Context: an optimization exercise on an open-source flow, tuned for small area. The choices shown serve that exercise and are no tape-out recipe. At most, simulation tests tie the RTL to the original design; equivalence was not proved. Some runs may be left out. An edit can pass the tests and still lose a function that they never use. The RTL of runs 2 and 3 was laid out without a check of its function. In runs 6 to 12 the design's own scripts or RTL, not TritonCTS, make the clock network. The flow treats the clock pin as an ideal source. Dropping or thinning the clock tree relies on that and would not hold on a real chip. Power figures rest on the tool's default switching activity, not on a simulated workload.

Run 1, placed cells, one colour a class:
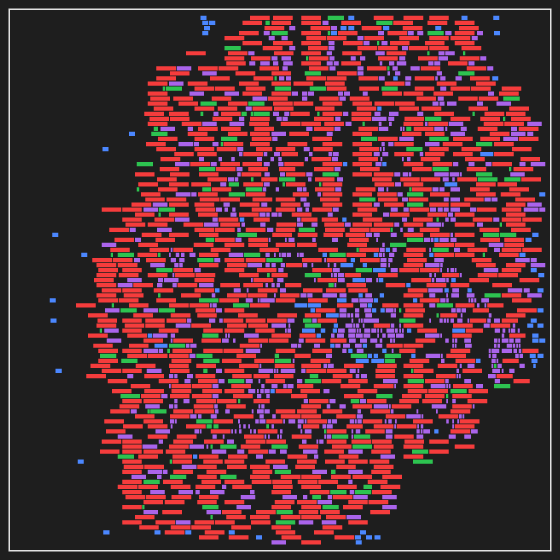
Run 1, clock wires, drivers and flops:
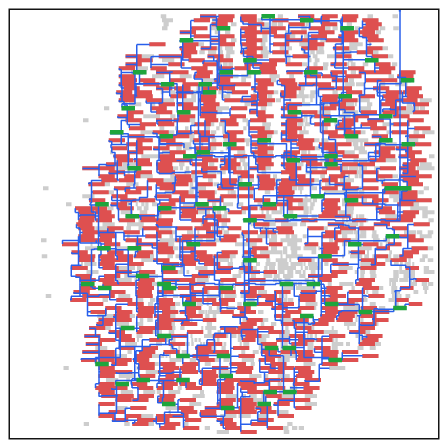
Run 1, wiring by layer:
Bar = 100 um. Only two layers are drawn.
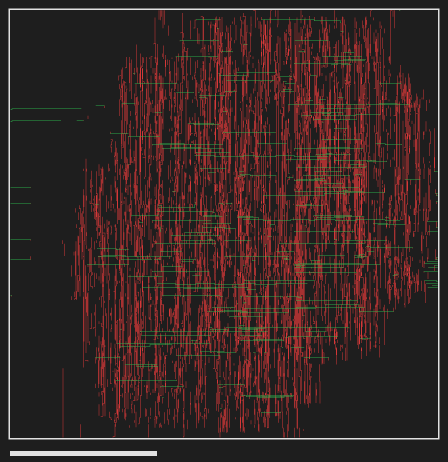
Run 1, finished layout with every layer on:
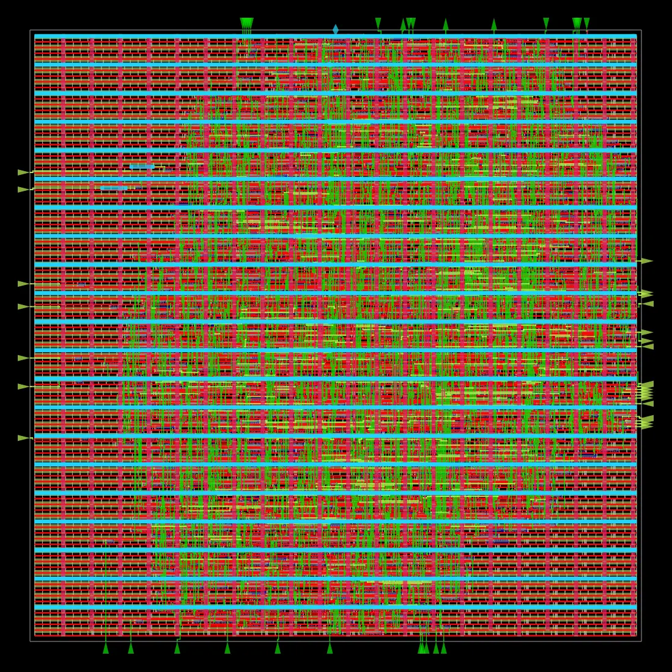
===== flow/config.mk =====
export PLATFORM = sky130hd
export DESIGN_NAME = sync_fifo_sp
export DESIGN_NICKNAME = sync_fifo_sp
export VERILOG_FILES = /design/flow/design.v
export SDC_FILE = /design/flow/constraint.sdc
export NUM_CORES = 4
export LEC_CHECK = 0
export CAP_MARGIN = 20
export CORE_MARGIN = 2
export CORE_UTILIZATION = 40
export PLACE_DENSITY = 0.6
export SLEW_MARGIN = 20

===== flow/constraint.sdc =====
create_clock -name core_clock -period 5.0 [get_ports {clk}]
set_input_delay 1.0000 -clock core_clock [delete_from_list [all_inputs] [get_ports {clk}]]
set_output_delay 1.0000 -clock core_clock [all_outputs]
set_load 0.01 [all_outputs]

===== flow/design.v =====
module sync_fifo_sp#( 
	parameter W_WIDTH = 32,
	parameter R_WIDTH = 8 ,
	parameter DEPTH = 24
)(
	input						clk		,
	input						rst_n	,
	input						wr_en	,
	input		[W_WIDTH -1:0] 	din		,
	input						rd_en	,
	output  reg	[R_WIDTH -1:0]	dout	,
	output						wfull	,
	output						rempty	,
	output	reg [$clog2(DEPTH) :0]	fifo_cnt
);
localparam AW = $clog2(DEPTH);
reg [AW -1:0] w_ptr;
reg [AW -1:0] r_ptr;
generate 
if(W_WIDTH > R_WIDTH) begin  
	localparam SP_CNT = W_WIDTH/R_WIDTH ;
	reg [W_WIDTH -1:0] mem[0: DEPTH];
	reg  rd_flag;
	reg [$clog2(SP_CNT) -1:0] r_cnt;
	wire [W_WIDTH -1:0] mem_out;
	reg [W_WIDTH -1:0] shift_reg;
	reg [W_WIDTH -1:0] shift_q;
	always@(posedge clk or negedge rst_n) begin
		if(~rst_n)
			w_ptr <= 'd0;
		else if(wr_en && !wfull && w_ptr == DEPTH -1)
			w_ptr <= 'd0;
		else if(wr_en && !wfull)
			w_ptr <= w_ptr +1;
	end
	always@(posedge clk) begin
		if(wr_en && !wfull)
			mem[w_ptr] <= din;
	end
	always@(posedge clk or negedge rst_n) begin
		if(~rst_n)
			rd_flag <= 1'b0;
		else if(rd_en && !rempty && !(rd_flag && r_cnt == SP_CNT -1 && fifo_cnt == 1))
			rd_flag <= 1'b1;
		else if(rd_flag && r_cnt == SP_CNT -1)
			rd_flag <= 1'b0;	
	end
	always@(posedge clk or negedge rst_n) begin
		if(~rst_n)
			r_cnt <= 'd0;
		else if(rd_flag && r_cnt == SP_CNT -1)
			r_cnt <= 'd0;
		else if(rd_flag)
			r_cnt <= r_cnt +1;
	end
	always@(posedge clk or negedge rst_n) begin
		if(~rst_n)
			r_ptr <= 'd0;
		else if(rd_flag && r_cnt == SP_CNT -1 && r_ptr == DEPTH -1)
			r_ptr <= 'd0;
		else if(rd_flag && r_cnt == SP_CNT -1)
			r_ptr <= r_ptr +1;
	end
	assign mem_out = mem[r_ptr];
	always@(*) begin
		if(rd_flag && r_cnt==0) 
			shift_reg = mem_out;
		else
			shift_reg = shift_q;
	end
	always@(posedge clk or negedge rst_n) begin
		if(~rst_n)
			shift_q <= 'd0;
		else if(rd_flag)
			shift_q <= {{R_WIDTH{1'b0}}, shift_reg[W_WIDTH-1: R_WIDTH]};
	end
	always@(*) begin
		dout = shift_reg[R_WIDTH -1:0];
	end 
	always@(posedge clk or negedge rst_n) begin
		if(~rst_n)
			fifo_cnt <= 'd0;
		else if(wr_en && !wfull && rd_flag && r_cnt == SP_CNT -1 && !rempty)
			fifo_cnt <= fifo_cnt;
		else if(wr_en && !wfull)
			fifo_cnt <= fifo_cnt +1;
		else if(rd_flag && r_cnt == SP_CNT -1 && !rempty)
			fifo_cnt <= fifo_cnt -1;
	end
end
else if(W_WIDTH > R_WIDTH) begin  
	localparam SP_CNT = R_WIDTH/W_WIDTH ;
	reg [R_WIDTH -1:0] mem[0: DEPTH];
	reg wr_flag;
	reg [R_WIDTH -1:0] shift_reg;
	reg [$clog2(SP_CNT) -1:0] w_cnt;
	always@(posedge clk or negedge rst_n) begin
		if(~rst_n)
			w_cnt <= 'd0;
		else if(wr_en && w_cnt == SP_CNT -1 && !wfull)
			w_cnt <= 'd0;
		else if(wr_en && !wfull)
			w_cnt <= w_cnt +1;
	end
	always@(posedge clk or negedge rst_n) begin
		if(~rst_n)
			shift_reg <= 'd0;
		else if(wr_en && !wfull)
			shift_reg <= {shift_reg[R_WIDTH-W_WIDTH-1: 0] , din};
	end
	always@(posedge clk or negedge rst_n) begin
		if(~rst_n)
			wr_flag <= 1'b0;
		else if(wr_en && w_cnt == SP_CNT -1 && !wfull)
			wr_flag <= 1'b1;
		else
			wr_flag <= 1'b0;
	end
	always@(posedge clk or negedge rst_n) begin
		if(~rst_n)
			w_ptr <= 'd0;
		else if(wr_flag && !wfull && w_ptr == DEPTH -1)
			w_ptr <= 'd0;
		else if(wr_flag && !wfull)
			w_ptr <= w_ptr +1;
	end
	always@(posedge clk or negedge rst_n) begin
		if(~rst_n)
			r_ptr <= 'd0;
		else if(rd_en && !rempty && r_ptr == DEPTH -1)
			r_ptr <= 'd0;
		else if(rd_en && !rempty)
			r_ptr <= r_ptr +1;
	end
	always@(posedge clk) begin
		if(wr_flag && !wfull)
			mem[w_ptr] <= shift_reg;
	end
	always@(posedge clk) begin
		if(rd_en && !rempty)
			dout <= mem[r_ptr];
	end
	always@(posedge clk or negedge rst_n) begin
		if(~rst_n)
			fifo_cnt <= 'd0;
		else if(wr_flag && !wfull && rd_en && !rempty)
			fifo_cnt <= fifo_cnt;
		else if(wr_flag && !wfull)
			fifo_cnt <= fifo_cnt + 1;
		else if(rd_en && !rempty)
			fifo_cnt <= fifo_cnt -1;
	end
end
else begin
reg [W_WIDTH -1:0] mem[0: DEPTH];
always@(posedge clk or negedge rst_n) begin
	if(~rst_n) begin
		w_ptr <= 'd0;
		r_ptr <= 'd0;
	end
	else begin
		if(wr_en && !wfull && w_ptr == DEPTH -1)
			w_ptr <= 'd0;
		else if(wr_en && !wfull)
			w_ptr <= w_ptr + 1;
		if(rd_en && !rempty && r_ptr == DEPTH -1)	
			r_ptr <= 'd0;
		else if(rd_en && !rempty)
			r_ptr <= r_ptr + 1;
	end
end
always@(posedge clk or negedge rst_n) begin
	if(rst_n && wr_en && !wfull)
		mem[w_ptr] <= din;
end
always@(posedge clk or negedge rst_n) begin
	if(~rst_n)
		dout <= 'd0;
	if(rd_en && !rempty)
		dout <= mem[r_ptr];
end
always @(posedge clk or negedge rst_n) begin
	if(~rst_n)
		fifo_cnt <= 'd0;
	else if(wr_en && !wfull && rd_en && !rempty)
		fifo_cnt <= fifo_cnt;
	else if(wr_en && !wfull)
		fifo_cnt <= fifo_cnt+1;
	else if(rd_en && !rempty)
		fifo_cnt <= fifo_cnt -1;
end
end
endgenerate
assign wfull = fifo_cnt == DEPTH;
assign rempty = fifo_cnt == 0;
endmodule

===== flow/run.sh =====
#!/bin/bash
# synth_recipe.tcl (not shown) runs the flow's synth.tcl, then flattens the netlist and writes it again
# the make line also repeats each setting of config.mk as NAME=value (left out here)
make -C /OpenROAD-flow-scripts/flow DESIGN_CONFIG=/design/flow/config.mk WORK_HOME=/design/flow/orfs CLKGATE_MAP_FILE= SYNTH_SCRIPT=/design/flow/synth_recipe.tcl finish

==> impl_metrics.json, run 1 <==
{
  "dp.cells": 2777,
  "hold_path_class": "in2async",
  "syn_area_um2": 33000,
  "synthToLayoutAreaGrowth_pct": 14.6,
  "start_util_pct": 40.3,
  "synth-simple-area-share_pct": 2.81,
  "outcome": "timing/DRC/antenna clean",
  "seq_area_share_pct": 66.4,
  "synth.most_common_cell": "edfxtp_1",
  "cts_buffer_depth": 3,
  "synth_commonest_cells": "800 x edfxtp_1, 157 x mux2i_1, 103 x mux4_2, 100 x nand2_1, 52 x nor2_1",
  "max_clock_freq_mhz": 216,
  "grt_remaining_overflow": 0,
  "place_congestion": 0.802,
  "synth_ff_type": "edfxtp_1",
  "port_buffers": 51,
  "seq_cell_power_mw": 8.78,
  "grtUsageMet2_pct": 30.0,
  "synthAdderAreaFrac_pct": 0.379,
  "diodes": 0,
  "synth_async_sr_flop_share_pct": 5.10,
  "multi_input_area_share_pct": 19.6,
  "clock_latency_ps": 640,
  "highest_layer": "met5",
  "use_met1_pct": 26.0,
  "largest_class": "flip-flops and latches",
  "dr.pass1.iters": 5,
  "buffer_area_share_pct": 2.94,
  "largest_reg_flops": 800,
  "postLayoutSetupSlackWorst_ps": 371,
  "setup.worst_path.start": "r_ptr[1]",
  "tightest_slew_ps": 1100,
  "critical_path.endpoint_type": "output pin",
  "ant_nets": 0,
  "swShare_pct": 31.4,
  "grt_antenna_before_repair": 2,
  "multi_input_area_um2": 7410,
  "hold_viol": 0,
  "cts_tree": "done",
  "cp.buffers_inverters": 1,
  "clock_sinks": 843,
  "synth_cells": 1704,
  "synth-xor-area-share_pct": 0.262,
  "dr_wl_met2_mm": 37.9,
  "hold_ws_ps": 237,
  "final_common_cell": "edfxtp_1",
  "rr_startpoint": "r_ptr[0]",
  "power.total_mw": 21.0,
  "dp_hpwl_mm": 46.1,
  "yosysTopAreaCellShare_pct": 72.8,
  "post_cts_buffers": 0,
  "clock_area_share_pct": 7.45,
  "clock_buffers": 114,
  "reg2regPathDepth": 6,
  "grt_pass1_wl_mm": 115,
  "crit_cells": 6,
  "synthDistinctLibCells": 56,
  "ys_seq_area_share_pct": 76.0,
  "comb_power_share_pct": 28.0,
  "p_sw_mw": 6.58,
  "route.met3.wl_mm": 4.70,
  "clkSlewWorstSetupHoldPaths_ps": 60,
  "finalSetupViolCount": 0,
  "p_int_mw": 14.4,
  "syn_nets": 1750,
  "power.density_nw_per_um2": 555,
  "reg2reg_slack_ps": 1320,
  "syn_area_per_cell_um2": 19.4,
  "slowest_stage": "dfrtp_4",
  "cts-root-buf": "clkbuf_16",
  "synth_top_family_by_area": "multiplexers",
  "drive_gt1_share_pct": 20.3,
  "grt_use_met3_pct": 2.70,
  "synth_compound_area_share_pct": 5.51,
  "report.final.slew_viol_count": 0,
  "finalNetCount": 1842,
  "synth_largest_area_cell": "edfxtp_1",
  "ctsHtreeMaxLevel": 3,
  "power_clock_mw": 6.33,
  "finalCriticalPeriod_ps": 4630,
  "vias_per_cell": 5.61,
  "nNonClkInverters": 8,
  "pre_cts_slack_ps": 1010,
  "top_regs": "genblk1.mem x800, genblk1.shift_q x24, fifo_cnt x6",
  "ys_warn_count": 1,
  "fin_skew_ps": 39.0,
  "path_cells": "nor2b_2 > nand2b_1 > o221ai_1 > a211oi_1 > a21oi_1 > clkdlybuf4s50_1",
  "dpl-instance-area_um2": 35000,
  "design.seq.count": 843,
  "wl_met1_mm": 34.0,
  "max_slew_margin_pct": 26.6,
  "required_ps": 4000,
  "cts_hold_buf": 0,
  "tapCellCount": 1070
}
About 'placed cells, one colour a class':
other buffers and delay cells -> blue  # cells 109, share of their area 3.0%
all other logic -> purple  # cells 756, share of their area 20%
clock drivers and dummy loads -> green  # cells 161, share of their area 7.7%
flops -> red  # cells 843, share of their area 69%
row count: 105
CORE AREA: 81800 um2
final core occ: 46.2%
post-route cell area: 37800 um2

About 'clock wires, drivers and flops':
clock wires -> blue  # length 9250 um
cells driving clock nets -> green  # count 86
flip-flops -> red  # count 843
routed clock nets = 87

About 'wiring by layer':
met3 -> green  # wire length 4700 um
met2 -> red  # wire length 37.9 mm
DR vias: 16486
Total GRT Usage: 18.6%
Wirelength per Cell: 26.8 um

About 'finished layout with every layer on':
Die Wd: 291 um
total I/O pin count: 52
fin cells: 2939
WL final: 78.7 mm
die height: 291 um

Run 1, cell sizes after repair:
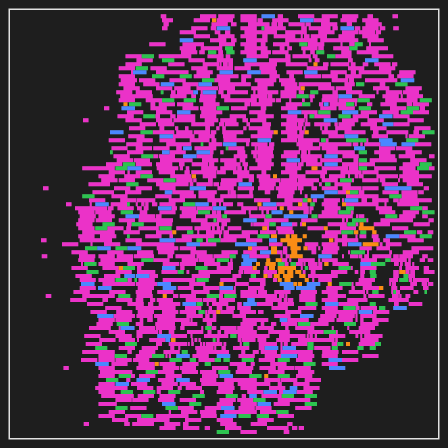

==> run 2, diff against run 1 <==
==> flow/design.v (replaced) <==
module sync_fifo_sp #(
	parameter W_WIDTH = 32,
	parameter R_WIDTH = 8,
	parameter DEPTH   = 24
)(
	input                          clk,
	input                          rst_n,
	input                          wr_en,
	input      [W_WIDTH-1:0]       din,
	input                          rd_en,
	output     [R_WIDTH-1:0]       dout,
	output                         wfull,
	output                         rempty,
	output reg [$clog2(DEPTH):0]   fifo_cnt
);
localparam AW = $clog2(DEPTH);
localparam SP = W_WIDTH / R_WIDTH;
localparam KW = $clog2(SP);
localparam NB = DEPTH * SP;           
localparam NG = NB / 3;               
localparam N4 = NG / 4;               
reg [AW-1:0] w_ptr;
reg [AW-1:0] r_ptr;
reg          busy;
reg [KW-1:0] k;
assign wfull  = fifo_cnt == DEPTH;
assign rempty = fifo_cnt == 0;
wire wacc = wr_en & ~wfull;
wire fin  = busy & (k == SP - 1);
wire racc = rd_en & ~rempty & ~(fin & (fifo_cnt == 1));
always @(posedge clk or negedge rst_n) begin
	if (~rst_n) begin
		w_ptr    <= 0;
		r_ptr    <= 0;
		busy     <= 1'b0;
		k        <= 0;
		fifo_cnt <= 0;
	end else begin
		if (wacc)
			w_ptr <= (w_ptr == DEPTH - 1) ? 0 : w_ptr + 1'b1;
		if (fin)
			r_ptr <= (r_ptr == DEPTH - 1) ? 0 : r_ptr + 1'b1;
		busy <= (busy & ~fin) | racc;
		if (busy)
			k <= k + 1'b1;
		if (wacc & ~fin)
			fifo_cnt <= fifo_cnt + 1'b1;
		else if (~wacc & fin)
			fifo_cnt <= fifo_cnt - 1'b1;
	end
end
reg  [W_WIDTH-1:0] mem   [0:DEPTH-1];
wire [W_WIDTH-1:0] mem_d [0:DEPTH-1];
wire [DEPTH-1:0]   rsel_n;
wire [SP-1:0]      ksel_n;
wire [NB-1:0]      bsel;               
genvar i, b, g;
generate
for (b = 0; b < SP; b = b + 1) begin : g_k
	assign ksel_n[b] = k != b;
end
for (i = 0; i < DEPTH; i = i + 1) begin : g_word
	wire we = wacc & (w_ptr == i);
	for (b = 0; b < W_WIDTH; b = b + 1) begin : g_bit
		fifo_ao22 u_hold (.a1(we), .a2(din[b]), .b1(~we), .b2(mem[i][b]), .y(mem_d[i][b]));
	end
	always @(posedge clk)
		mem[i] <= mem_d[i];
	assign rsel_n[i] = r_ptr != i;
	for (b = 0; b < SP; b = b + 1) begin : g_byte
		fifo_nor2 u_sel (.a(rsel_n[i]), .b(ksel_n[b]), .y(bsel[i*SP + b]));
	end
end
for (b = 0; b < R_WIDTH; b = b + 1) begin : g_out
	wire [NG-1:0] t1;
	wire [N4-1:0] t2;
	wire [1:0]    t3;
	for (g = 0; g < NG; g = g + 1) begin : g_aoi
		fifo_aoi222 u_aoi (
			.a1(bsel[3*g]),     .a2(mem[(3*g)   / SP][((3*g)   % SP)*R_WIDTH + b]),
			.b1(bsel[3*g + 1]), .b2(mem[(3*g+1) / SP][((3*g+1) % SP)*R_WIDTH + b]),
			.c1(bsel[3*g + 2]), .c2(mem[(3*g+2) / SP][((3*g+2) % SP)*R_WIDTH + b]),
			.y(t1[g]));
	end
	for (g = 0; g < N4; g = g + 1) begin : g_nand
		fifo_nand4 u_nand (.a(t1[4*g]), .b(t1[4*g+1]), .c(t1[4*g+2]), .d(t1[4*g+3]), .y(t2[g]));
	end
	fifo_nor4 u_nor0 (.a(t2[0]), .b(t2[1]), .c(t2[2]), .d(t2[3]), .y(t3[0]));
	fifo_nor4 u_nor1 (.a(t2[4]), .b(t2[5]), .c(t2[6]), .d(t2[7]), .y(t3[1]));
	fifo_nand2 u_out (.a(t3[0]), .b(t3[1]), .y(dout[b]));
end
endgenerate
endmodule
module fifo_ao22 (input a1, input a2, input b1, input b2, output y);
assign y = (a1 & a2) | (b1 & b2);
endmodule
module fifo_aoi222 (input a1, input a2, input b1, input b2, input c1, input c2, output y);
assign y = ~((a1 & a2) | (b1 & b2) | (c1 & c2));
endmodule
module fifo_nand4 (input a, input b, input c, input d, output y);
assign y = ~(a & b & c & d);
endmodule
module fifo_nor4 (input a, input b, input c, input d, output y);
assign y = ~(a | b | c | d);
endmodule
module fifo_nand2 (input a, input b, output y);
assign y = ~(a & b);
endmodule
module fifo_nor2 (input a, input b, output y);
assign y = ~(a | b);
endmodule
--- a/flow/config.mk
+++ b/flow/config.mk
@@ -9,4 +9,8 @@
 export CORE_MARGIN = 2
-export CORE_UTILIZATION = 40
-export PLACE_DENSITY = 0.6
+export CORE_UTILIZATION = 60
+export CTS_BUF_LIST = sky130_fd_sc_hd__clkbuf_2 sky130_fd_sc_hd__clkbuf_4
+export CTS_CLUSTER_SIZE = 20
+export PLACE_DENSITY = 0.7
 export SLEW_MARGIN = 20
+export SYNTH_HIERARCHICAL = 1
+export SYNTH_MINIMUM_KEEP_SIZE = 0
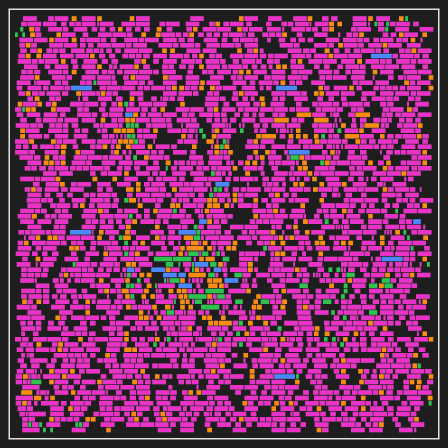
Run 2: cell sizes after repair
drive 2 -> green  # cells 112, most used nor2_2
drive 1 or less -> magenta  # cells 2140, most used a22o_1
drive 6 and up -> blue  # cells 20, most used bufinv_16
drive 3 to 4 -> orange  # cells 422, most used clkbuf_4

==> run 2 against run 1 <==
Synthesized area decreased by 17%; global-route usage increased by 23 points; the layout now fails its checks (setup timing); critical path depth increased by 4; clock skew increased by 26 ps; hold slack improved by 230 ps; critical path type unchanged; first-iteration DRC count increased to 3.3 times the previous value; clock power decreased by 13%; clock-buffer cell count increased by 163; sequential power increased by 29%.
==> impl_metrics.json, run 2 <==
{
  "seqPwrFrac_pct": 49.2,
  "grt_remaining_overflow": 0,
  "core_area_um2": 45300,
  "synth_largest_area_cell": "dfxtp_1",
  "ant_nets": 0,
  "outcome": "complete, but fails checks",
  "multi_input_area_share_pct": 36.4,
  "synth_compound_area_share_pct": 34.2,
  "synth_cells": 2192,
  "synth.most_common_cell": "a22o_1",
  "tightest_slew_ps": 1290,
  "final_common_cell": "a22o_1",
  "seq_cell_power_mw": 11.3,
  "busiest_layer": "met1",
  "grt_max_degree": 33,
  "grt_antenna_before_repair": 2,
  "grt_use_met3_pct": 11.6,
  "setup.worst_path.start": "k[0]",
  "clock_buffers": 277,
  "grt_pass1_vias": 23564,
  "max_clock_freq_mhz": 197,
  "cts_tree": "done",
  "via_count": 25037,
  "tapCellCount": 600,
  "path_cells": "buf_6 > ha_2 > clkinvlp_4 > buf_4 > nor2_4 > a222oi_1 > nand4_1 > nor4_2 > nand2_1 > dlygate4sd2_1",
  "routed_wl_mm": 102,
  "synthMuxAreaShare_pct": 0.242,
  "clkSlewWorstSetupHoldPaths_ps": 70,
  "pre_cts_slack_ps": 375,
  "hold_viol": 0,
  "p_int_mw": 15.4,
  "dpl-instance-area_um2": 29200,
  "power_leader": "registers",
  "cts_made_buffers": 191,
  "peakVddDrop_mv": 0.414,
  "multi_input_area_um2": 11800,
  "finalCriticalPeriod_ps": 5090,
  "synth_edf_count": 0,
  "dr_wl_met2_mm": 42.0,
  "seq_area_share_pct": 48.8,
  "syn_area_um2": 27500,
  "largest_reg_flops": 768,
  "fin_skew_ps": 65.4,
  "crit_cells": 10,
  "syn_nets": 2247,
  "design.seq.count": 787,
  "postLayoutSetupSlackWorst_ps": -88.4,
  "vias_per_cell": 7.59,
  "yosysTopAreaCellShare_pct": 56.0,
  "p_leak_nw": 13.7,
  "reg2reg_slack_ps": 2100,
  "grtUsageMet2_pct": 57.5,
  "check.faults": "setup timing",
  "synthDistinctLibCells": 38,
  "wl_met1_mm": 40.7,
  "comb_power_share_pct": 26.7,
  "largest-register": "mem",
  "dp.cells": 2909,
  "max_slew_margin_pct": 14.0,
  "syn_area_per_cell_um2": 12.5,
  "avgRoutedWirePerCell_um": 31.0,
  "synth.area.top_cells": "dfxtp_1 56%, a22o_1 25%, a222oi_1 9.3%",
  "clock_area_share_pct": 7.84,
  "signal_buffers": 174,
  "synthAdderAreaFrac_pct": 0.866,
  "synth.ff_latch_count": 787,
  "hold_ws_ps": 466,
  "synth_async_sr_flop_share_pct": 2.41,
  "ys_warn_count": 9,
  "hold_path_class": "in2async",
  "grt_pass1_wl_mm": 150,
  "synth-simple-area-share_pct": 6.17,
  "worstSetupPathType": "reg2out",
  "p_clk_share_pct": 24.1,
  "ios": 52,
  "post_cts_buffers": 16,
  "power.total_mw": 23.0,
  "cts_hold_buf": 0,
  "worst_setup_path_start_kind": "register",
  "synth_ff_type": "dfxtp_1",
  "dr.pass1.iters": 11,
  "nNonClkInverters": 16,
  "synth_top_family_by_area": "compound AO/OA/AOI/OAI gates",
  "route.met3.wl_mm": 14.3,
  "report.final.slew_viol_count": 0,
  "clock_latency_ps": 1100,
  "cts-root-buf": "clkbuf_4",
  "die_width_um": 218,
  "start_util_pct": 60.6,
  "critical_path.endpoint_type": "output pin",
  "grt_usage_pct": 42.0,
  "ys_seq_area_share_pct": 57.7,
  "ctsHtreeMaxLevel": 4,
  "port_buffers": 51,
  "top_regs": "mem x768, fifo_cnt x6",
  "p_sw_mw": 7.59,
  "swShare_pct": 33.1,
  "drive_gt1_share_pct": 20.6,
  "power.density_nw_per_um2": 706,
  "pg_comb_mw": 6.14,
  "largest_class": "flip-flops and latches",
  "synthToLayoutAreaGrowth_pct": 18.4,
  "highest_layer": "met4",
  "buffer_area_share_pct": 4.43,
  "required_ps": 4000,
  "regArea_um2": 15900,
  "design_area_um2": 32500,
  "use_met1_pct": 60.0,
  "cp.buffers_inverters": 4,
  "power_clock_mw": 5.53,
  "dp_hpwl_mm": 57.2,
  "slowest_stage": "a222oi_1",
  "post-route-period-util_pct": 102,
  "cp.arrival_ps": 4090,
  "synth-xor-area-share_pct": 0.287,
  "synth_commonest_cells": "769 x a22o_1, 768 x dfxtp_1, 256 x a222oi_1, 104 x nor2_1, 79 x nand4_1",
  "diodes": 6,
  "num-fill-cells": 3273,
  "multi_input_gates": 1372,
  "clock_sinks": 787,
  "place_congestion": 0.923,
  "rr_startpoint": "w_ptr[0]",
  "finalSetupViolCount": 2,
  "reg2regPathDepth": 6,
  "finalNetCount": 2597,
  "drv_cap": 0,
  "cts_buffer_depth": 3
}
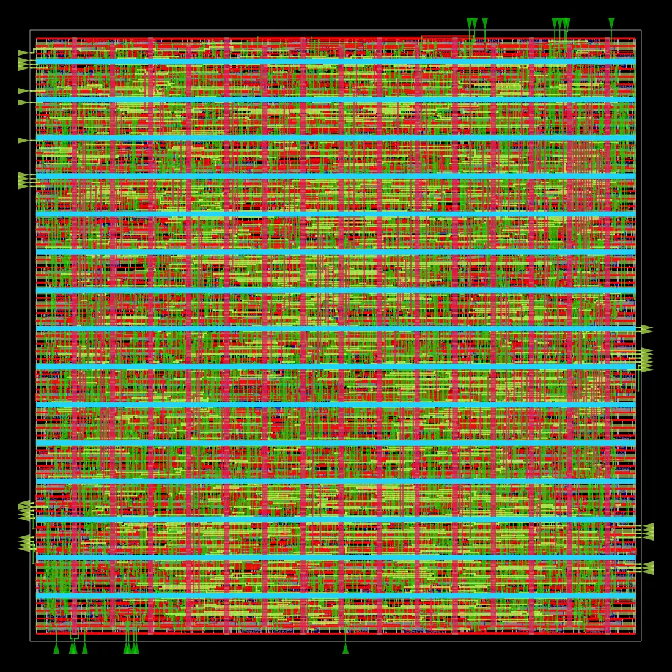
Run 2: finished layout with every layer on
final core occ: 71.8%
fin cells: 3300
row count: 78
die area: 47500 um2
die height: 218 um

Run 2, clock wires, drivers and flops:
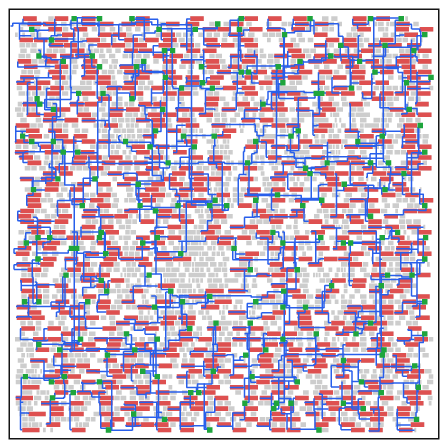

==> run 3, diff against run 2 <==
--- a/flow/config.mk
+++ b/flow/config.mk
@@ -9,6 +9,5 @@
 export CORE_MARGIN = 2
-export CORE_UTILIZATION = 60
-export CTS_BUF_LIST = sky130_fd_sc_hd__clkbuf_2 sky130_fd_sc_hd__clkbuf_4
-export CTS_CLUSTER_SIZE = 20
-export PLACE_DENSITY = 0.7
+export CORE_UTILIZATION = 50
+export CTS_BUF_LIST = sky130_fd_sc_hd__clkbuf_4 sky130_fd_sc_hd__clkbuf_8
+export PLACE_DENSITY = 0.6
 export SLEW_MARGIN = 20
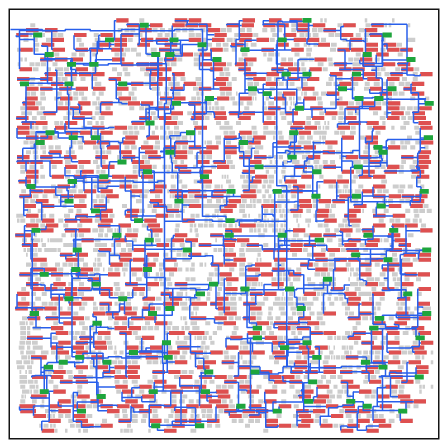
Run 3: clock wires, drivers and flops
clock wires -> blue  # length 9940 um
flip-flops -> red  # count 787
cells driving clock nets -> green  # count 131
flops lie = spread over the die
clock-net power: 6.07 mW
Clock power frac: 26.0%

==> run 3 against run 2 <==
Still fails the layout checks on setup timing; non-clock buffer count shrank 23; clock-buffer cell count shrank 70; clock power increased by 9.8%; via count shrank 3.5%; synthesized area did not move; worst setup slack gained 63 ps; sequential power about the same; first-iteration DRC count is 17% lower; combinational power decreased by 2%; critical endpoint is now dout[2].
==> impl_metrics.json, run 3 <==
{
  "drive_gt1_share_pct": 17.2,
  "check.faults": "setup timing",
  "busiest_layer": "met2",
  "report.final.slew_viol_count": 0,
  "largest_reg_flops": 768,
  "grt_use_met3_pct": 11.0,
  "grt_max_degree": 33,
  "num-fill-cells": 4480,
  "seq_cell_power_mw": 11.2,
  "ios": 52,
  "regArea_um2": 15900,
  "cp.buffers_inverters": 2,
  "synth_cells": 2192,
  "synth_largest_area_cell": "dfxtp_1",
  "dieArea_um2": 56800,
  "fin_skew_ps": 37.3,
  "synth_compound_area_share_pct": 34.2,
  "ctsHtreeMaxLevel": 4,
  "die_h_um": 238,
  "dpl-instance-area_um2": 29300,
  "highest_layer": "met4",
  "seq_area_share_pct": 48.7,
  "clock_latency_ps": 820,
  "yosysTopAreaCellShare_pct": 56.0,
  "grt_antenna_before_repair": 0,
  "cp.arrival_ps": 4030,
  "power_leader": "registers",
  "tapCellCount": 696,
  "postLayoutSetupSlackWorst_ps": -25.2,
  "synthToLayoutAreaGrowth_pct": 18.6,
  "synth.area.top_cells": "dfxtp_1 56%, a22o_1 25%, a222oi_1 9.3%",
  "p_sw_mw": 7.57,
  "synthMuxAreaShare_pct": 0.242,
  "finalNetCount": 2514,
  "max_slew_margin_pct": 16.3,
  "synthDistinctLibCells": 38,
  "path_cells": "ha_4 > and4b_2 > inv_4 > nor2_2 > a222oi_1 > nand4_1 > nor4_2 > nand2_1 > dlygate4sd2_1",
  "power.total_mw": 23.3,
  "place_congestion": 0.942,
  "diodes": 1,
  "max_clock_freq_mhz": 199,
  "synth-xor-area-share_pct": 0.287,
  "ant_nets": 0,
  "required_ps": 4000,
  "wl_met1_mm": 44.7,
  "buffer_area_share_pct": 3.81,
  "grtUsageMet2_pct": 52.9,
  "dp.cells": 3010,
  "avgRoutedWirePerCell_um": 33.6,
  "p_leak_nw": 13.7,
  "largest_class": "flip-flops and latches",
  "grt_pass1_wl_mm": 156,
  "route.met3.wl_mm": 13.5,
  "multi_input_gates": 1372,
  "dp_hpwl_mm": 60.0,
  "cts_tree": "done",
  "finalSetupViolCount": 1,
  "multi_input_area_share_pct": 35.9,
  "die_width_um": 238,
  "pg_comb_mw": 6.04,
  "cts_buffer_depth": 3,
  "hold_viol": 0,
  "clock_buffers": 207,
  "drv_cap": 0,
  "synth.most_common_cell": "a22o_1",
  "slowest_stage": "a222oi_1",
  "synth-simple-area-share_pct": 6.17,
  "routed_wl_mm": 109,
  "port_buffers": 51,
  "synth.ff_latch_count": 787,
  "via_count": 24154,
  "worst_setup_path_start_kind": "register",
  "largest-register": "mem",
  "core.rowCount": 85,
  "top_regs": "mem x768, fifo_cnt x6",
  "grt_usage_pct": 37.5,
  "critical_path.endpoint_type": "output pin",
  "rr_startpoint": "fifo_cnt[0]",
  "peakVddDrop_mv": 0.348,
  "grt_remaining_overflow": 0,
  "synth_ff_type": "dfxtp_1",
  "cts-root-buf": "clkbuf_8",
  "synth_commonest_cells": "769 x a22o_1, 768 x dfxtp_1, 256 x a222oi_1, 104 x nor2_1, 79 x nand4_1",
  "signal_buffers": 151,
  "cts_made_buffers": 131,
  "clock_area_share_pct": 8.68,
  "syn_area_per_cell_um2": 12.5,
  "worstSetupPathType": "reg2out",
  "clock_sinks": 787,
  "multi_input_area_um2": 11700,
  "design_area_um2": 32600,
  "outcome": "complete, but fails checks",
  "final_cell_count_no_fill": 3255,
  "hold_path_class": "in2async"
}
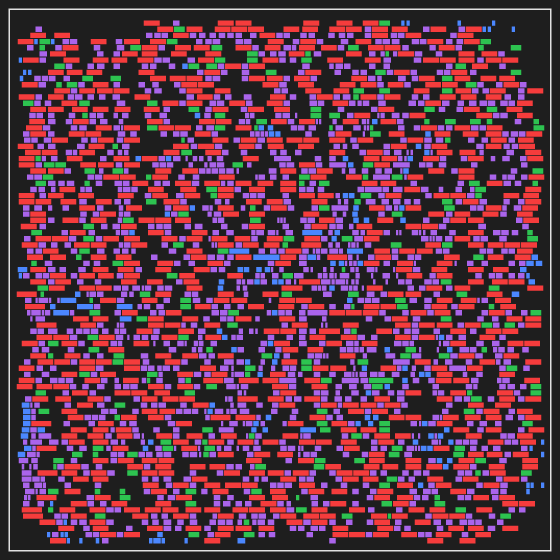
Run 3: placed cells, one colour a class
other buffers and delay cells -> blue  # cells 151, share of their area 3.9%
clock drivers and dummy loads -> green  # cells 232, share of their area 8.9%
all other logic -> purple  # cells 1388, share of their area 37%
flops -> red  # cells 787, share of their area 50%

Run 3, wiring by layer:
Bar = 50 um. Only two layers are drawn.
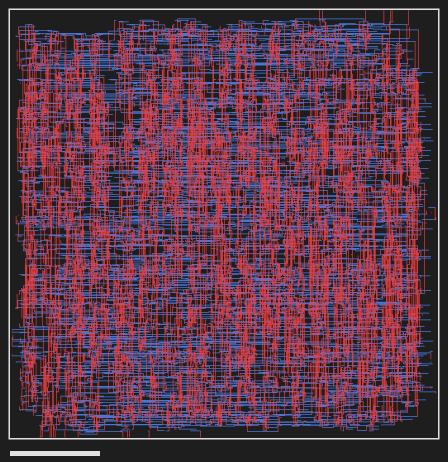

==> run 4, diff against run 3 <==
--- a/flow/design.v
+++ b/flow/design.v
@@ -22,10 +22,13 @@
 reg [AW-1:0] w_ptr;
-reg [AW-1:0] r_ptr;
+reg [AW-1:0] r_ptr;       
+reg [KW-1:0] k;           
 reg          busy;
-reg [KW-1:0] k;
+reg [R_WIDTH-1:0] dout_q;
 assign wfull  = fifo_cnt == DEPTH;
 assign rempty = fifo_cnt == 0;
+assign dout   = dout_q;
 wire wacc = wr_en & ~wfull;
-wire fin  = busy & (k == SP - 1);
+wire fin  = busy & (k == 0);
 wire racc = rd_en & ~rempty & ~(fin & (fifo_cnt == 1));
+wire busy_d = (busy & ~fin) | racc;
 always @(posedge clk or negedge rst_n) begin
@@ -40,7 +43,8 @@
 			w_ptr <= (w_ptr == DEPTH - 1) ? 0 : w_ptr + 1'b1;
-		if (fin)
-			r_ptr <= (r_ptr == DEPTH - 1) ? 0 : r_ptr + 1'b1;
-		busy <= (busy & ~fin) | racc;
-		if (busy)
+		busy <= busy_d;
+		if (busy_d) begin
 			k <= k + 1'b1;
+			if (k == SP - 1)
+				r_ptr <= (r_ptr == DEPTH - 1) ? 0 : r_ptr + 1'b1;
+		end
 		if (wacc & ~fin)
@@ -56,2 +60,3 @@
 wire [NB-1:0]      bsel;               
+wire [R_WIDTH-1:0] rd_byte;
 genvar i, b, g;
@@ -89,5 +94,7 @@
 	fifo_nor4 u_nor1 (.a(t2[4]), .b(t2[5]), .c(t2[6]), .d(t2[7]), .y(t3[1]));
-	fifo_nand2 u_out (.a(t3[0]), .b(t3[1]), .y(dout[b]));
+	fifo_nand2 u_out (.a(t3[0]), .b(t3[1]), .y(rd_byte[b]));
 end
 endgenerate
+always @(posedge clk)
+	dout_q <= rd_byte;
 endmodule
--- a/flow/config.mk
+++ b/flow/config.mk
@@ -9,5 +9,7 @@
 export CORE_MARGIN = 2
-export CORE_UTILIZATION = 50
-export CTS_BUF_LIST = sky130_fd_sc_hd__clkbuf_4 sky130_fd_sc_hd__clkbuf_8
-export PLACE_DENSITY = 0.6
+export CORE_UTILIZATION = 55
+export CTS_BUF_LIST = sky130_fd_sc_hd__clkbuf_8
+export CTS_CLUSTER_DIAMETER = 50
+export CTS_CLUSTER_SIZE = 16
+export PLACE_DENSITY = 0.65
 export SLEW_MARGIN = 20
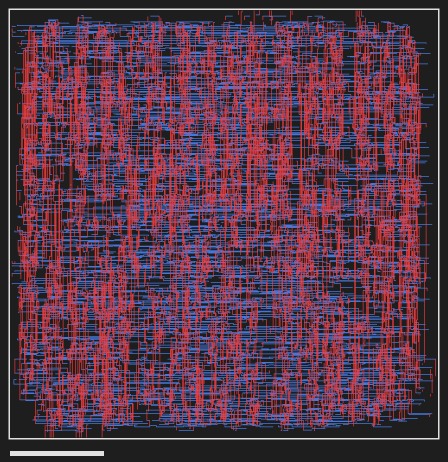
Run 4: wiring by layer
Bar = 50 um. Only two layers are drawn.
met2 -> red  # wire length 40.4 mm
met1 -> blue  # wire length 40.7 mm
Wirelength per Cell: 30.9 um
WL final: 94.7 mm

==> run 4 against run 3 <==
Now clean on timing, DRC and antenna; total power shrank 15%; cell count shrank 5.8%; clock power shrank 37%; sequential power is essentially flat; fmax grew 41%; clock skew shrank 8.4 ps; critical path type is now reg2reg; critical endpoint is now dout_q[6]; highest routed layer unchanged.
==> impl_metrics.json, run 4 <==
{
  "outcome": "timing/DRC/antenna clean",
  "path_cells": "inv_1 > ha_1 > inv_1 > nor2_1 > a222oi_1 > nand4_1 > nor4_2 > nand2_1",
  "p_leak_nw": 12.6,
  "seq_area_share_pct": 52.8,
  "synth_commonest_cells": "776 x dfxtp_1, 768 x a22o_1, 256 x a222oi_1, 114 x nor2_1, 65 x nand4_1",
  "largest-register": "mem",
  "max_clock_freq_mhz": 280,
  "buffer_area_share_pct": 2.04,
  "synth_edf_count": 0,
  "vias_per_cell": 7.46,
  "largest_reg_flops": 768,
  "grt_pass1_vias": 21305,
  "clock_sinks": 795,
  "die_width_um": 228,
  "synthAdderAreaFrac_pct": 0.863,
  "synthDistinctLibCells": 43,
  "synth_largest_area_cell": "dfxtp_1",
  "comb_power_share_pct": 24.9,
  "synth.most_common_cell": "dfxtp_1",
  "seqPwrFrac_pct": 55.8,
  "grt_remaining_overflow": 0,
  "busiest_layer": "met1",
  "core.rowCount": 82,
  "report.final.slew_viol_count": 0,
  "worstSetupPathType": "reg2reg",
  "place_congestion": 0.831,
  "design.seq.count": 795,
  "drv_cap": 0,
  "grt_max_degree": 34,
  "slowest_stage": "nor4_2",
  "syn_area_um2": 27500,
  "use_met1_pct": 51.6,
  "syn_nets": 2263,
  "grtUsageMet2_pct": 51.0,
  "ios": 52,
  "dr_wl_met2_mm": 40.4,
  "pg_comb_mw": 4.97,
  "rr_startpoint": "k[0]",
  "post_cts_buffers": 0,
  "grt_pass1_wl_mm": 139,
  "start_util_pct": 55.4,
  "cp.buffers_inverters": 2,
  "ys_warn_count": 9,
  "crit_cells": 8,
  "synth_top_family_by_area": "compound AO/OA/AOI/OAI gates",
  "dp.cells": 2954,
  "core_area_um2": 49800,
  "synth_ff_type": "dfxtp_1",
  "top_regs": "mem x768, dout_q x8, fifo_cnt x6",
  "finalCriticalPeriod_ps": 3580,
  "finalNetCount": 2407,
  "synth.area.top_cells": "dfxtp_1 56%, a22o_1 24%, a222oi_1 9.3%",
  "synth_async_sr_flop_share_pct": 2.39,
  "dpl-instance-area_um2": 29000,
  "synth_compound_area_share_pct": 34.0,
  "synth-xor-area-share_pct": 0.286,
  "cts_buffer_depth": 3,
  "die_h_um": 228,
  "cts_hold_buf": 0,
  "synth.ff_latch_count": 795,
  "yosysTopAreaCellShare_pct": 56.4,
  "clock_area_share_pct": 4.48,
  "highest_layer": "met4",
  "wl_met1_mm": 40.7
}
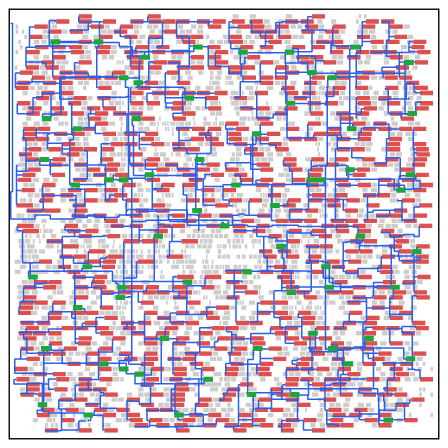
Run 4: clock wires, drivers and flops
flip-flops -> red  # count 795
clock wires -> blue  # length 8320 um
cells driving clock nets -> green  # count 68
routed clock nets = 69
flops lie = spread over the die
clock-net power: 3.84 mW
Clock power frac: 19.3%
skew final: 28.9 ps
worst skew pair latency: 680 ps

Run 4, placed cells, one colour a class:
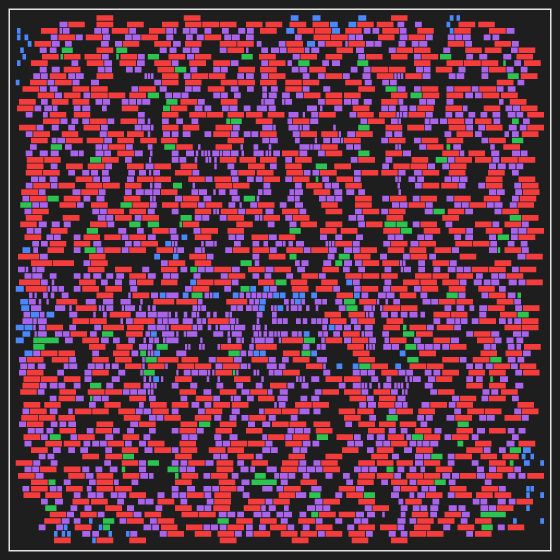

==> run 5, diff against run 4 <==
==> flow/flow/run.sh (new file) <==
#!/bin/bash
# The standard layout (bash standard.sh), with two changes:
#  - clock tree synthesis without dummy loads on the clock tree;
#  - port buffers of the smallest buffer cell (repair may still resize them).
set -euo pipefail
cd "$(dirname "$0")/.."
export CTS_ARGS="-sink_clustering_enable -repair_clock_nets -buf_list sky130_fd_sc_hd__clkbuf_8 -sink_clustering_size 16 -sink_clustering_max_diameter 50 -dont_use_dummy_load"
export BUFFER_PORTS_ARGS="-buffer_cell sky130_fd_sc_hd__buf_1"
bash standard.sh > standard.log 2>&1
==> flow/standard.sh (new file) <==
#!/bin/bash
# synth_recipe.tcl (not shown) runs the flow's synth.tcl, then flattens the netlist and writes it again
# the make line also repeats each setting of config.mk as NAME=value (left out here)
make -C /OpenROAD-flow-scripts/flow DESIGN_CONFIG=/design/flow/config.mk WORK_HOME=/design/flow/orfs CLKGATE_MAP_FILE= SYNTH_SCRIPT=/design/flow/synth_recipe.tcl "${@:-finish}"
removed: flow/run.sh
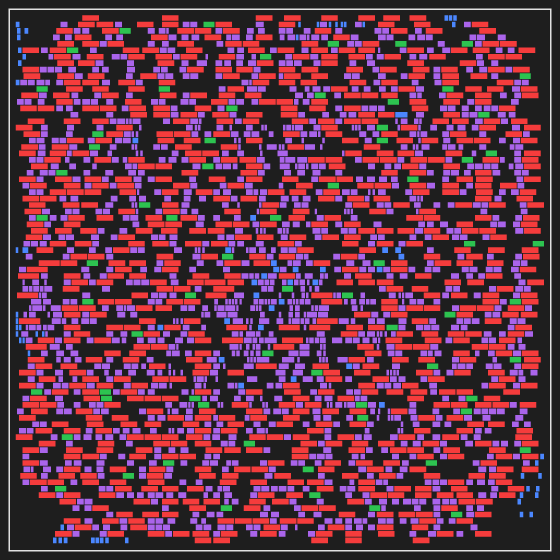
Run 5: placed cells, one colour a class
cells driving clock nets -> green  # cells 68, share of their area 3.2%
all other logic -> purple  # cells 1401, share of their area 40%
other buffers and delay cells -> blue  # cells 79, share of their area 1.6%
flops -> red  # cells 795, share of their area 55%
post-route cell area: 29800 um2
final core occ: 59.8%
row count: 82
CORE AREA: 49800 um2
fraction of area in registers: 53.8%

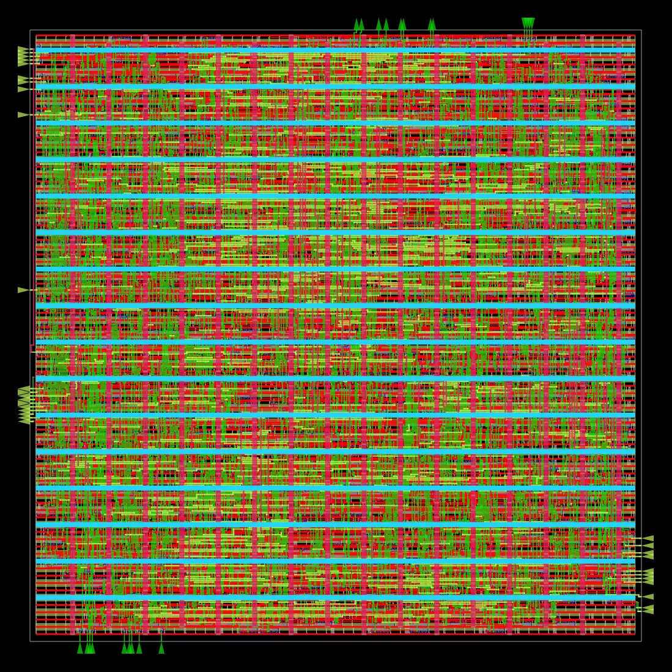
Run 5: finished layout with every layer on
fin cells: 3016
WL final: 95.9 mm
die height: 228 um
die area: 51900 um2

==> run 5 against run 4 <==
Sequential power barely moved; routed wire length rose by 1.2%; flip-flop and latch count did not move; clock-buffer cell count fell by 10; first-iteration DRC count rose by 2.0%; cell count fell by 1.6%; combinational power barely moved; synthesized cell count did not move; via count fell by 0.31%; total power fell by 3.2%; non-clock buffer count fell by 7; cell area fell by 1.9%; critical endpoint is now dout_q[0]; largest cell class unchanged; largest power group unchanged.
==> impl_metrics.json, run 5 <==
{
  "outcome": "timing/DRC/antenna clean",
  "ant_nets": 0,
  "multi_input_gates": 1375,
  "ys_seq_area_share_pct": 58.1,
  "syn_area_per_cell_um2": 12.5,
  "report.final.slew_viol_count": 0,
  "synth_compound_area_share_pct": 34.0,
  "port_buffers": 51,
  "seqPwrFrac_pct": 57.6,
  "syn_area_um2": 27500,
  "synthAdderAreaFrac_pct": 0.863,
  "clkSlewWorstSetupHoldPaths_ps": 90,
  "seq_cell_power_mw": 11.1,
  "diodes": 1,
  "largest_reg_flops": 768,
  "grt_antenna_before_repair": 1,
  "rr_startpoint": "k[0]",
  "via_count": 22788,
  "setup.worst_path.start": "k[0]",
  "use_met1_pct": 52.9,
  "cp.arrival_ps": 4310,
  "cts_tree": "done",
  "synth-xor-area-share_pct": 0.286,
  "finalSetupViolCount": 0,
  "cts_made_buffers": 68,
  "slowest_stage": "a222oi_1",
  "avgRoutedWirePerCell_um": 31.8,
  "ios": 52,
  "critical_path.endpoint_type": "register",
  "p_int_mw": 13.1,
  "multi_input_area_um2": 11400,
  "start_util_pct": 55.4,
  "synthMuxAreaShare_pct": 0.241,
  "synth.area.top_cells": "dfxtp_1 56%, a22o_1 24%, a222oi_1 9.3%",
  "synth_async_sr_flop_share_pct": 2.39,
  "die_width_um": 228,
  "cts_buffer_depth": 3,
  "synth.most_common_cell": "dfxtp_1",
  "synth.ff_latch_count": 795,
  "power_clock_mw": 3.24,
  "drv_cap": 0,
  "top_regs": "mem x768, dout_q x8, fifo_cnt x6",
  "p_sw_mw": 6.19,
  "power.density_nw_per_um2": 648,
  "grt_pass1_wl_mm": 141,
  "grt_pass1_vias": 21269,
  "ys_warn_count": 9,
  "dp.cells": 2946,
  "multi_input_area_share_pct": 38.4,
  "finalCriticalPeriod_ps": 3780,
  "p_clk_share_pct": 16.8,
  "max_slew_margin_pct": 18.0,
  "regArea_um2": 16000,
  "synth_ff_type": "dfxtp_1",
  "dpl-instance-area_um2": 28800,
  "hold_path_class": "in2async",
  "yosysTopAreaCellShare_pct": 56.4,
  "drive_gt1_share_pct": 7.51,
  "synth-simple-area-share_pct": 5.89,
  "synth_largest_area_cell": "dfxtp_1",
  "reg2regPathDepth": 8,
  "synth_edf_count": 0,
  "ctsHtreeMaxLevel": 3,
  "clock_area_share_pct": 3.15,
  "finalNetCount": 2400,
  "place_congestion": 0.886,
  "pg_comb_mw": 4.94,
  "pre_cts_slack_ps": 1410,
  "dp_hpwl_mm": 54.8,
  "cp.buffers_inverters": 2,
  "busiest_layer": "met1",
  "required_ps": 5530,
  "vias_per_cell": 7.56,
  "syn_nets": 2263,
  "num-fill-cells": 4053,
  "buffer_area_share_pct": 1.51,
  "worstSetupPathType": "reg2reg",
  "path_cells": "ha_1 > inv_1 > buf_4 > nor2_1 > a222oi_1 > nand4_1 > nor4_2 > nand2_1",
  "comb_power_share_pct": 25.6,
  "grt_remaining_overflow": 0,
  "peakVddDrop_mv": 0.348
}
Run 5, cell sizes after repair:
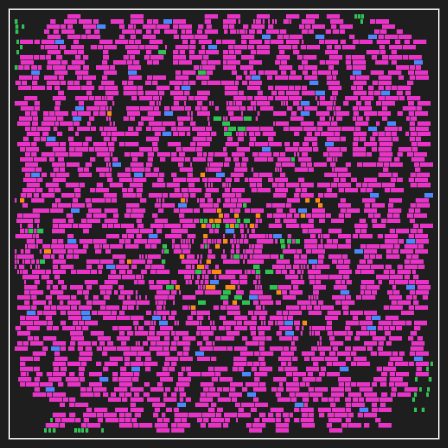

==> run 6, diff against run 5 <==
==> flow/flow/run.sh (replaced) <==
#!/bin/bash
# The standard layout (bash standard.sh), with two changes:
#  - the clock tree is built by cts_tree.tcl (sourced as the PRE_CTS hook, it
#    replaces clock_tree_synthesis): flip-flops split by recursive bisection
#    into groups of CTREE_LEAF_SIZE, each driven by one inverter, the leaf
#    inverters grouped under mid-level inverters, all under one root buffer;
#  - port buffers of the smallest buffer cell (repair may still resize them).
set -euo pipefail
cd "$(dirname "$0")/.."
export PRE_CTS_TCL="$PWD/flow/cts_tree.tcl"
export CTREE_LEAF_CELL=sky130_fd_sc_hd__inv_8
export CTREE_LEAF_SIZE=20
export CTREE_MID_CELL=sky130_fd_sc_hd__inv_12
export CTREE_MID_SIZE=5
export CTREE_ROOT_CELL=sky130_fd_sc_hd__clkbuf_16
export BUFFER_PORTS_ARGS="-buffer_cell sky130_fd_sc_hd__buf_1"
bash standard.sh > standard.log 2>&1
==> flow/flow/cts_tree.tcl (new file) <==
# Clock tree built in place of clock_tree_synthesis (sourced as the PRE_CTS hook).
# The flip-flops are split by recursive bisection of their placement into compact
# groups of at most CTS_LEAF_SIZE; each group gets one leaf buffer at its centre.
# The leaf buffers are grouped the same way under mid-level buffers, which a
# single root buffer next to the clock port's load centre drives. Every register
# sees the same number of buffer levels.

proc ctree_env {name default} {
  if {[info exists ::env($name)] && $::env($name) ne ""} { return $::env($name) }
  return $default
}

proc ctree_bisect {items maxn} {
  set n [llength $items]
  if {$n <= $maxn} { return [list $items] }
  set g [expr {($n + $maxn - 1) / $maxn}]
  set g1 [expr {$g / 2}]
  set k [expr {int(round(double($n) * $g1 / $g))}]
  set xs [lmap it $items {lindex $it 0}]
  set ys [lmap it $items {lindex $it 1}]
  set dx [expr {[tcl::mathfunc::max {*}$xs] - [tcl::mathfunc::min {*}$xs]}]
  set dy [expr {[tcl::mathfunc::max {*}$ys] - [tcl::mathfunc::min {*}$ys]}]
  set axis [expr {$dx >= $dy ? 0 : 1}]
  set sorted [lsort -integer -index $axis $items]
  return [concat [ctree_bisect [lrange $sorted 0 [expr {$k - 1}]] $maxn] \
                 [ctree_bisect [lrange $sorted $k end] $maxn]]
}

proc ctree_centre {items} {
  set sx 0; set sy 0
  foreach it $items { set sx [expr {$sx + [lindex $it 0]}]; set sy [expr {$sy + [lindex $it 1]}] }
  set n [llength $items]
  return [list [expr {$sx / $n}] [expr {$sy / $n}]]
}

proc ctree_buffer {block master name x y innet outnet} {
  set inst [odb::dbInst_create $block $master $name]
  set w [$master getWidth]; set h [$master getHeight]
  $inst setLocation [expr {int($x - $w / 2)}] [expr {int($y - $h / 2)}]
  $inst setPlacementStatus PLACED
  [$inst findITerm A] connect $innet
  set out [$inst findITerm X]
  if {$out eq "NULL" || $out eq ""} { set out [$inst findITerm Y] }
  $out connect $outnet
  return $inst
}

proc clock_tree_synthesis {args} {
  set db [ord::get_db]
  set block [ord::get_db_block]
  set leaf_master [$db findMaster [ctree_env CTREE_LEAF_CELL sky130_fd_sc_hd__clkbuf_4]]
  set mid_master  [$db findMaster [ctree_env CTREE_MID_CELL sky130_fd_sc_hd__clkbuf_8]]
  set root_master [$db findMaster [ctree_env CTREE_ROOT_CELL sky130_fd_sc_hd__clkbuf_16]]
  set leaf_size [ctree_env CTREE_LEAF_SIZE 16]
  set mid_size  [ctree_env CTREE_MID_SIZE 8]

  set clknet [$block findNet clk]
  set sinks {}
  foreach it [$clknet getITerms] {
    set inst [$it getInst]
    set box [$inst getBBox]
    lappend sinks [list [expr {([$box xMin] + [$box xMax]) / 2}] \
                        [expr {([$box yMin] + [$box yMax]) / 2}] $it]
  }
  puts "ctree: [llength $sinks] clock sinks"

  # leaves
  set leaves {}
  set i 0
  foreach grp [ctree_bisect $sinks $leaf_size] {
    lassign [ctree_centre $grp] cx cy
    set net [odb::dbNet_create $block "clknet_leaf_$i"]
    $net setSigType CLOCK
    foreach s $grp { set it [lindex $s 2]; $it disconnect; $it connect $net }
    lappend leaves [list $cx $cy $i]
    incr i
  }
  # mid level (none when CTREE_MID_SIZE is 0: the root drives the leaves)
  set rootnet [odb::dbNet_create $block "clknet_root"]
  $rootnet setSigType CLOCK
  if {$mid_size == 0} {
    foreach l $leaves {
      lassign $l lx ly li
      ctree_buffer $block $leaf_master "clkbuf_leaf_$li" $lx $ly $rootnet [$block findNet "clknet_leaf_$li"]
    }
    lassign [ctree_centre $leaves] cx cy
    ctree_buffer $block $root_master "clkbuf_root" $cx $cy $clknet $rootnet
    puts "ctree: [llength $leaves] leaf buffers, 1 root buffer"
    global_connect
    set_propagated_clock [all_clocks]
    return
  }
  set mids {}
  set j 0
  foreach grp [ctree_bisect $leaves $mid_size] {
    lassign [ctree_centre $grp] cx cy
    set net [odb::dbNet_create $block "clknet_mid_$j"]
    $net setSigType CLOCK
    foreach l $grp {
      lassign $l lx ly li
      ctree_buffer $block $leaf_master "clkbuf_leaf_$li" $lx $ly $net [$block findNet "clknet_leaf_$li"]
    }
    ctree_buffer $block $mid_master "clkbuf_mid_$j" $cx $cy $rootnet $net
    lappend mids [list $cx $cy $j]
    incr j
  }
  lassign [ctree_centre $mids] cx cy
  ctree_buffer $block $root_master "clkbuf_root" $cx $cy $clknet $rootnet
  puts "ctree: [llength $leaves] leaf buffers, [llength $mids] mid buffers, 1 root buffer"
  global_connect
  set_propagated_clock [all_clocks]
}
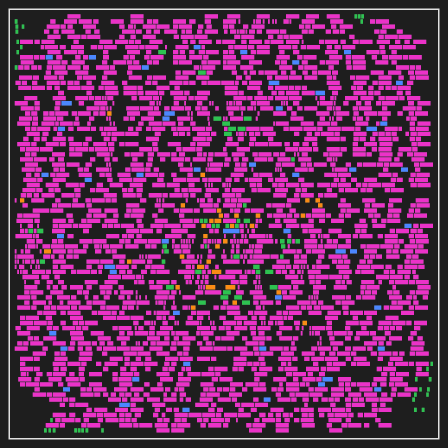
Run 6: cell sizes after repair
drive 6 and up -> blue  # cells 50, most used inv_8
drive 1 or less -> magenta  # cells 2167, most used dfxtp_1
drive 2 -> green  # cells 74, most used clkbuf_2
drive 3 to 4 -> orange  # cells 33, most used buf_4
post-layout worst setup margin: 1220 ps
area grow syn2layout: 6.82%
post-route cell area: 29400 um2

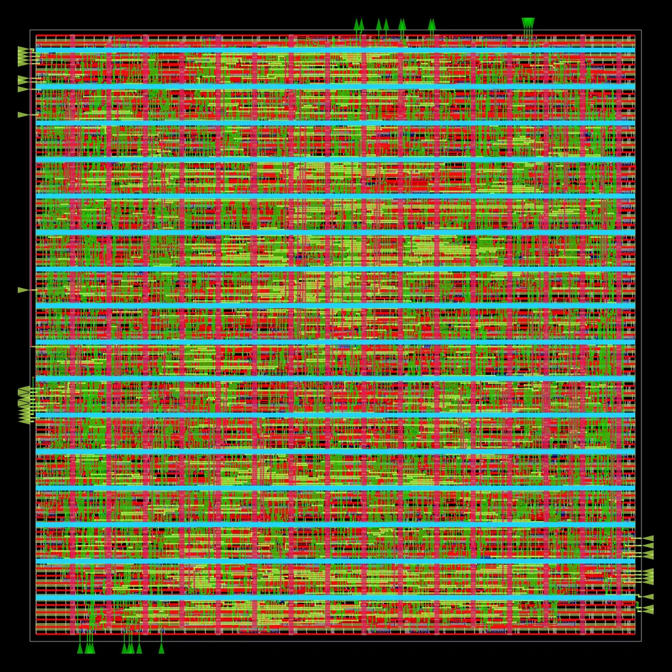
Run 6: finished layout with every layer on
final core occ: 59.1%
fin cells: 2996

==> run 6 against run 5 <==
Still clean on timing, DRC and antenna; first-iteration DRC count rose by 7.1%; core utilization down 0.67 points; register-to-register slack is essentially flat; synthesized area did not move; largest cell class unchanged; highest routed layer unchanged.
==> impl_metrics.json, run 6 <==
{
  "grt_remaining_overflow": 0,
  "path_cells": "inv_1 > ha_1 > inv_1 > buf_4 > nor2_1 > a222oi_1 > nand4_1 > nor4_2 > nand2_1",
  "synth.most_common_cell": "dfxtp_1",
  "p_sw_mw": 6.56,
  "power_clock_mw": 2.79,
  "worstSetupPathType": "reg2reg",
  "drv_cap": 0,
  "setup.worst_path.start": "k[0]",
  "grtUsageMet2_pct": 51.1,
  "dp_hpwl_mm": 54.8,
  "swShare_pct": 34.8,
  "finalCriticalPeriod_ps": 3780,
  "via_count": 22754,
  "vias_per_cell": 7.59,
  "syn_area_per_cell_um2": 12.5,
  "synth_compound_area_share_pct": 34.0,
  "start_util_pct": 55.4,
  "design.seq.count": 795,
  "max_slew_margin_pct": 17.0,
  "mostFrequentLayoutCells": "776 x dfxtp_1, 768 x a22o_1, 256 x a222oi_1, 106 x nor2_1, 65 x nand4_1",
  "diodes": 0,
  "cp_top_family": "simple AND/OR/NAND/NOR gates",
  "synthDistinctLibCells": 43,
  "ys_seq_area_share_pct": 58.1,
  "post_cts_buffers": 0,
  "synth_edf_count": 0,
  "clock_latency_ps": 580,
  "setup_tns_ps": 0,
  "dr_wl_met2_mm": 40.3,
  "max_clock_freq_mhz": 265,
  "critical_path.endpoint_type": "register",
  "dp.cells": 2946,
  "synthAdderAreaFrac_pct": 0.863,
  "synth_commonest_cells": "776 x dfxtp_1, 768 x a22o_1, 256 x a222oi_1, 114 x nor2_1, 65 x nand4_1",
  "avgRoutedWirePerCell_um": 31.8,
  "seqPwrFrac_pct": 59.0,
  "tightest_slew_ps": 1250,
  "nNonClkInverters": 74,
  "route.met3.wl_mm": 11.4,
  "finalSetupViolCount": 0,
  "core_area_um2": 49800,
  "worstPathMaxFanout": 14,
  "seq_area_share_pct": 54.4,
  "cp.arrival_ps": 4220,
  "grt_max_degree": 34,
  "num-fill-cells": 4085,
  "dieArea_um2": 51900,
  "power_leader": "registers",
  "synth_largest_area_cell": "dfxtp_1",
  "synth-xor-area-share_pct": 0.286,
  "multi_input_area_um2": 11400,
  "power.total_mw": 18.8,
  "place_congestion": 0.886,
  "grt_use_met3_pct": 7.46,
  "max_stage_delay_ps": 690,
  "grt_usage_pct": 35.1,
  "pre_cts_slack_ps": 1410,
  "power.density_nw_per_um2": 640,
  "crit_path_end": "dout_q[3]",
  "comb_power_share_pct": 26.2,
  "tapCellCount": 672,
  "cts.repair.resized": 0,
  "top_regs": "mem x768, dout_q x8, fifo_cnt x6",
  "p_clk_share_pct": 14.8,
  "hold_ws_ps": 367,
  "reg2regPathDepth": 9,
  "syn_nets": 2263,
  "synth_top_family_by_area": "compound AO/OA/AOI/OAI gates",
  "ant_nets": 0,
  "outcome": "timing/DRC/antenna clean",
  "reg2reg_slack_ps": 1220,
  "grt_antenna_before_repair": 0,
  "port_buffers": 51,
  "slowest_stage": "nor4_2",
  "highest_layer": "met4",
  "crit_cells": 9,
  "synthMuxAreaShare_pct": 0.241,
  "drc": 0,
  "cp.buffers_inverters": 3,
  "cts_hold_buf": 0,
  "die_width_um": 228,
  "synth_async_sr_flop_share_pct": 2.39,
  "p_int_mw": 12.3,
  "hold_viol": 0,
  "syn_area_um2": 27500,
  "rsz0062_at_grt": "no",
  "report.final.slew_viol_count": 0,
  "finalNetCount": 2381,
  "largest_reg_flops": 768,
  "synth_ff_type": "dfxtp_1",
  "seq_cell_power_mw": 11.1,
  "required_ps": 5440,
  "pg_comb_mw": 4.93,
  "synth.area.top_cells": "dfxtp_1 56%, a22o_1 24%, a222oi_1 9.3%",
  "synth.ff_latch_count": 795,
  "die_h_um": 228,
  "critPathMostFrequentCell": "inv_1",
  "ios": 52,
  "worst_setup_path_start_kind": "register",
  "p_leak_nw": 12.1,
  "hold_path_class": "in2async",
  "multi_input_gates": 1375,
  "grt_pass1_wl_mm": 140,
  "largest-register": "mem",
  "fin_skew_ps": 15.6,
  "post-route-period-util_pct": 75.6,
  "rr_startpoint": "k[0]",
  "largest_class": "flip-flops and latches",
  "drive_gt1_share_pct": 6.76,
  "yosysTopAreaCellShare_pct": 56.4,
  "initialDrtViolationCount": 4505,
  "busiest_layer": "met1",
  "use_met1_pct": 51.6,
  "ys_warn_count": 9,
  "final_common_cell": "dfxtp_1",
  "regToRegEndpoint": "dout_q[3]",
  "synth_cells": 2208,
  "synth-simple-area-share_pct": 5.89,
  "multi_input_area_share_pct": 38.8,
  "clkSlewWorstSetupHoldPaths_ps": 100,
  "grt_pass1_vias": 21096,
  "regArea_um2": 16000,
  "core.rowCount": 82,
  "peakVddDrop_mv": 0.394,
  "dpl-instance-area_um2": 28800,
  "wl_met1_mm": 40.0,
  "dr.pass1.iters": 8,
  "routed_wl_mm": 95.3
}
Run 6, placed cells, one colour a class:
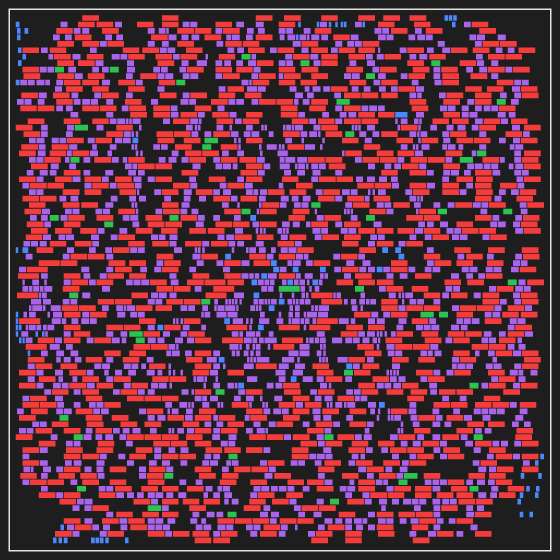

==> run 7, diff against run 6 <==
--- a/flow/design.v
+++ b/flow/design.v
@@ -13,3 +13,3 @@
 	output                         rempty,
-	output reg [$clog2(DEPTH):0]   fifo_cnt
+	output     [$clog2(DEPTH):0]   fifo_cnt
 );
@@ -26,4 +26,6 @@
 reg [R_WIDTH-1:0] dout_q;
-assign wfull  = fifo_cnt == DEPTH;
-assign rempty = fifo_cnt == 0;
+reg [AW-1:0] cnt;         
+assign fifo_cnt = {1'b0, cnt};
+assign wfull  = cnt[AW-1] & cnt[AW-2];
+assign rempty = cnt == 0;
 assign dout   = dout_q;
@@ -31,3 +33,3 @@
 wire fin  = busy & (k == 0);
-wire racc = rd_en & ~rempty & ~(fin & (fifo_cnt == 1));
+wire racc = rd_en & ~rempty & ~(fin & (cnt == 1));
 wire busy_d = (busy & ~fin) | racc;
@@ -39,3 +41,3 @@
 		k        <= 0;
-		fifo_cnt <= 0;
+		cnt      <= 0;
 	end else begin
@@ -50,5 +52,5 @@
 		if (wacc & ~fin)
-			fifo_cnt <= fifo_cnt + 1'b1;
+			cnt <= cnt + 1'b1;
 		else if (~wacc & fin)
-			fifo_cnt <= fifo_cnt - 1'b1;
+			cnt <= cnt - 1'b1;
 	end
@@ -62,3 +64,13 @@
 genvar i, b, g;
+wire [7:0] wlo, rlo;
+wire [2:0] whi, rhi;
 generate
+for (i = 0; i < 8; i = i + 1) begin : g_lo
+	assign wlo[i] = w_ptr[2:0] == i;
+	assign rlo[i] = r_ptr[2:0] == i;
+end
+for (i = 0; i < 3; i = i + 1) begin : g_hi
+	assign whi[i] = wacc & (w_ptr[AW-1:3] == i);
+	assign rhi[i] = r_ptr[AW-1:3] == i;
+end
 for (b = 0; b < SP; b = b + 1) begin : g_k
@@ -67,5 +79,7 @@
 for (i = 0; i < DEPTH; i = i + 1) begin : g_word
-	wire we = wacc & (w_ptr == i);
+	wire we, wen;
+	fifo_nand2 u_wdec (.a(whi[i / 8]), .b(wlo[i % 8]), .y(wen));
+	fifo_inv   u_winv (.a(wen), .y(we));
 	for (b = 0; b < W_WIDTH; b = b + 1) begin : g_bit
-		fifo_ao22 u_hold (.a1(we), .a2(din[b]), .b1(~we), .b2(mem[i][b]), .y(mem_d[i][b]));
+		fifo_ao22 u_hold (.a1(we), .a2(din[b]), .b1(wen), .b2(mem[i][b]), .y(mem_d[i][b]));
 	end
@@ -73,3 +87,3 @@
 		mem[i] <= mem_d[i];
-	assign rsel_n[i] = r_ptr != i;
+	fifo_nand2 u_rdec (.a(rhi[i / 8]), .b(rlo[i % 8]), .y(rsel_n[i]));
 	for (b = 0; b < SP; b = b + 1) begin : g_byte
@@ -81,3 +95,3 @@
 	wire [N4-1:0] t2;
-	wire [1:0]    t3;
+	wire [3:0]    t3;
 	for (g = 0; g < NG; g = g + 1) begin : g_aoi
@@ -92,5 +106,6 @@
 	end
-	fifo_nor4 u_nor0 (.a(t2[0]), .b(t2[1]), .c(t2[2]), .d(t2[3]), .y(t3[0]));
-	fifo_nor4 u_nor1 (.a(t2[4]), .b(t2[5]), .c(t2[6]), .d(t2[7]), .y(t3[1]));
-	fifo_nand2 u_out (.a(t3[0]), .b(t3[1]), .y(rd_byte[b]));
+	for (g = 0; g < 4; g = g + 1) begin : g_nor
+		fifo_nor2 u_nor (.a(t2[2*g]), .b(t2[2*g+1]), .y(t3[g]));
+	end
+	fifo_nand4 u_out (.a(t3[0]), .b(t3[1]), .c(t3[2]), .d(t3[3]), .y(rd_byte[b]));
 end
@@ -109,4 +124,4 @@
 endmodule
-module fifo_nor4 (input a, input b, input c, input d, output y);
-assign y = ~(a | b | c | d);
+module fifo_inv (input a, output y);
+assign y = ~a;
 endmodule
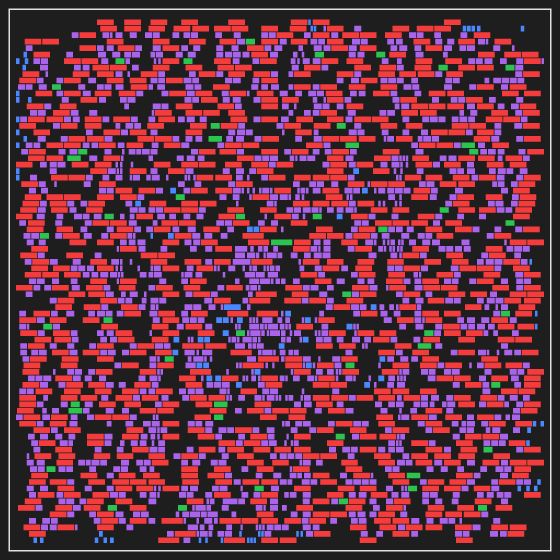
Run 7: placed cells, one colour a class
flops -> red  # cells 794, share of their area 56%
cells driving clock nets -> green  # cells 49, share of their area 2.1%
all other logic -> purple  # cells 1405, share of their area 40%
other buffers and delay cells -> blue  # cells 83, share of their area 1.7%
final core occ: 59.7%
row count: 81
post-route cell area: 29200 um2
CORE AREA: 49000 um2

==> run 7 against run 6 <==
Hold slack better by 24 ps; sequential power shrank 5%; via count is 0.59% lower; combinational power fell by 11%; first-iteration DRC count down 18%; flip-flop and latch count down 1; critical path depth unchanged; global-route usage is 0.27 points lower; largest cell class unchanged; sequential share of layout area rose by 0.29 points; clock power is essentially flat; critical endpoint is now dout_q[1]; core utilization up 0.57 points; routed wire length is 2.8% lower.
==> impl_metrics.json, run 7 <==
{
  "final_cell_count_no_fill": 2995,
  "finalNetCount": 2389,
  "seqPwrFrac_pct": 59.6,
  "vias_per_cell": 7.55,
  "swShare_pct": 34.3,
  "worstPathMaxFanout": 10,
  "place_congestion": 0.897,
  "cp_top_family": "simple AND/OR/NAND/NOR gates",
  "synthDistinctLibCells": 41,
  "synth_compound_area_share_pct": 34.4,
  "syn_area_per_cell_um2": 12.4,
  "avgRoutedWirePerCell_um": 30.9,
  "hold_viol": 0,
  "postLayoutSetupSlackWorst_ps": 1670,
  "synth_cells": 2202,
  "rsz0062_at_grt": "no",
  "syn_nets": 2258,
  "tightest_slew_ps": 1230,
  "rr_startpoint": "k[0]",
  "grtUsageMet2_pct": 52.0,
  "num-fill-cells": 4021,
  "ant_nets": 0,
  "synth_top_family_by_area": "compound AO/OA/AOI/OAI gates",
  "drive_gt1_share_pct": 5.23,
  "syn_area_um2": 27300,
  "grt_usage_pct": 34.8,
  "largest-register": "mem",
  "clkSlewWorstSetupHoldPaths_ps": 110,
  "post_cts_buffers": 0,
  "power.density_nw_per_um2": 608,
  "p_leak_nw": 12.0,
  "multi_input_area_um2": 11200,
  "synth_edf_count": 0,
  "initialDrtViolationCount": 3675,
  "power_clock_mw": 2.77,
  "critical_path.endpoint_type": "register",
  "crit_cells": 9,
  "comb_power_share_pct": 24.8,
  "outcome": "timing/DRC/antenna clean",
  "synth.ff_latch_count": 794,
  "worstSetupPathType": "reg2reg",
  "grt_pass1_vias": 20831,
  "largest_class": "flip-flops and latches",
  "dr_wl_met2_mm": 40.1,
  "grt_remaining_overflow": 0,
  "pre_cts_slack_ps": 1450,
  "max_slew_margin_pct": 17.9,
  "p_sw_mw": 6.10,
  "grt_antenna_before_repair": 2,
  "busiest_layer": "met1",
  "post-route-period-util_pct": 66.5,
  "max_clock_freq_mhz": 301,
  "seq_cell_power_mw": 10.6,
  "p_clk_share_pct": 15.6,
  "power.total_mw": 17.8,
  "synth_commonest_cells": "776 x dfxtp_1, 768 x a22o_1, 256 x a222oi_1, 130 x nor2_1, 76 x nand4_1",
  "top_regs": "mem x768, dout_q x8",
  "synthAdderAreaFrac_pct": 0.916,
  "setup.worst_path.start": "k[0]",
  "dp.cells": 2946,
  "worst_setup_path_start_kind": "register",
  "grt_max_degree": 34,
  "reg2reg_slack_ps": 1670,
  "p_int_mw": 11.7,
  "synth_largest_area_cell": "dfxtp_1",
  "path_cells": "inv_1 > ha_1 > inv_1 > buf_4 > nor2_1 > a222oi_1 > nand4_1 > nor2_1 > nand4_1",
  "required_ps": 5370,
  "diodes": 0,
  "dr.pass1.iters": 9,
  "synthToLayoutAreaGrowth_pct": 7.01,
  "ys_warn_count": 9,
  "peakVddDrop_mv": 0.314,
  "reg2regPathDepth": 9,
  "use_met1_pct": 52.1,
  "die_width_um": 227,
  "drv_cap": 0,
  "multi_input_area_share_pct": 38.2,
  "tapCellCount": 664,
  "seq_area_share_pct": 54.7,
  "via_count": 22620,
  "slowest_stage": "a222oi_1",
  "finalCriticalPeriod_ps": 3330,
  "synth_async_sr_flop_share_pct": 2.27,
  "dp_hpwl_mm": 53.5,
  "largest_reg_flops": 768,
  "synth-simple-area-share_pct": 5.06,
  "die_h_um": 227,
  "ys_seq_area_share_pct": 58.5,
  "regArea_um2": 16000,
  "setup_tns_ps": 0,
  "fin_skew_ps": 17.4,
  "port_buffers": 50,
  "max_stage_delay_ps": 500,
  "synth.area.top_cells": "dfxtp_1 57%, a22o_1 25%, a222oi_1 9.4%",
  "wl_met1_mm": 39.0
}
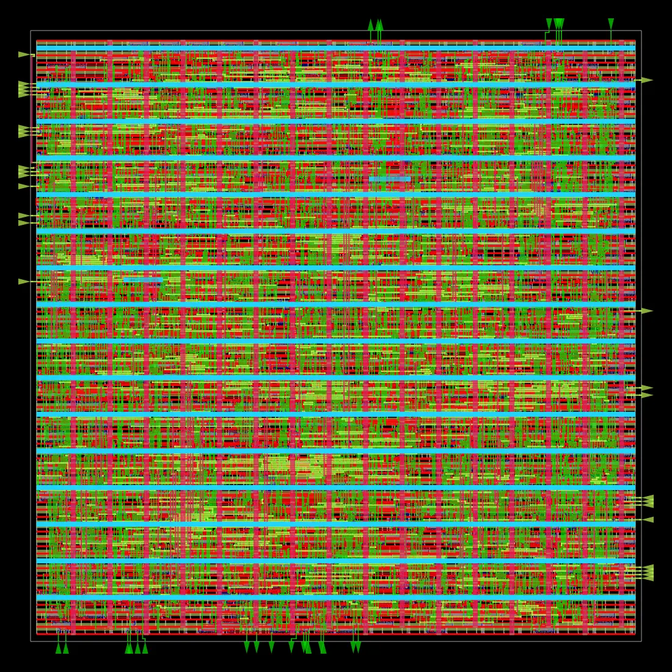
Run 7: finished layout with every layer on
die area: 51400 um2
WL final: 92.7 mm

Run 7, cell sizes after repair:
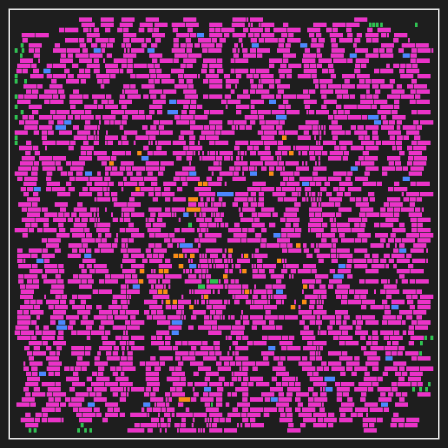

==> run 8, diff against run 7 <==
--- a/flow/design.v
+++ b/flow/design.v
@@ -25,3 +25,2 @@
 reg          busy;
-reg [R_WIDTH-1:0] dout_q;
 reg [AW-1:0] cnt;         
@@ -30,14 +29,12 @@
 assign rempty = cnt == 0;
-assign dout   = dout_q;
 wire wacc = wr_en & ~wfull;
-wire fin  = busy & (k == 0);
+wire fin  = busy & (k == SP - 1);
 wire racc = rd_en & ~rempty & ~(fin & (cnt == 1));
-wire busy_d = (busy & ~fin) | racc;
 always @(posedge clk or negedge rst_n) begin
 	if (~rst_n) begin
-		w_ptr    <= 0;
-		r_ptr    <= 0;
-		busy     <= 1'b0;
-		k        <= 0;
-		cnt      <= 0;
+		w_ptr <= 0;
+		r_ptr <= 0;
+		busy  <= 1'b0;
+		k     <= 0;
+		cnt   <= 0;
 	end else begin
@@ -45,8 +42,7 @@
 			w_ptr <= (w_ptr == DEPTH - 1) ? 0 : w_ptr + 1'b1;
-		busy <= busy_d;
-		if (busy_d) begin
+		if (fin)
+			r_ptr <= (r_ptr == DEPTH - 1) ? 0 : r_ptr + 1'b1;
+		busy <= (busy & ~fin) | racc;
+		if (busy)
 			k <= k + 1'b1;
-			if (k == SP - 1)
-				r_ptr <= (r_ptr == DEPTH - 1) ? 0 : r_ptr + 1'b1;
-		end
 		if (wacc & ~fin)
@@ -112,4 +108,3 @@
 endgenerate
-always @(posedge clk)
-	dout_q <= rd_byte;
+assign dout = rd_byte;
 endmodule
--- a/flow/config.mk
+++ b/flow/config.mk
@@ -9,7 +9,4 @@
 export CORE_MARGIN = 2
-export CORE_UTILIZATION = 55
-export CTS_BUF_LIST = sky130_fd_sc_hd__clkbuf_8
-export CTS_CLUSTER_DIAMETER = 50
-export CTS_CLUSTER_SIZE = 16
-export PLACE_DENSITY = 0.65
+export CORE_UTILIZATION = 75
+export PLACE_DENSITY = 0.85
 export SLEW_MARGIN = 20
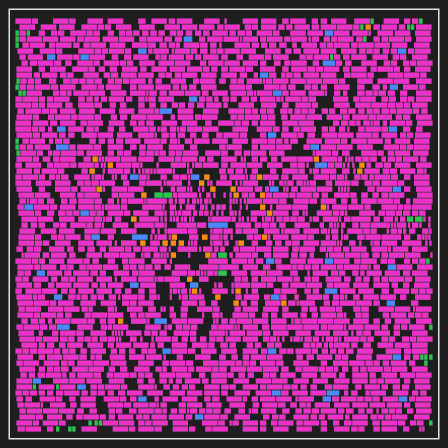
Run 8: cell sizes after repair
drive 2 -> green  # cells 39, most used clkbuf_2
drive 3 to 4 -> orange  # cells 37, most used buf_4
drive 1 or less -> magenta  # cells 2199, most used a22o_1
drive 6 and up -> blue  # cells 50, most used inv_8
post-layout worst setup margin: 103 ps
area grow syn2layout: 6.23%

==> run 8 against run 7 <==
Register-to-register slack gained 30 ps; fmax shrank 32%; cell count fell by 7.0%; total power up 1.5%; critical path depth unchanged; hold slack improved by 9.1 ps; first-iteration DRC count grew 19%; combinational power is 3% higher; sequential power about the same; routed wire length shrank 5.2%; critical path type is now reg2out; largest cell class unchanged.
==> impl_metrics.json, run 8 <==
{
  "synth_async_sr_flop_share_pct": 2.29,
  "finalNetCount": 2383,
  "critical_path.endpoint_type": "output pin",
  "reg2regPathDepth": 6,
  "regToRegEndpoint": "mem[12][17]",
  "rsz0062_at_grt": "no",
  "synth_commonest_cells": "770 x a22o_1, 768 x dfxtp_1, 256 x a222oi_1, 131 x nor2_1, 76 x nand4_1",
  "worstPathMaxFanout": 11,
  "cp.arrival_ps": 3900,
  "max_stage_delay_ps": 520,
  "core.rowCount": 69,
  "seqPwrFrac_pct": 59.7,
  "grt_antenna_before_repair": 0,
  "p_leak_nw": 11.9,
  "multi_input_area_um2": 11100,
  "dp.cells": 2737,
  "seq_area_share_pct": 55.0,
  "grt_remaining_overflow": 0,
  "ant_nets": 0,
  "synth.area.top_cells": "dfxtp_1 57%, a22o_1 25%, a222oi_1 9.5%",
  "cp_top_family": "simple AND/OR/NAND/NOR gates",
  "fin_skew_ps": 10.9,
  "synth_top_family_by_area": "compound AO/OA/AOI/OAI gates",
  "dp_hpwl_mm": 52.6,
  "dr.pass1.iters": 9,
  "outcome": "timing/DRC/antenna clean",
  "regArea_um2": 15800,
  "grt_max_degree": 34,
  "design.seq.count": 786,
  "largest_reg_flops": 768,
  "worst_setup_path_start_kind": "register",
  "p_int_mw": 11.8,
  "power.total_mw": 18.0,
  "route.met3.wl_mm": 12.7,
  "die_width_um": 194,
  "dr_wl_met2_mm": 37.2,
  "cts.repair.resized": 0,
  "multi_input_gates": 1363,
  "path_cells": "ha_1 > inv_1 > buf_4 > nor2_1 > a222oi_1 > nand4_1 > nor2_1 > nand4_1 > buf_1",
  "synthDistinctLibCells": 33,
  "ios": 52,
  "comb_power_share_pct": 25.3,
  "crit_cells": 9,
  "crit_path_end": "dout[6]",
  "syn_area_per_cell_um2": 12.4,
  "reg2reg_slack_ps": 1700,
  "largest-register": "mem",
  "report.final.slew_viol_count": 0,
  "place_congestion": 0.951,
  "swShare_pct": 34.8,
  "ys_warn_count": 9,
  "highest_layer": "met4",
  "power_leader": "registers",
  "port_buffers": 50,
  "synth_ff_type": "dfxtp_1",
  "finalCriticalPeriod_ps": 4900,
  "post_cts_buffers": 0,
  "syn_nets": 2248,
  "finalSetupViolCount": 0,
  "start_util_pct": 76.2,
  "synth.ff_latch_count": 786,
  "p_sw_mw": 6.29,
  "multi_input_area_share_pct": 38.6,
  "cp.buffers_inverters": 3,
  "p_clk_share_pct": 15.0,
  "synth_cells": 2192,
  "synthMuxAreaShare_pct": 0.203,
  "setup_tns_ps": 0,
  "drc": 0,
  "power.density_nw_per_um2": 627,
  "hold_path_class": "in2async",
  "grtUsageMet2_pct": 66.1,
  "worstSetupPathType": "reg2out",
  "final_util_pct": 81.0,
  "pg_comb_mw": 4.56,
  "final_common_cell": "a22o_1",
  "synth_compound_area_share_pct": 34.6,
  "ys_seq_area_share_pct": 58.4,
  "synth-simple-area-share_pct": 5.05,
  "nNonClkInverters": 87,
  "initialDrtViolationCount": 4374,
  "dpl-instance-area_um2": 28200,
  "cts_hold_buf": 0,
  "wl_met1_mm": 32.7,
  "yosysTopAreaCellShare_pct": 56.7,
  "peakVddDrop_mv": 0.505,
  "slowest_stage": "nor2_1",
  "clock_latency_ps": 560,
  "seq_cell_power_mw": 10.8,
  "power_clock_mw": 2.70
}
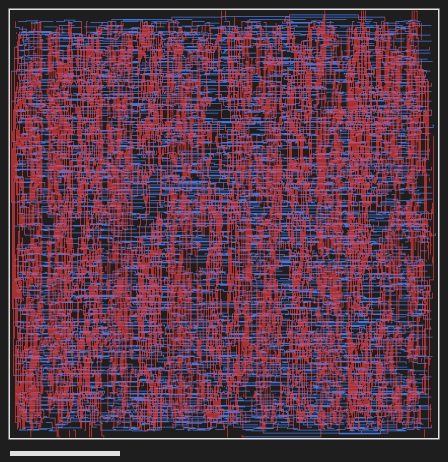
Run 8: wiring by layer
Bar = 50 um. Only two layers are drawn.
met2 -> red  # wire length 37.2 mm
met1 -> blue  # wire length 32.7 mm
WL final: 87.9 mm
Total GRT Usage: 44.4%
Wirelength per Cell: 31.5 um
DR vias: 22986

Run 8, finished layout with every layer on:
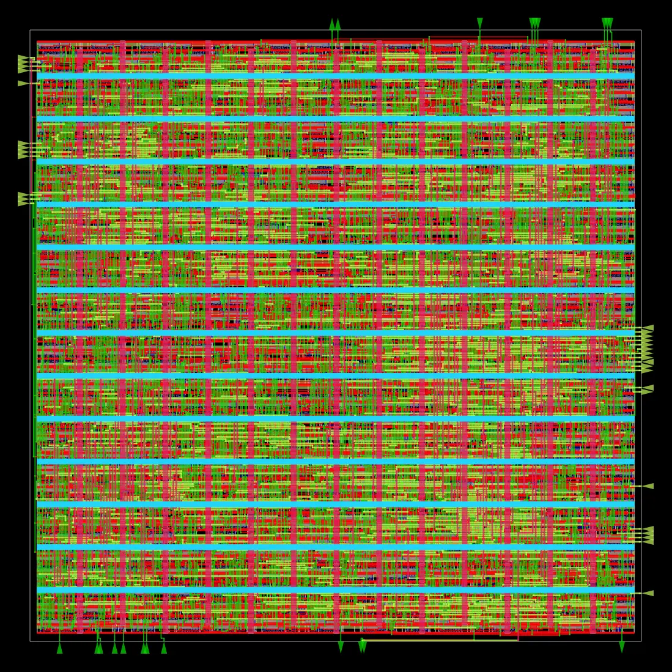

==> run 9, diff against run 8 <==
--- a/flow/design.v
+++ b/flow/design.v
@@ -32,2 +32,6 @@
 wire racc = rd_en & ~rempty & ~(fin & (cnt == 1));
+wire w_lo7 = &w_ptr[2:0];
+wire r_lo7 = &r_ptr[2:0];
+wire [1:0] w_hi_n = (w_ptr[4:3] == 2'd2) ? 2'd0 : w_ptr[4:3] + 1'b1;
+wire [1:0] r_hi_n = (r_ptr[4:3] == 2'd2) ? 2'd0 : r_ptr[4:3] + 1'b1;
 always @(posedge clk or negedge rst_n) begin
@@ -40,6 +44,12 @@
 	end else begin
-		if (wacc)
-			w_ptr <= (w_ptr == DEPTH - 1) ? 0 : w_ptr + 1'b1;
-		if (fin)
-			r_ptr <= (r_ptr == DEPTH - 1) ? 0 : r_ptr + 1'b1;
+		if (wacc) begin
+			w_ptr[2:0] <= w_ptr[2:0] + 1'b1;
+			if (w_lo7)
+				w_ptr[4:3] <= w_hi_n;
+		end
+		if (fin) begin
+			r_ptr[2:0] <= r_ptr[2:0] + 1'b1;
+			if (r_lo7)
+				r_ptr[4:3] <= r_hi_n;
+		end
 		busy <= (busy & ~fin) | racc;
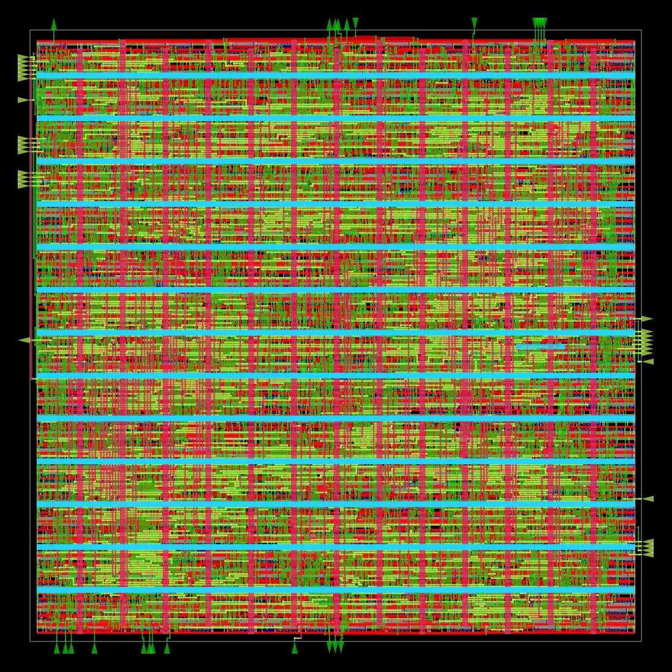
Run 9: finished layout with every layer on
die area: 37600 um2
final core occ: 80.8%
die height: 194 um
row count: 69

==> run 9 against run 8 <==
Still clean on timing, DRC and antenna; clock power is essentially flat; synthesized cell count shrank 0.55%; fmax grew 0.79%; flip-flop and latch count is the same; core utilization shrank 0.15 points; cell count shrank 0.32%; hold slack is essentially flat; first-iteration DRC count grew 9.4%; via count grew 0.48%; critical path depth is the same.
==> impl_metrics.json, run 9 <==
{
  "synth_async_sr_flop_share_pct": 2.29,
  "start_util_pct": 76.1,
  "outcome": "timing/DRC/antenna clean",
  "power_clock_mw": 2.71,
  "avgRoutedWirePerCell_um": 32.0,
  "synthAdderAreaFrac_pct": 0.925,
  "diodes": 1,
  "reg2reg_slack_ps": 1790,
  "max_clock_freq_mhz": 206,
  "dr_wl_met2_mm": 36.7,
  "setup.worst_path.start": "k[0]",
  "largest_reg_flops": 768,
  "tapCellCount": 461,
  "drc": 0,
  "dp.cells": 2727,
  "fin_skew_ps": 17.1,
  "dr.pass1.iters": 9,
  "max_stage_delay_ps": 530,
  "cp_top_family": "simple AND/OR/NAND/NOR gates",
  "hold_viol": 0,
  "synth-simple-area-share_pct": 4.91,
  "hold_ws_ps": 399,
  "synth_compound_area_share_pct": 34.6,
  "dp_hpwl_mm": 52.2,
  "path_cells": "ha_1 > inv_1 > buf_4 > nor2_1 > a222oi_1 > nand4_1 > nor2_1 > nand4_1 > buf_1",
  "rsz0062_at_grt": "no",
  "synth-xor-area-share_pct": 0.259,
  "clkSlewWorstSetupHoldPaths_ps": 100,
  "highest_layer": "met5",
  "via_count": 23096,
  "syn_area_per_cell_um2": 12.4,
  "p_int_mw": 11.3,
  "drive_gt1_share_pct": 5.62,
  "mostFrequentLayoutCells": "769 x a22o_1, 768 x dfxtp_1, 256 x a222oi_1, 131 x nor2_1, 75 x nand4_1",
  "grt_use_met3_pct": 11.6,
  "routed_wl_mm": 89.0,
  "wl_met1_mm": 32.4,
  "multi_input_gates": 1353,
  "seq_cell_power_mw": 10.3,
  "use_met1_pct": 63.4,
  "syn_nets": 2236,
  "slowest_stage": "a222oi_1",
  "setup_tns_ps": 0,
  "ant_nets": 0,
  "synth.most_common_cell": "a22o_1",
  "busiest_layer": "met2",
  "regToRegEndpoint": "mem[7][17]",
  "grt_remaining_overflow": 0,
  "comb_power_share_pct": 25.7,
  "crit_cells": 9,
  "largest-register": "mem",
  "cp.arrival_ps": 3860,
  "largest_class": "flip-flops and latches",
  "route.met3.wl_mm": 14.2,
  "grt_pass1_wl_mm": 132,
  "cts_hold_buf": 0,
  "design.seq.count": 786,
  "worst_setup_path_start_kind": "register",
  "grt_usage_pct": 44.8,
  "num-fill-cells": 2266,
  "peakVddDrop_mv": 0.474,
  "ys_seq_area_share_pct": 58.5,
  "final_cell_count_no_fill": 2777,
  "power_leader": "registers",
  "synth_top_family_by_area": "compound AO/OA/AOI/OAI gates",
  "clock_latency_ps": 570,
  "synth_largest_area_cell": "dfxtp_1",
  "port_buffers": 50,
  "synthToLayoutAreaGrowth_pct": 6.23,
  "yosysTopAreaCellShare_pct": 56.8,
  "synth.area.top_cells": "dfxtp_1 57%, a22o_1 25%, a222oi_1 9.5%",
  "report.final.slew_viol_count": 0,
  "rr_startpoint": "cnt[3]",
  "hold_path_class": "in2async",
  "cp.buffers_inverters": 3,
  "synthDistinctLibCells": 30,
  "synth.ff_latch_count": 786,
  "finalNetCount": 2373,
  "reg2regPathDepth": 6,
  "synthMuxAreaShare_pct": 0.245,
  "post_cts_buffers": 0,
  "synth_cells": 2180,
  "multi_input_area_share_pct": 38.5,
  "p_leak_nw": 11.9,
  "ys_warn_count": 9,
  "max_slew_margin_pct": 13.9,
  "pre_cts_slack_ps": 1040,
  "nNonClkInverters": 87,
  "postLayoutSetupSlackWorst_ps": 142,
  "worstSetupPathType": "reg2out",
  "p_sw_mw": 6.16,
  "cts.repair.resized": 0,
  "pg_comb_mw": 4.49,
  "synth_edf_count": 0,
  "finalCriticalPeriod_ps": 4860,
  "dpl-instance-area_um2": 28100,
  "grt_antenna_before_repair": 2,
  "synth_ff_type": "dfxtp_1",
  "initialDrtViolationCount": 4783,
  "regArea_um2": 15800,
  "required_ps": 4000,
  "synth_commonest_cells": "769 x a22o_1, 768 x dfxtp_1, 256 x a222oi_1, 131 x nor2_1, 75 x nand4_1"
}
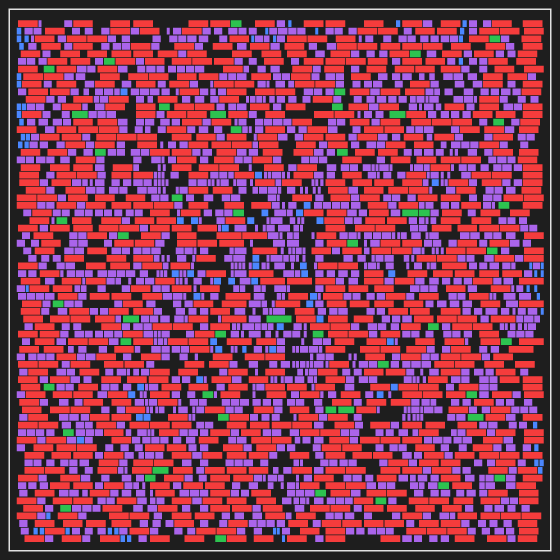
Run 9: placed cells, one colour a class
all other logic -> purple  # cells 1392, share of their area 40%
flops -> red  # cells 786, share of their area 56%
cells driving clock nets -> green  # cells 49, share of their area 2.2%
other buffers and delay cells -> blue  # cells 88, share of their area 1.8%
CORE AREA: 35600 um2
fraction of area in registers: 55.1%
post-route cell area: 28700 um2

Run 9, wiring by layer:
Bar = 50 um. Only two layers are drawn.
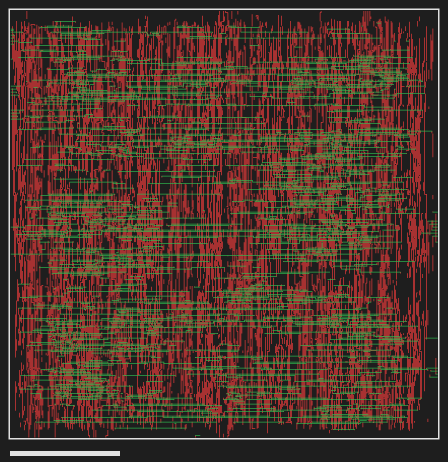

==> run 10, diff against run 9 <==
--- a/flow/design.v
+++ b/flow/design.v
@@ -65,4 +65,2 @@
 wire [W_WIDTH-1:0] mem_d [0:DEPTH-1];
-wire [DEPTH-1:0]   rsel_n;
-wire [SP-1:0]      ksel_n;
 wire [NB-1:0]      bsel;               
@@ -70,4 +68,5 @@
 genvar i, b, g;
-wire [7:0] wlo, rlo;
-wire [2:0] whi, rhi;
+wire [7:0]    wlo, rlo_n;
+wire [2:0]    whi;
+wire [3*SP-1:0] rhk_n;
 generate
@@ -75,3 +74,3 @@
 	assign wlo[i] = w_ptr[2:0] == i;
-	assign rlo[i] = r_ptr[2:0] == i;
+	assign rlo_n[i] = r_ptr[2:0] != i;
 end
@@ -79,6 +78,5 @@
 	assign whi[i] = wacc & (w_ptr[AW-1:3] == i);
-	assign rhi[i] = r_ptr[AW-1:3] == i;
-end
-for (b = 0; b < SP; b = b + 1) begin : g_k
-	assign ksel_n[b] = k != b;
+	for (b = 0; b < SP; b = b + 1) begin : g_k
+		assign rhk_n[i*SP + b] = ~((r_ptr[AW-1:3] == i) & (k == b));
+	end
 end
@@ -93,5 +91,4 @@
 		mem[i] <= mem_d[i];
-	fifo_nand2 u_rdec (.a(rhi[i / 8]), .b(rlo[i % 8]), .y(rsel_n[i]));
 	for (b = 0; b < SP; b = b + 1) begin : g_byte
-		fifo_nor2 u_sel (.a(rsel_n[i]), .b(ksel_n[b]), .y(bsel[i*SP + b]));
+		fifo_nor2 u_sel (.a(rlo_n[i % 8]), .b(rhk_n[(i / 8)*SP + b]), .y(bsel[i*SP + b]));
 	end
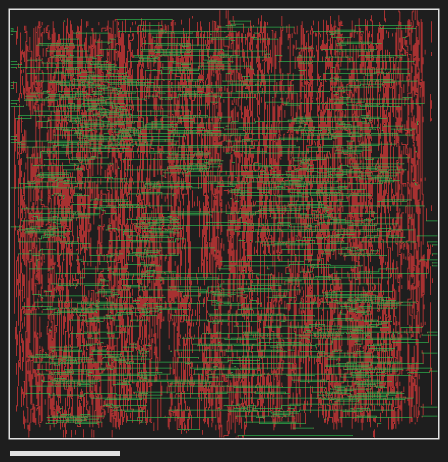
Run 10: wiring by layer
Bar = 50 um. Only two layers are drawn.
met2 -> red  # wire length 35.5 mm
met3 -> green  # wire length 13900 um
WL final: 87.1 mm
DR vias: 22688
Total GRT Usage: 44.1%

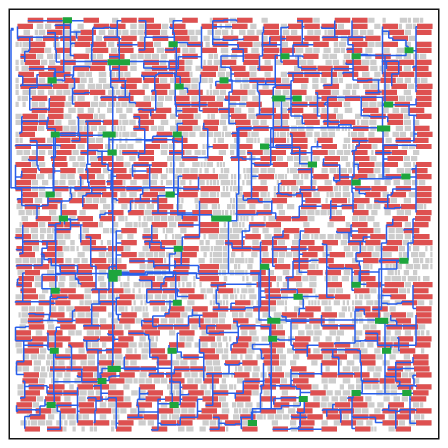
Run 10: clock wires, drivers and flops
cells driving clock nets -> green  # count 49
flip-flops -> red  # count 786
clock wires -> blue  # length 6510 um
routed clock nets = 50
skew final: 14.6 ps
worst skew pair latency: 560 ps
clock-net power: 2.69 mW
Clock power frac: 15.7%

==> run 10 against run 9 <==
Die area fell by 0.25%; core utilization fell by 0.25 points; combinational power fell by 5.3%; via count fell by 1.8%; critical endpoint is now dout[3].
==> impl_metrics.json, run 10 <==
{
  "outcome": "timing/DRC/antenna clean",
  "seq_area_share_pct": 55.4,
  "pre_cts_slack_ps": 826,
  "max_slew_margin_pct": 24.1,
  "start_util_pct": 76.1,
  "dp.cells": 2702,
  "syn_nets": 2223,
  "path_cells": "ha_1 > ha_1 > inv_1 > nor2_1 > a222oi_1 > nand4_1 > nor2_1 > nand4_1 > buf_1",
  "setup_tns_ps": 0,
  "use_met1_pct": 64.9,
  "mostFrequentLayoutCells": "768 x a22o_1, 768 x dfxtp_1, 256 x a222oi_1, 131 x nor2_1, 75 x nand4_1",
  "synth_largest_area_cell": "dfxtp_1",
  "power_leader": "registers",
  "grtUsageMet2_pct": 62.3,
  "synth.ff_latch_count": 786,
  "design.seq.count": 786,
  "pg_comb_mw": 4.25,
  "largest_reg_flops": 768,
  "grt_use_met3_pct": 8.87,
  "core.rowCount": 69,
  "post-route-period-util_pct": 99.4,
  "max_stage_delay_ps": 620,
  "synthDistinctLibCells": 30,
  "worstSetupPathType": "reg2out",
  "port_buffers": 50,
  "dr.pass1.iters": 11,
  "grt_max_degree": 34,
  "dpl-instance-area_um2": 28000,
  "busiest_layer": "met1",
  "max_clock_freq_mhz": 201,
  "synth_ff_type": "dfxtp_1",
  "postLayoutSetupSlackWorst_ps": 30.3,
  "final_util_pct": 80.5,
  "rsz0062_at_grt": "no",
  "finalNetCount": 2348,
  "initialDrtViolationCount": 5233,
  "worst_setup_path_start_kind": "register",
  "hold_viol": 0,
  "seqPwrFrac_pct": 59.6,
  "highest_layer": "met5",
  "grt_pass1_vias": 20905,
  "synth_cells": 2167,
  "ys_seq_area_share_pct": 58.6,
  "place_congestion": 0.942,
  "vias_per_cell": 8.25,
  "comb_power_share_pct": 24.8,
  "diodes": 0,
  "crit_cells": 9,
  "tapCellCount": 461,
  "cp_top_family": "simple AND/OR/NAND/NOR gates",
  "synth-simple-area-share_pct": 4.67,
  "num-fill-cells": 2169,
  "report.final.slew_viol_count": 0,
  "multi_input_area_share_pct": 38.5,
  "nNonClkInverters": 86,
  "synthToLayoutAreaGrowth_pct": 5.91,
  "post_cts_buffers": 0,
  "dp_hpwl_mm": 51.8,
  "p_leak_nw": 11.8,
  "final_cell_count_no_fill": 2751,
  "worstPathMaxFanout": 12,
  "hold_path_class": "in2async",
  "route.met3.wl_mm": 13.9,
  "cts.repair.resized": 0,
  "peakVddDrop_mv": 0.490,
  "tightest_slew_ps": 1140,
  "regArea_um2": 15800,
  "slowest_stage": "a222oi_1",
  "p_int_mw": 11.2,
  "ys_warn_count": 9,
  "largest-register": "mem",
  "rr_startpoint": "cnt[3]",
  "synthMuxAreaShare_pct": 0.246,
  "synth-xor-area-share_pct": 0.260,
  "drive_gt1_share_pct": 5.11,
  "finalSetupViolCount": 0,
  "critical_path.endpoint_type": "output pin",
  "synth_compound_area_share_pct": 34.7,
  "synthAdderAreaFrac_pct": 0.927,
  "hold_ws_ps": 416,
  "core_area_um2": 35500,
  "setup.worst_path.start": "r_ptr[0]",
  "cp.arrival_ps": 3970,
  "required_ps": 4000,
  "multi_input_area_um2": 11000,
  "drv_cap": 0,
  "crit_path_end": "dout[3]",
  "synth.area.top_cells": "dfxtp_1 57%, a22o_1 25%, a222oi_1 9.5%",
  "avgRoutedWirePerCell_um": 31.7,
  "die_h_um": 194,
  "seq_cell_power_mw": 10.2,
  "die_width_um": 194,
  "wl_met1_mm": 32.4,
  "multi_input_gates": 1341,
  "synth_top_family_by_area": "compound AO/OA/AOI/OAI gates",
  "cp.buffers_inverters": 2,
  "yosysTopAreaCellShare_pct": 57.0,
  "largest_class": "flip-flops and latches",
  "clkSlewWorstSetupHoldPaths_ps": 90,
  "ios": 52,
  "synth_edf_count": 0,
  "swShare_pct": 34.9,
  "grt_antenna_before_repair": 1,
  "synth_async_sr_flop_share_pct": 2.29,
  "regToRegEndpoint": "mem[3][8]",
  "synth_commonest_cells": "768 x a22o_1, 768 x dfxtp_1, 256 x a222oi_1, 131 x nor2_1, 75 x nand4_1",
  "p_sw_mw": 6.00,
  "syn_area_per_cell_um2": 12.5,
  "reg2regPathDepth": 6,
  "dieArea_um2": 37500,
  "dr_wl_met2_mm": 35.5,
  "grt_pass1_wl_mm": 130,
  "cts_hold_buf": 0,
  "design_area_um2": 28600,
  "ant_nets": 0,
  "power.density_nw_per_um2": 601,
  "syn_area_um2": 27000,
  "finalCriticalPeriod_ps": 4970,
  "reg2reg_slack_ps": 1900,
  "grt_remaining_overflow": 0
}
Run 10, cell sizes after repair:
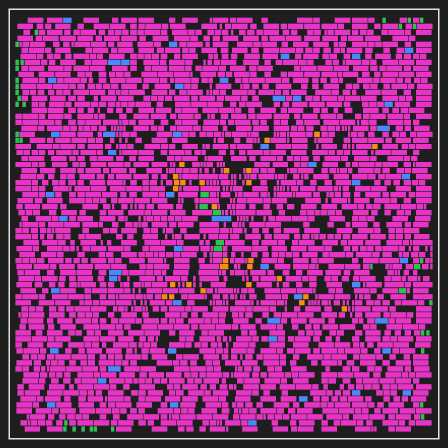

==> run 11, diff against run 10 <==
--- a/flow/design.v
+++ b/flow/design.v
@@ -74,3 +74,2 @@
 	assign wlo[i] = w_ptr[2:0] == i;
-	assign rlo_n[i] = r_ptr[2:0] != i;
 end
@@ -78,6 +77,5 @@
 	assign whi[i] = wacc & (w_ptr[AW-1:3] == i);
-	for (b = 0; b < SP; b = b + 1) begin : g_k
-		assign rhk_n[i*SP + b] = ~((r_ptr[AW-1:3] == i) & (k == b));
-	end
 end
+fifo_dec_lo u_rlo (.a(r_ptr[2:0]), .yn(rlo_n));
+fifo_dec_hk u_rhk (.h(r_ptr[AW-1:3]), .k(k), .yn(rhk_n));
 for (i = 0; i < DEPTH; i = i + 1) begin : g_word
@@ -117,2 +115,20 @@
 endmodule
+module fifo_dec_lo (input [2:0] a, output [7:0] yn);
+genvar i;
+generate
+for (i = 0; i < 8; i = i + 1) begin : g
+	assign yn[i] = a != i;
+end
+endgenerate
+endmodule
+module fifo_dec_hk (input [1:0] h, input [1:0] k, output [11:0] yn);
+genvar i, j;
+generate
+for (i = 0; i < 3; i = i + 1) begin : g_h
+	for (j = 0; j < 4; j = j + 1) begin : g_k
+		assign yn[4*i + j] = ~((h == i) & (k == j));
+	end
+end
+endgenerate
+endmodule
 module fifo_ao22 (input a1, input a2, input b1, input b2, output y);
--- a/flow/config.mk
+++ b/flow/config.mk
@@ -11,2 +11,3 @@
 export PLACE_DENSITY = 0.85
+export SETUP_SLACK_MARGIN = 0.2
 export SLEW_MARGIN = 20
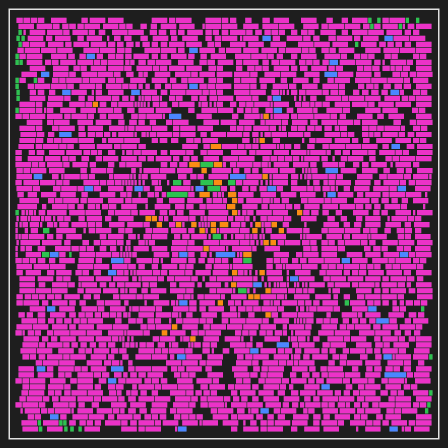
Run 11: cell sizes after repair
drive 3 to 4 -> orange  # cells 43, most used buf_4
drive 6 and up -> blue  # cells 51, most used inv_8
drive 2 -> green  # cells 46, most used clkbuf_2
drive 1 or less -> magenta  # cells 2146

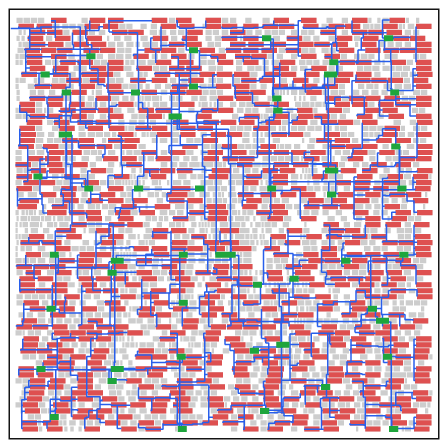
Run 11: clock wires, drivers and flops
flip-flops -> red  # count 786
cells driving clock nets -> green  # count 49
clock wires -> blue  # length 6700 um
routed clock nets = 50
flops lie = spread over the die

==> run 11 against run 10 <==
Fmax up 3.9%; synthesized area about the same; sequential share of layout area down 0.27 points; core utilization up 0.40 points; combinational power up 6.6%.
==> impl_metrics.json, run 11 <==
{
  "outcome": "timing/DRC/antenna clean",
  "finalCriticalPeriod_ps": 4780,
  "mostFrequentLayoutCells": "768 x a22o_1, 768 x dfxtp_1, 256 x a222oi_1, 129 x nor2_1, 75 x nand4_1",
  "design.seq.count": 786,
  "final_util_pct": 81.0,
  "largest_class": "flip-flops and latches",
  "rr_startpoint": "cnt[3]",
  "cp.arrival_ps": 3780,
  "use_met1_pct": 64.9,
  "post_cts_buffers": 0,
  "dp_hpwl_mm": 53.3,
  "synth.ff_latch_count": 786,
  "syn_nets": 2205,
  "required_ps": 4000,
  "cp.buffers_inverters": 1,
  "largest-register": "mem",
  "die_h_um": 194,
  "seq_area_share_pct": 55.1,
  "worstSetupPathType": "reg2out",
  "place_congestion": 0.982,
  "power.total_mw": 17.6,
  "synthDistinctLibCells": 39,
  "syn_area_um2": 27000,
  "worstPathMaxFanout": 15,
  "synth-simple-area-share_pct": 5.08,
  "power.density_nw_per_um2": 613,
  "busiest_layer": "met2",
  "multi_input_area_um2": 11100,
  "core.rowCount": 69,
  "clock_latency_ps": 570,
  "ys_seq_area_share_pct": 58.6,
  "drc": 0,
  "num-fill-cells": 2213,
  "core_area_um2": 35500,
  "multi_input_area_share_pct": 38.5,
  "reg2reg_slack_ps": 1760,
  "grt_max_degree": 34,
  "regToRegEndpoint": "mem[16][21]",
  "hold_path_class": "in2async",
  "grtUsageMet2_pct": 64.9,
  "wl_met1_mm": 32.8,
  "rsz0062_at_grt": "yes",
  "hold_ws_ps": 397,
  "synth_top_family_by_area": "compound AO/OA/AOI/OAI gates",
  "synth_commonest_cells": "768 x a22o_1, 768 x dfxtp_1, 256 x a222oi_1, 130 x nor2_1, 75 x nand4_1",
  "grt_pass1_wl_mm": 136,
  "pg_comb_mw": 4.53,
  "crit_path_end": "dout[6]",
  "synth_cells": 2157,
  "synthToLayoutAreaGrowth_pct": 6.43,
  "power_clock_mw": 2.73,
  "postLayoutSetupSlackWorst_ps": 217,
  "synth_async_sr_flop_share_pct": 2.29,
  "post-route-period-util_pct": 95.7,
  "dieArea_um2": 37500,
  "seq_cell_power_mw": 10.3,
  "route.met3.wl_mm": 16.1,
  "grt_usage_pct": 46.7,
  "dr_wl_met2_mm": 37.1,
  "port_buffers": 50,
  "drv_cap": 0,
  "reg2regPathDepth": 6,
  "synth_largest_area_cell": "dfxtp_1",
  "ios": 52,
  "dr.pass1.iters": 14,
  "setup_tns_ps": 0,
  "largest_reg_flops": 768,
  "comb_power_share_pct": 25.7,
  "clkSlewWorstSetupHoldPaths_ps": 100,
  "synth_edf_count": 0,
  "max_slew_margin_pct": 15.9,
  "pre_cts_slack_ps": 837,
  "multi_input_gates": 1334,
  "syn_area_per_cell_um2": 12.5,
  "routed_wl_mm": 92.2,
  "seqPwrFrac_pct": 58.7,
  "avgRoutedWirePerCell_um": 33.6,
  "finalSetupViolCount": 0,
  "p_leak_nw": 11.8,
  "nNonClkInverters": 79,
  "fin_skew_ps": 17.4,
  "highest_layer": "met4",
  "peakVddDrop_mv": 0.423,
  "max_stage_delay_ps": 870,
  "dpl-instance-area_um2": 28000,
  "swShare_pct": 35.7,
  "setup.worst_path.start": "r_ptr[4]",
  "regArea_um2": 15800,
  "crit_cells": 7,
  "die_width_um": 194,
  "start_util_pct": 76.1,
  "dp.cells": 2689,
  "grt_antenna_before_repair": 0,
  "vias_per_cell": 8.53,
  "initialDrtViolationCount": 5088,
  "p_sw_mw": 6.28,
  "slowest_stage": "a222oi_1",
  "max_clock_freq_mhz": 209,
  "cts.repair.resized": 0,
  "diodes": 0,
  "worst_setup_path_start_kind": "register",
  "via_count": 23439,
  "design_area_um2": 28700,
  "synth.area.top_cells": "dfxtp_1 57%, a22o_1 25%, a222oi_1 9.5%",
  "drive_gt1_share_pct": 6.12,
  "report.final.slew_viol_count": 0,
  "cts_hold_buf": 0,
  "hold_viol": 0,
  "synth-xor-area-share_pct": 0.292,
  "yosysTopAreaCellShare_pct": 57.0,
  "power_leader": "registers",
  "p_int_mw": 11.3,
  "critical_path.endpoint_type": "output pin",
  "synthMuxAreaShare_pct": 0.204,
  "grt_use_met3_pct": 15.3,
  "ys_warn_count": 9,
  "tightest_slew_ps": 1260,
  "synth_compound_area_share_pct": 34.7,
  "finalNetCount": 2336,
  "grt_remaining_overflow": 0,
  "path_cells": "nand4bb_2 > nor2_1 > a222oi_1 > nand4_1 > nor2_1 > nand4_1 > buf_1",
  "ant_nets": 0,
  "cp_top_family": "simple AND/OR/NAND/NOR gates",
  "final_cell_count_no_fill": 2747,
  "synth_ff_type": "dfxtp_1",
  "p_clk_share_pct": 15.5,
  "grt_pass1_vias": 21727,
  "tapCellCount": 461,
  "synthAdderAreaFrac_pct": 0.556
}
Run 11, wiring by layer:
Bar = 50 um. Only two layers are drawn.
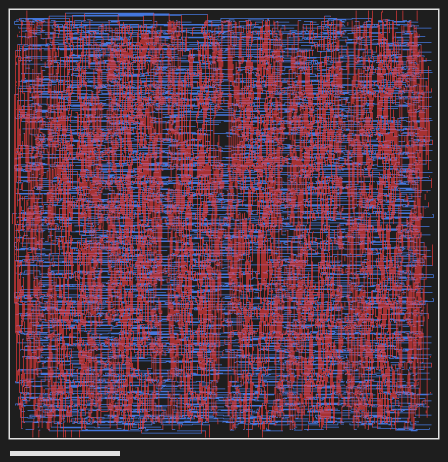

==> run 12, diff against run 11 <==
--- a/flow/design.v
+++ b/flow/design.v
@@ -124,2 +124,6 @@
 module fifo_dec_hk (input [1:0] h, input [1:0] k, output [11:0] yn);
+wire [2:0] hs;
+wire [3:0] ks;
+fifo_dec_h u_h (.a(h), .y(hs));
+fifo_dec_k u_k (.a(k), .y(ks));
 genvar i, j;
@@ -128,3 +132,3 @@
 	for (j = 0; j < 4; j = j + 1) begin : g_k
-		assign yn[4*i + j] = ~((h == i) & (k == j));
+		fifo_nand2 u_n (.a(hs[i]), .b(ks[j]), .y(yn[4*i + j]));
 	end
@@ -132,2 +136,8 @@
 endgenerate
+endmodule
+module fifo_dec_h (input [1:0] a, output [2:0] y);
+assign y = {a == 2'd2, a == 2'd1, a == 2'd0};
+endmodule
+module fifo_dec_k (input [1:0] a, output [3:0] y);
+assign y = {a == 2'd3, a == 2'd2, a == 2'd1, a == 2'd0};
 endmodule
--- a/flow/config.mk
+++ b/flow/config.mk
@@ -11,3 +11,2 @@
 export PLACE_DENSITY = 0.85
-export SETUP_SLACK_MARGIN = 0.2
 export SLEW_MARGIN = 20
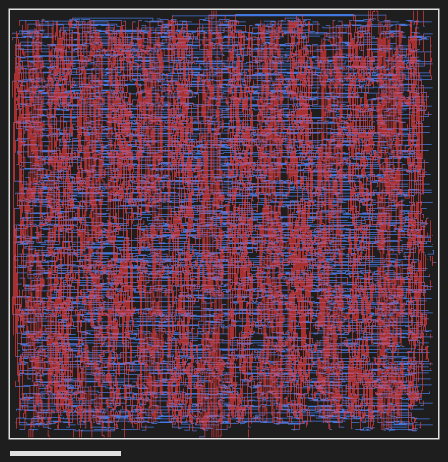
Run 12: wiring by layer
Bar = 50 um. Only two layers are drawn.
met1 -> blue  # wire length 31.5 mm
met2 -> red  # wire length 37.8 mm
DR vias: 23107
Total GRT Usage: 44.4%
WL final: 87.6 mm

==> run 12 against run 11 <==
Still clean on timing, DRC and antenna; synthesized cell count up 0.14%; combinational power shrank 6.0%; clock power about the same; core utilization shrank 0.57 points; sequential power about the same; total power fell by 1.8%; worst setup slack better by 62 ps; clock skew down 4.5 ps; critical path depth did not move; cell count shrank 0.15%; sequential share of layout area increased by 0.39 points; synthesized area decreased by 0.19%; largest cell class unchanged.
==> impl_metrics.json, run 12 <==
{
  "outcome": "timing/DRC/antenna clean",
  "p_sw_mw": 6.05,
  "finalSetupViolCount": 0,
  "crit_path_end": "dout[0]",
  "nNonClkInverters": 79,
  "core.rowCount": 69,
  "synth_compound_area_share_pct": 34.7,
  "highest_layer": "met4",
  "p_clk_share_pct": 15.7,
  "finalNetCount": 2331,
  "drc": 0,
  "grt_max_degree": 34,
  "mostFrequentLayoutCells": "768 x a22o_1, 768 x dfxtp_1, 256 x a222oi_1, 132 x nor2_1, 75 x nand4_1",
  "synthToLayoutAreaGrowth_pct": 5.88,
  "slowest_stage": "or3b_1",
  "cts.repair.resized": 0,
  "multi_input_area_um2": 11000,
  "design.seq.count": 786,
  "report.final.slew_viol_count": 0,
  "ant_nets": 0,
  "dpl-instance-area_um2": 27900,
  "synth_async_sr_flop_share_pct": 2.29,
  "synthDistinctLibCells": 38,
  "dieArea_um2": 37500,
  "syn_nets": 2208,
  "postLayoutSetupSlackWorst_ps": 279,
  "largest_class": "flip-flops and latches",
  "grt_antenna_before_repair": 1,
  "vias_per_cell": 8.42,
  "power.density_nw_per_um2": 606,
  "max_slew_margin_pct": 24.2,
  "seqPwrFrac_pct": 59.6,
  "port_buffers": 50,
  "dr.pass1.iters": 11,
  "hold_viol": 0,
  "avgRoutedWirePerCell_um": 31.9,
  "synth_commonest_cells": "768 x a22o_1, 768 x dfxtp_1, 256 x a222oi_1, 132 x nor2_1, 75 x nand4_1",
  "seq_cell_power_mw": 10.3,
  "worst_setup_path_start_kind": "register",
  "largest-register": "mem",
  "multi_input_gates": 1341,
  "post-route-period-util_pct": 94.4,
  "drv_cap": 0,
  "start_util_pct": 75.9,
  "regArea_um2": 15800,
  "clock_latency_ps": 560,
  "ys_seq_area_share_pct": 58.7,
  "grtUsageMet2_pct": 66.8,
  "setup.worst_path.start": "r_ptr[2]",
  "regToRegEndpoint": "mem[16][19]",
  "power_leader": "registers",
  "rsz0062_at_grt": "no",
  "reg2reg_slack_ps": 1710,
  "comb_power_share_pct": 24.6,
  "post_cts_buffers": 0,
  "worstSetupPathType": "reg2out",
  "syn_area_um2": 26900,
  "route.met3.wl_mm": 12.7,
  "hold_ws_ps": 416,
  "grt_remaining_overflow": 0,
  "finalCriticalPeriod_ps": 4720,
  "ys_warn_count": 9,
  "wl_met1_mm": 31.5,
  "largest_reg_flops": 768,
  "max_stage_delay_ps": 640,
  "initialDrtViolationCount": 4318,
  "grt_pass1_wl_mm": 131,
  "hold_path_class": "in2async",
  "synth.ff_latch_count": 786,
  "setup_tns_ps": 0,
  "multi_input_area_share_pct": 38.5,
  "tapCellCount": 461,
  "core_area_um2": 35500,
  "dp_hpwl_mm": 52.2,
  "synth_cells": 2160,
  "critical_path.endpoint_type": "output pin",
  "peakVddDrop_mv": 0.480,
  "synth_top_family_by_area": "compound AO/OA/AOI/OAI gates",
  "pre_cts_slack_ps": 1050,
  "max_clock_freq_mhz": 212,
  "num-fill-cells": 2254,
  "synth-xor-area-share_pct": 0.293,
  "clkSlewWorstSetupHoldPaths_ps": 100,
  "cp.arrival_ps": 3720,
  "crit_cells": 7,
  "busiest_layer": "met2",
  "p_int_mw": 11.2,
  "power_clock_mw": 2.72,
  "seq_area_share_pct": 55.5,
  "grt_pass1_vias": 21670,
  "synth_largest_area_cell": "dfxtp_1",
  "diodes": 1,
  "drive_gt1_share_pct": 5.13,
  "final_util_pct": 80.4,
  "synth-simple-area-share_pct": 4.97,
  "dp.cells": 2693
}
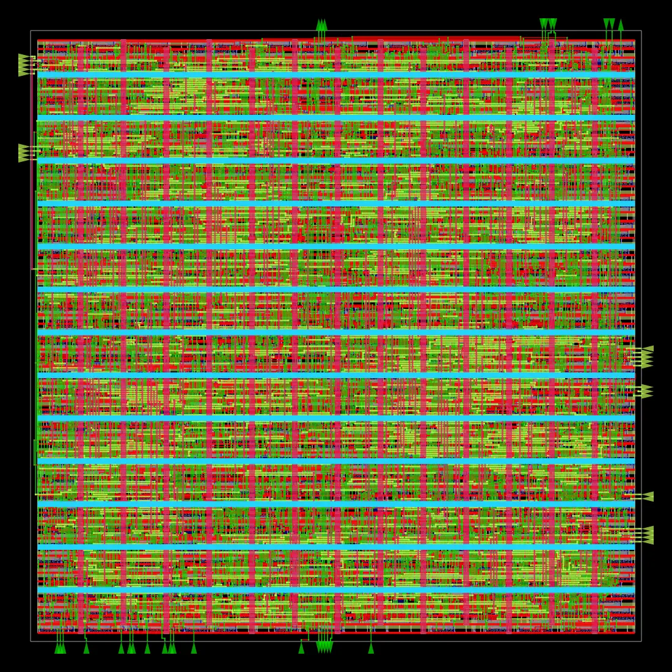
Run 12: finished layout with every layer on
Die Wd: 194 um
post-route cell area: 28500 um2
die height: 194 um
fin cells: 2743


==> layout pictures side by side <==
Cell sizes after repair.
(a)
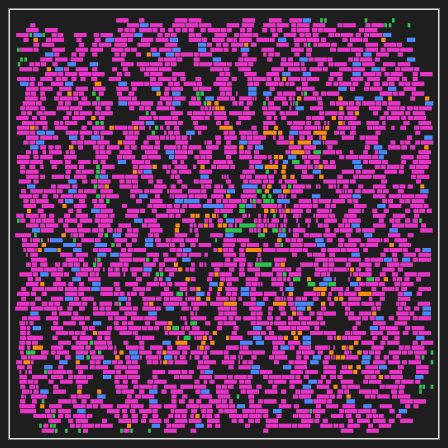
(b)
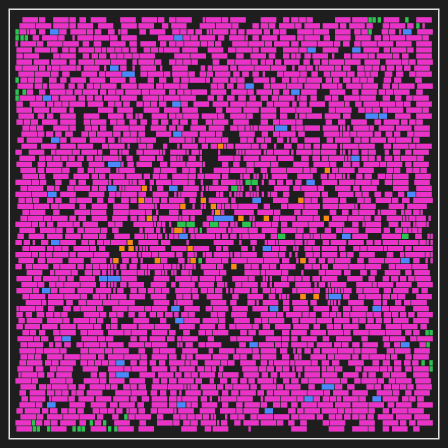
(c)
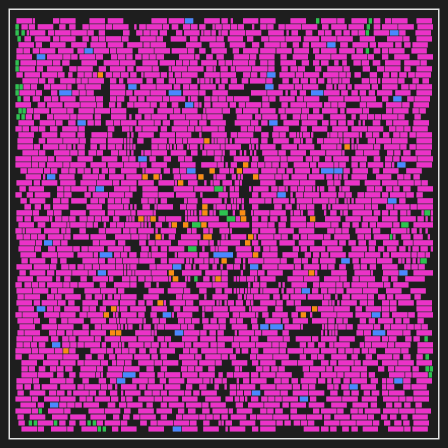
(d)
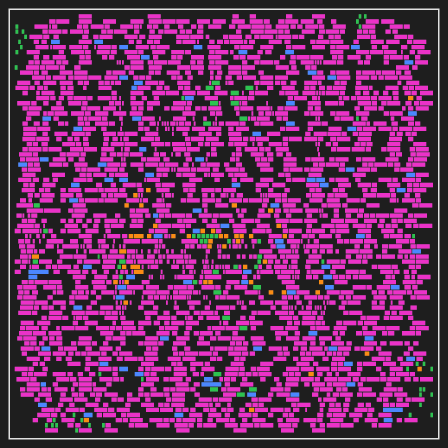
(d): run 4
(a): run 3
(b): run 12
(c): run 9

Key to (a):
drive 3 to 4 -> orange  # cells 148, most used buf_4
drive 1 or less -> magenta  # cells 2117, most used a22o_1
drive 6 and up -> blue  # cells 190, most used clkbuf_8
drive 2 -> green  # cells 103, most used buf_2

-- re-timing with driven ports --
Ports are ideal in the flow. The routed layouts listed here were re-timed in OpenROAD.
Step 1 sets driving cells, clkbuf_16 on the clock port and buf_2 on the other inputs (assumed; they add their load-dependent delay and slew).
Step 2, shift: input delay + t, output delay - t, t = (earliest + latest rising clock arrival at the registers) / 2. This alone moves slack from input paths to output paths.
Three values: ideal ports, drivers, drivers and shift; two values: the first two.
| run | shift t [ns] | setup WS [ns] | worst hold slack (ns) | latest minus earliest clock arrival (ns) | cell pins on the clock port's net |
|---|---|---|---|---|---|
| run 1 | 0.684 | 0.371 / 0.303 / 0.987 | 0.237 / 0.200 / 0.534 | 0.040 / 0.041 | 1 |
| run 2 | 1.123 | -0.088 / -0.145 / 0.978 | 0.466 / 0.431 / 0.471 | 0.076 / 0.076 | 1 |
| run 3 | 0.865 | -0.025 / -0.084 / 0.780 | 0.195 / 0.157 / 0.469 | 0.037 / 0.037 | 1 |
| run 4 | 0.720 | 1.425 / 1.411 / 1.278 | 0.478 / 0.478 / 0.478 | 0.029 / 0.030 | 1 |
| run 5 | 0.704 | 1.222 / 1.222 / 1.222 | 0.284 / 0.252 / 0.474 | 0.077 / 0.078 | 1 |
| run 6 | 0.632 | 1.221 / 1.221 / 1.221 | 0.367 / 0.333 / 0.479 | 0.020 / 0.020 | 1 |
| run 7 | 0.623 | 1.673 / 1.673 / 1.377 | 0.390 / 0.419 / 0.480 | 0.018 / 0.018 | 1 |
| run 8 | 0.613 | 0.103 / 0.044 / 0.656 | 0.400 / 0.361 / 0.478 | 0.013 / 0.013 | 1 |
| run 9 | 0.619 | 0.142 / 0.081 / 0.699 | 0.399 / 0.435 / 0.480 | 0.017 / 0.017 | 1 |
| run 10 | 0.611 | 0.030 / -0.026 / 0.585 | 0.416 / 0.386 / 0.476 | 0.014 / 0.015 | 1 |
| run 11 | 0.629 | 0.217 / 0.153 / 0.782 | 0.397 / 0.358 / 0.480 | 0.017 / 0.017 | 1 |
| run 12 | 0.613 | 0.279 / 0.221 / 0.833 | 0.416 / 0.449 / 0.477 | 0.015 / 0.015 | 1 |
The setup slack of run 7, which loses most, moves by 0.000 ns with the drivers and by -0.296 ns with both steps.
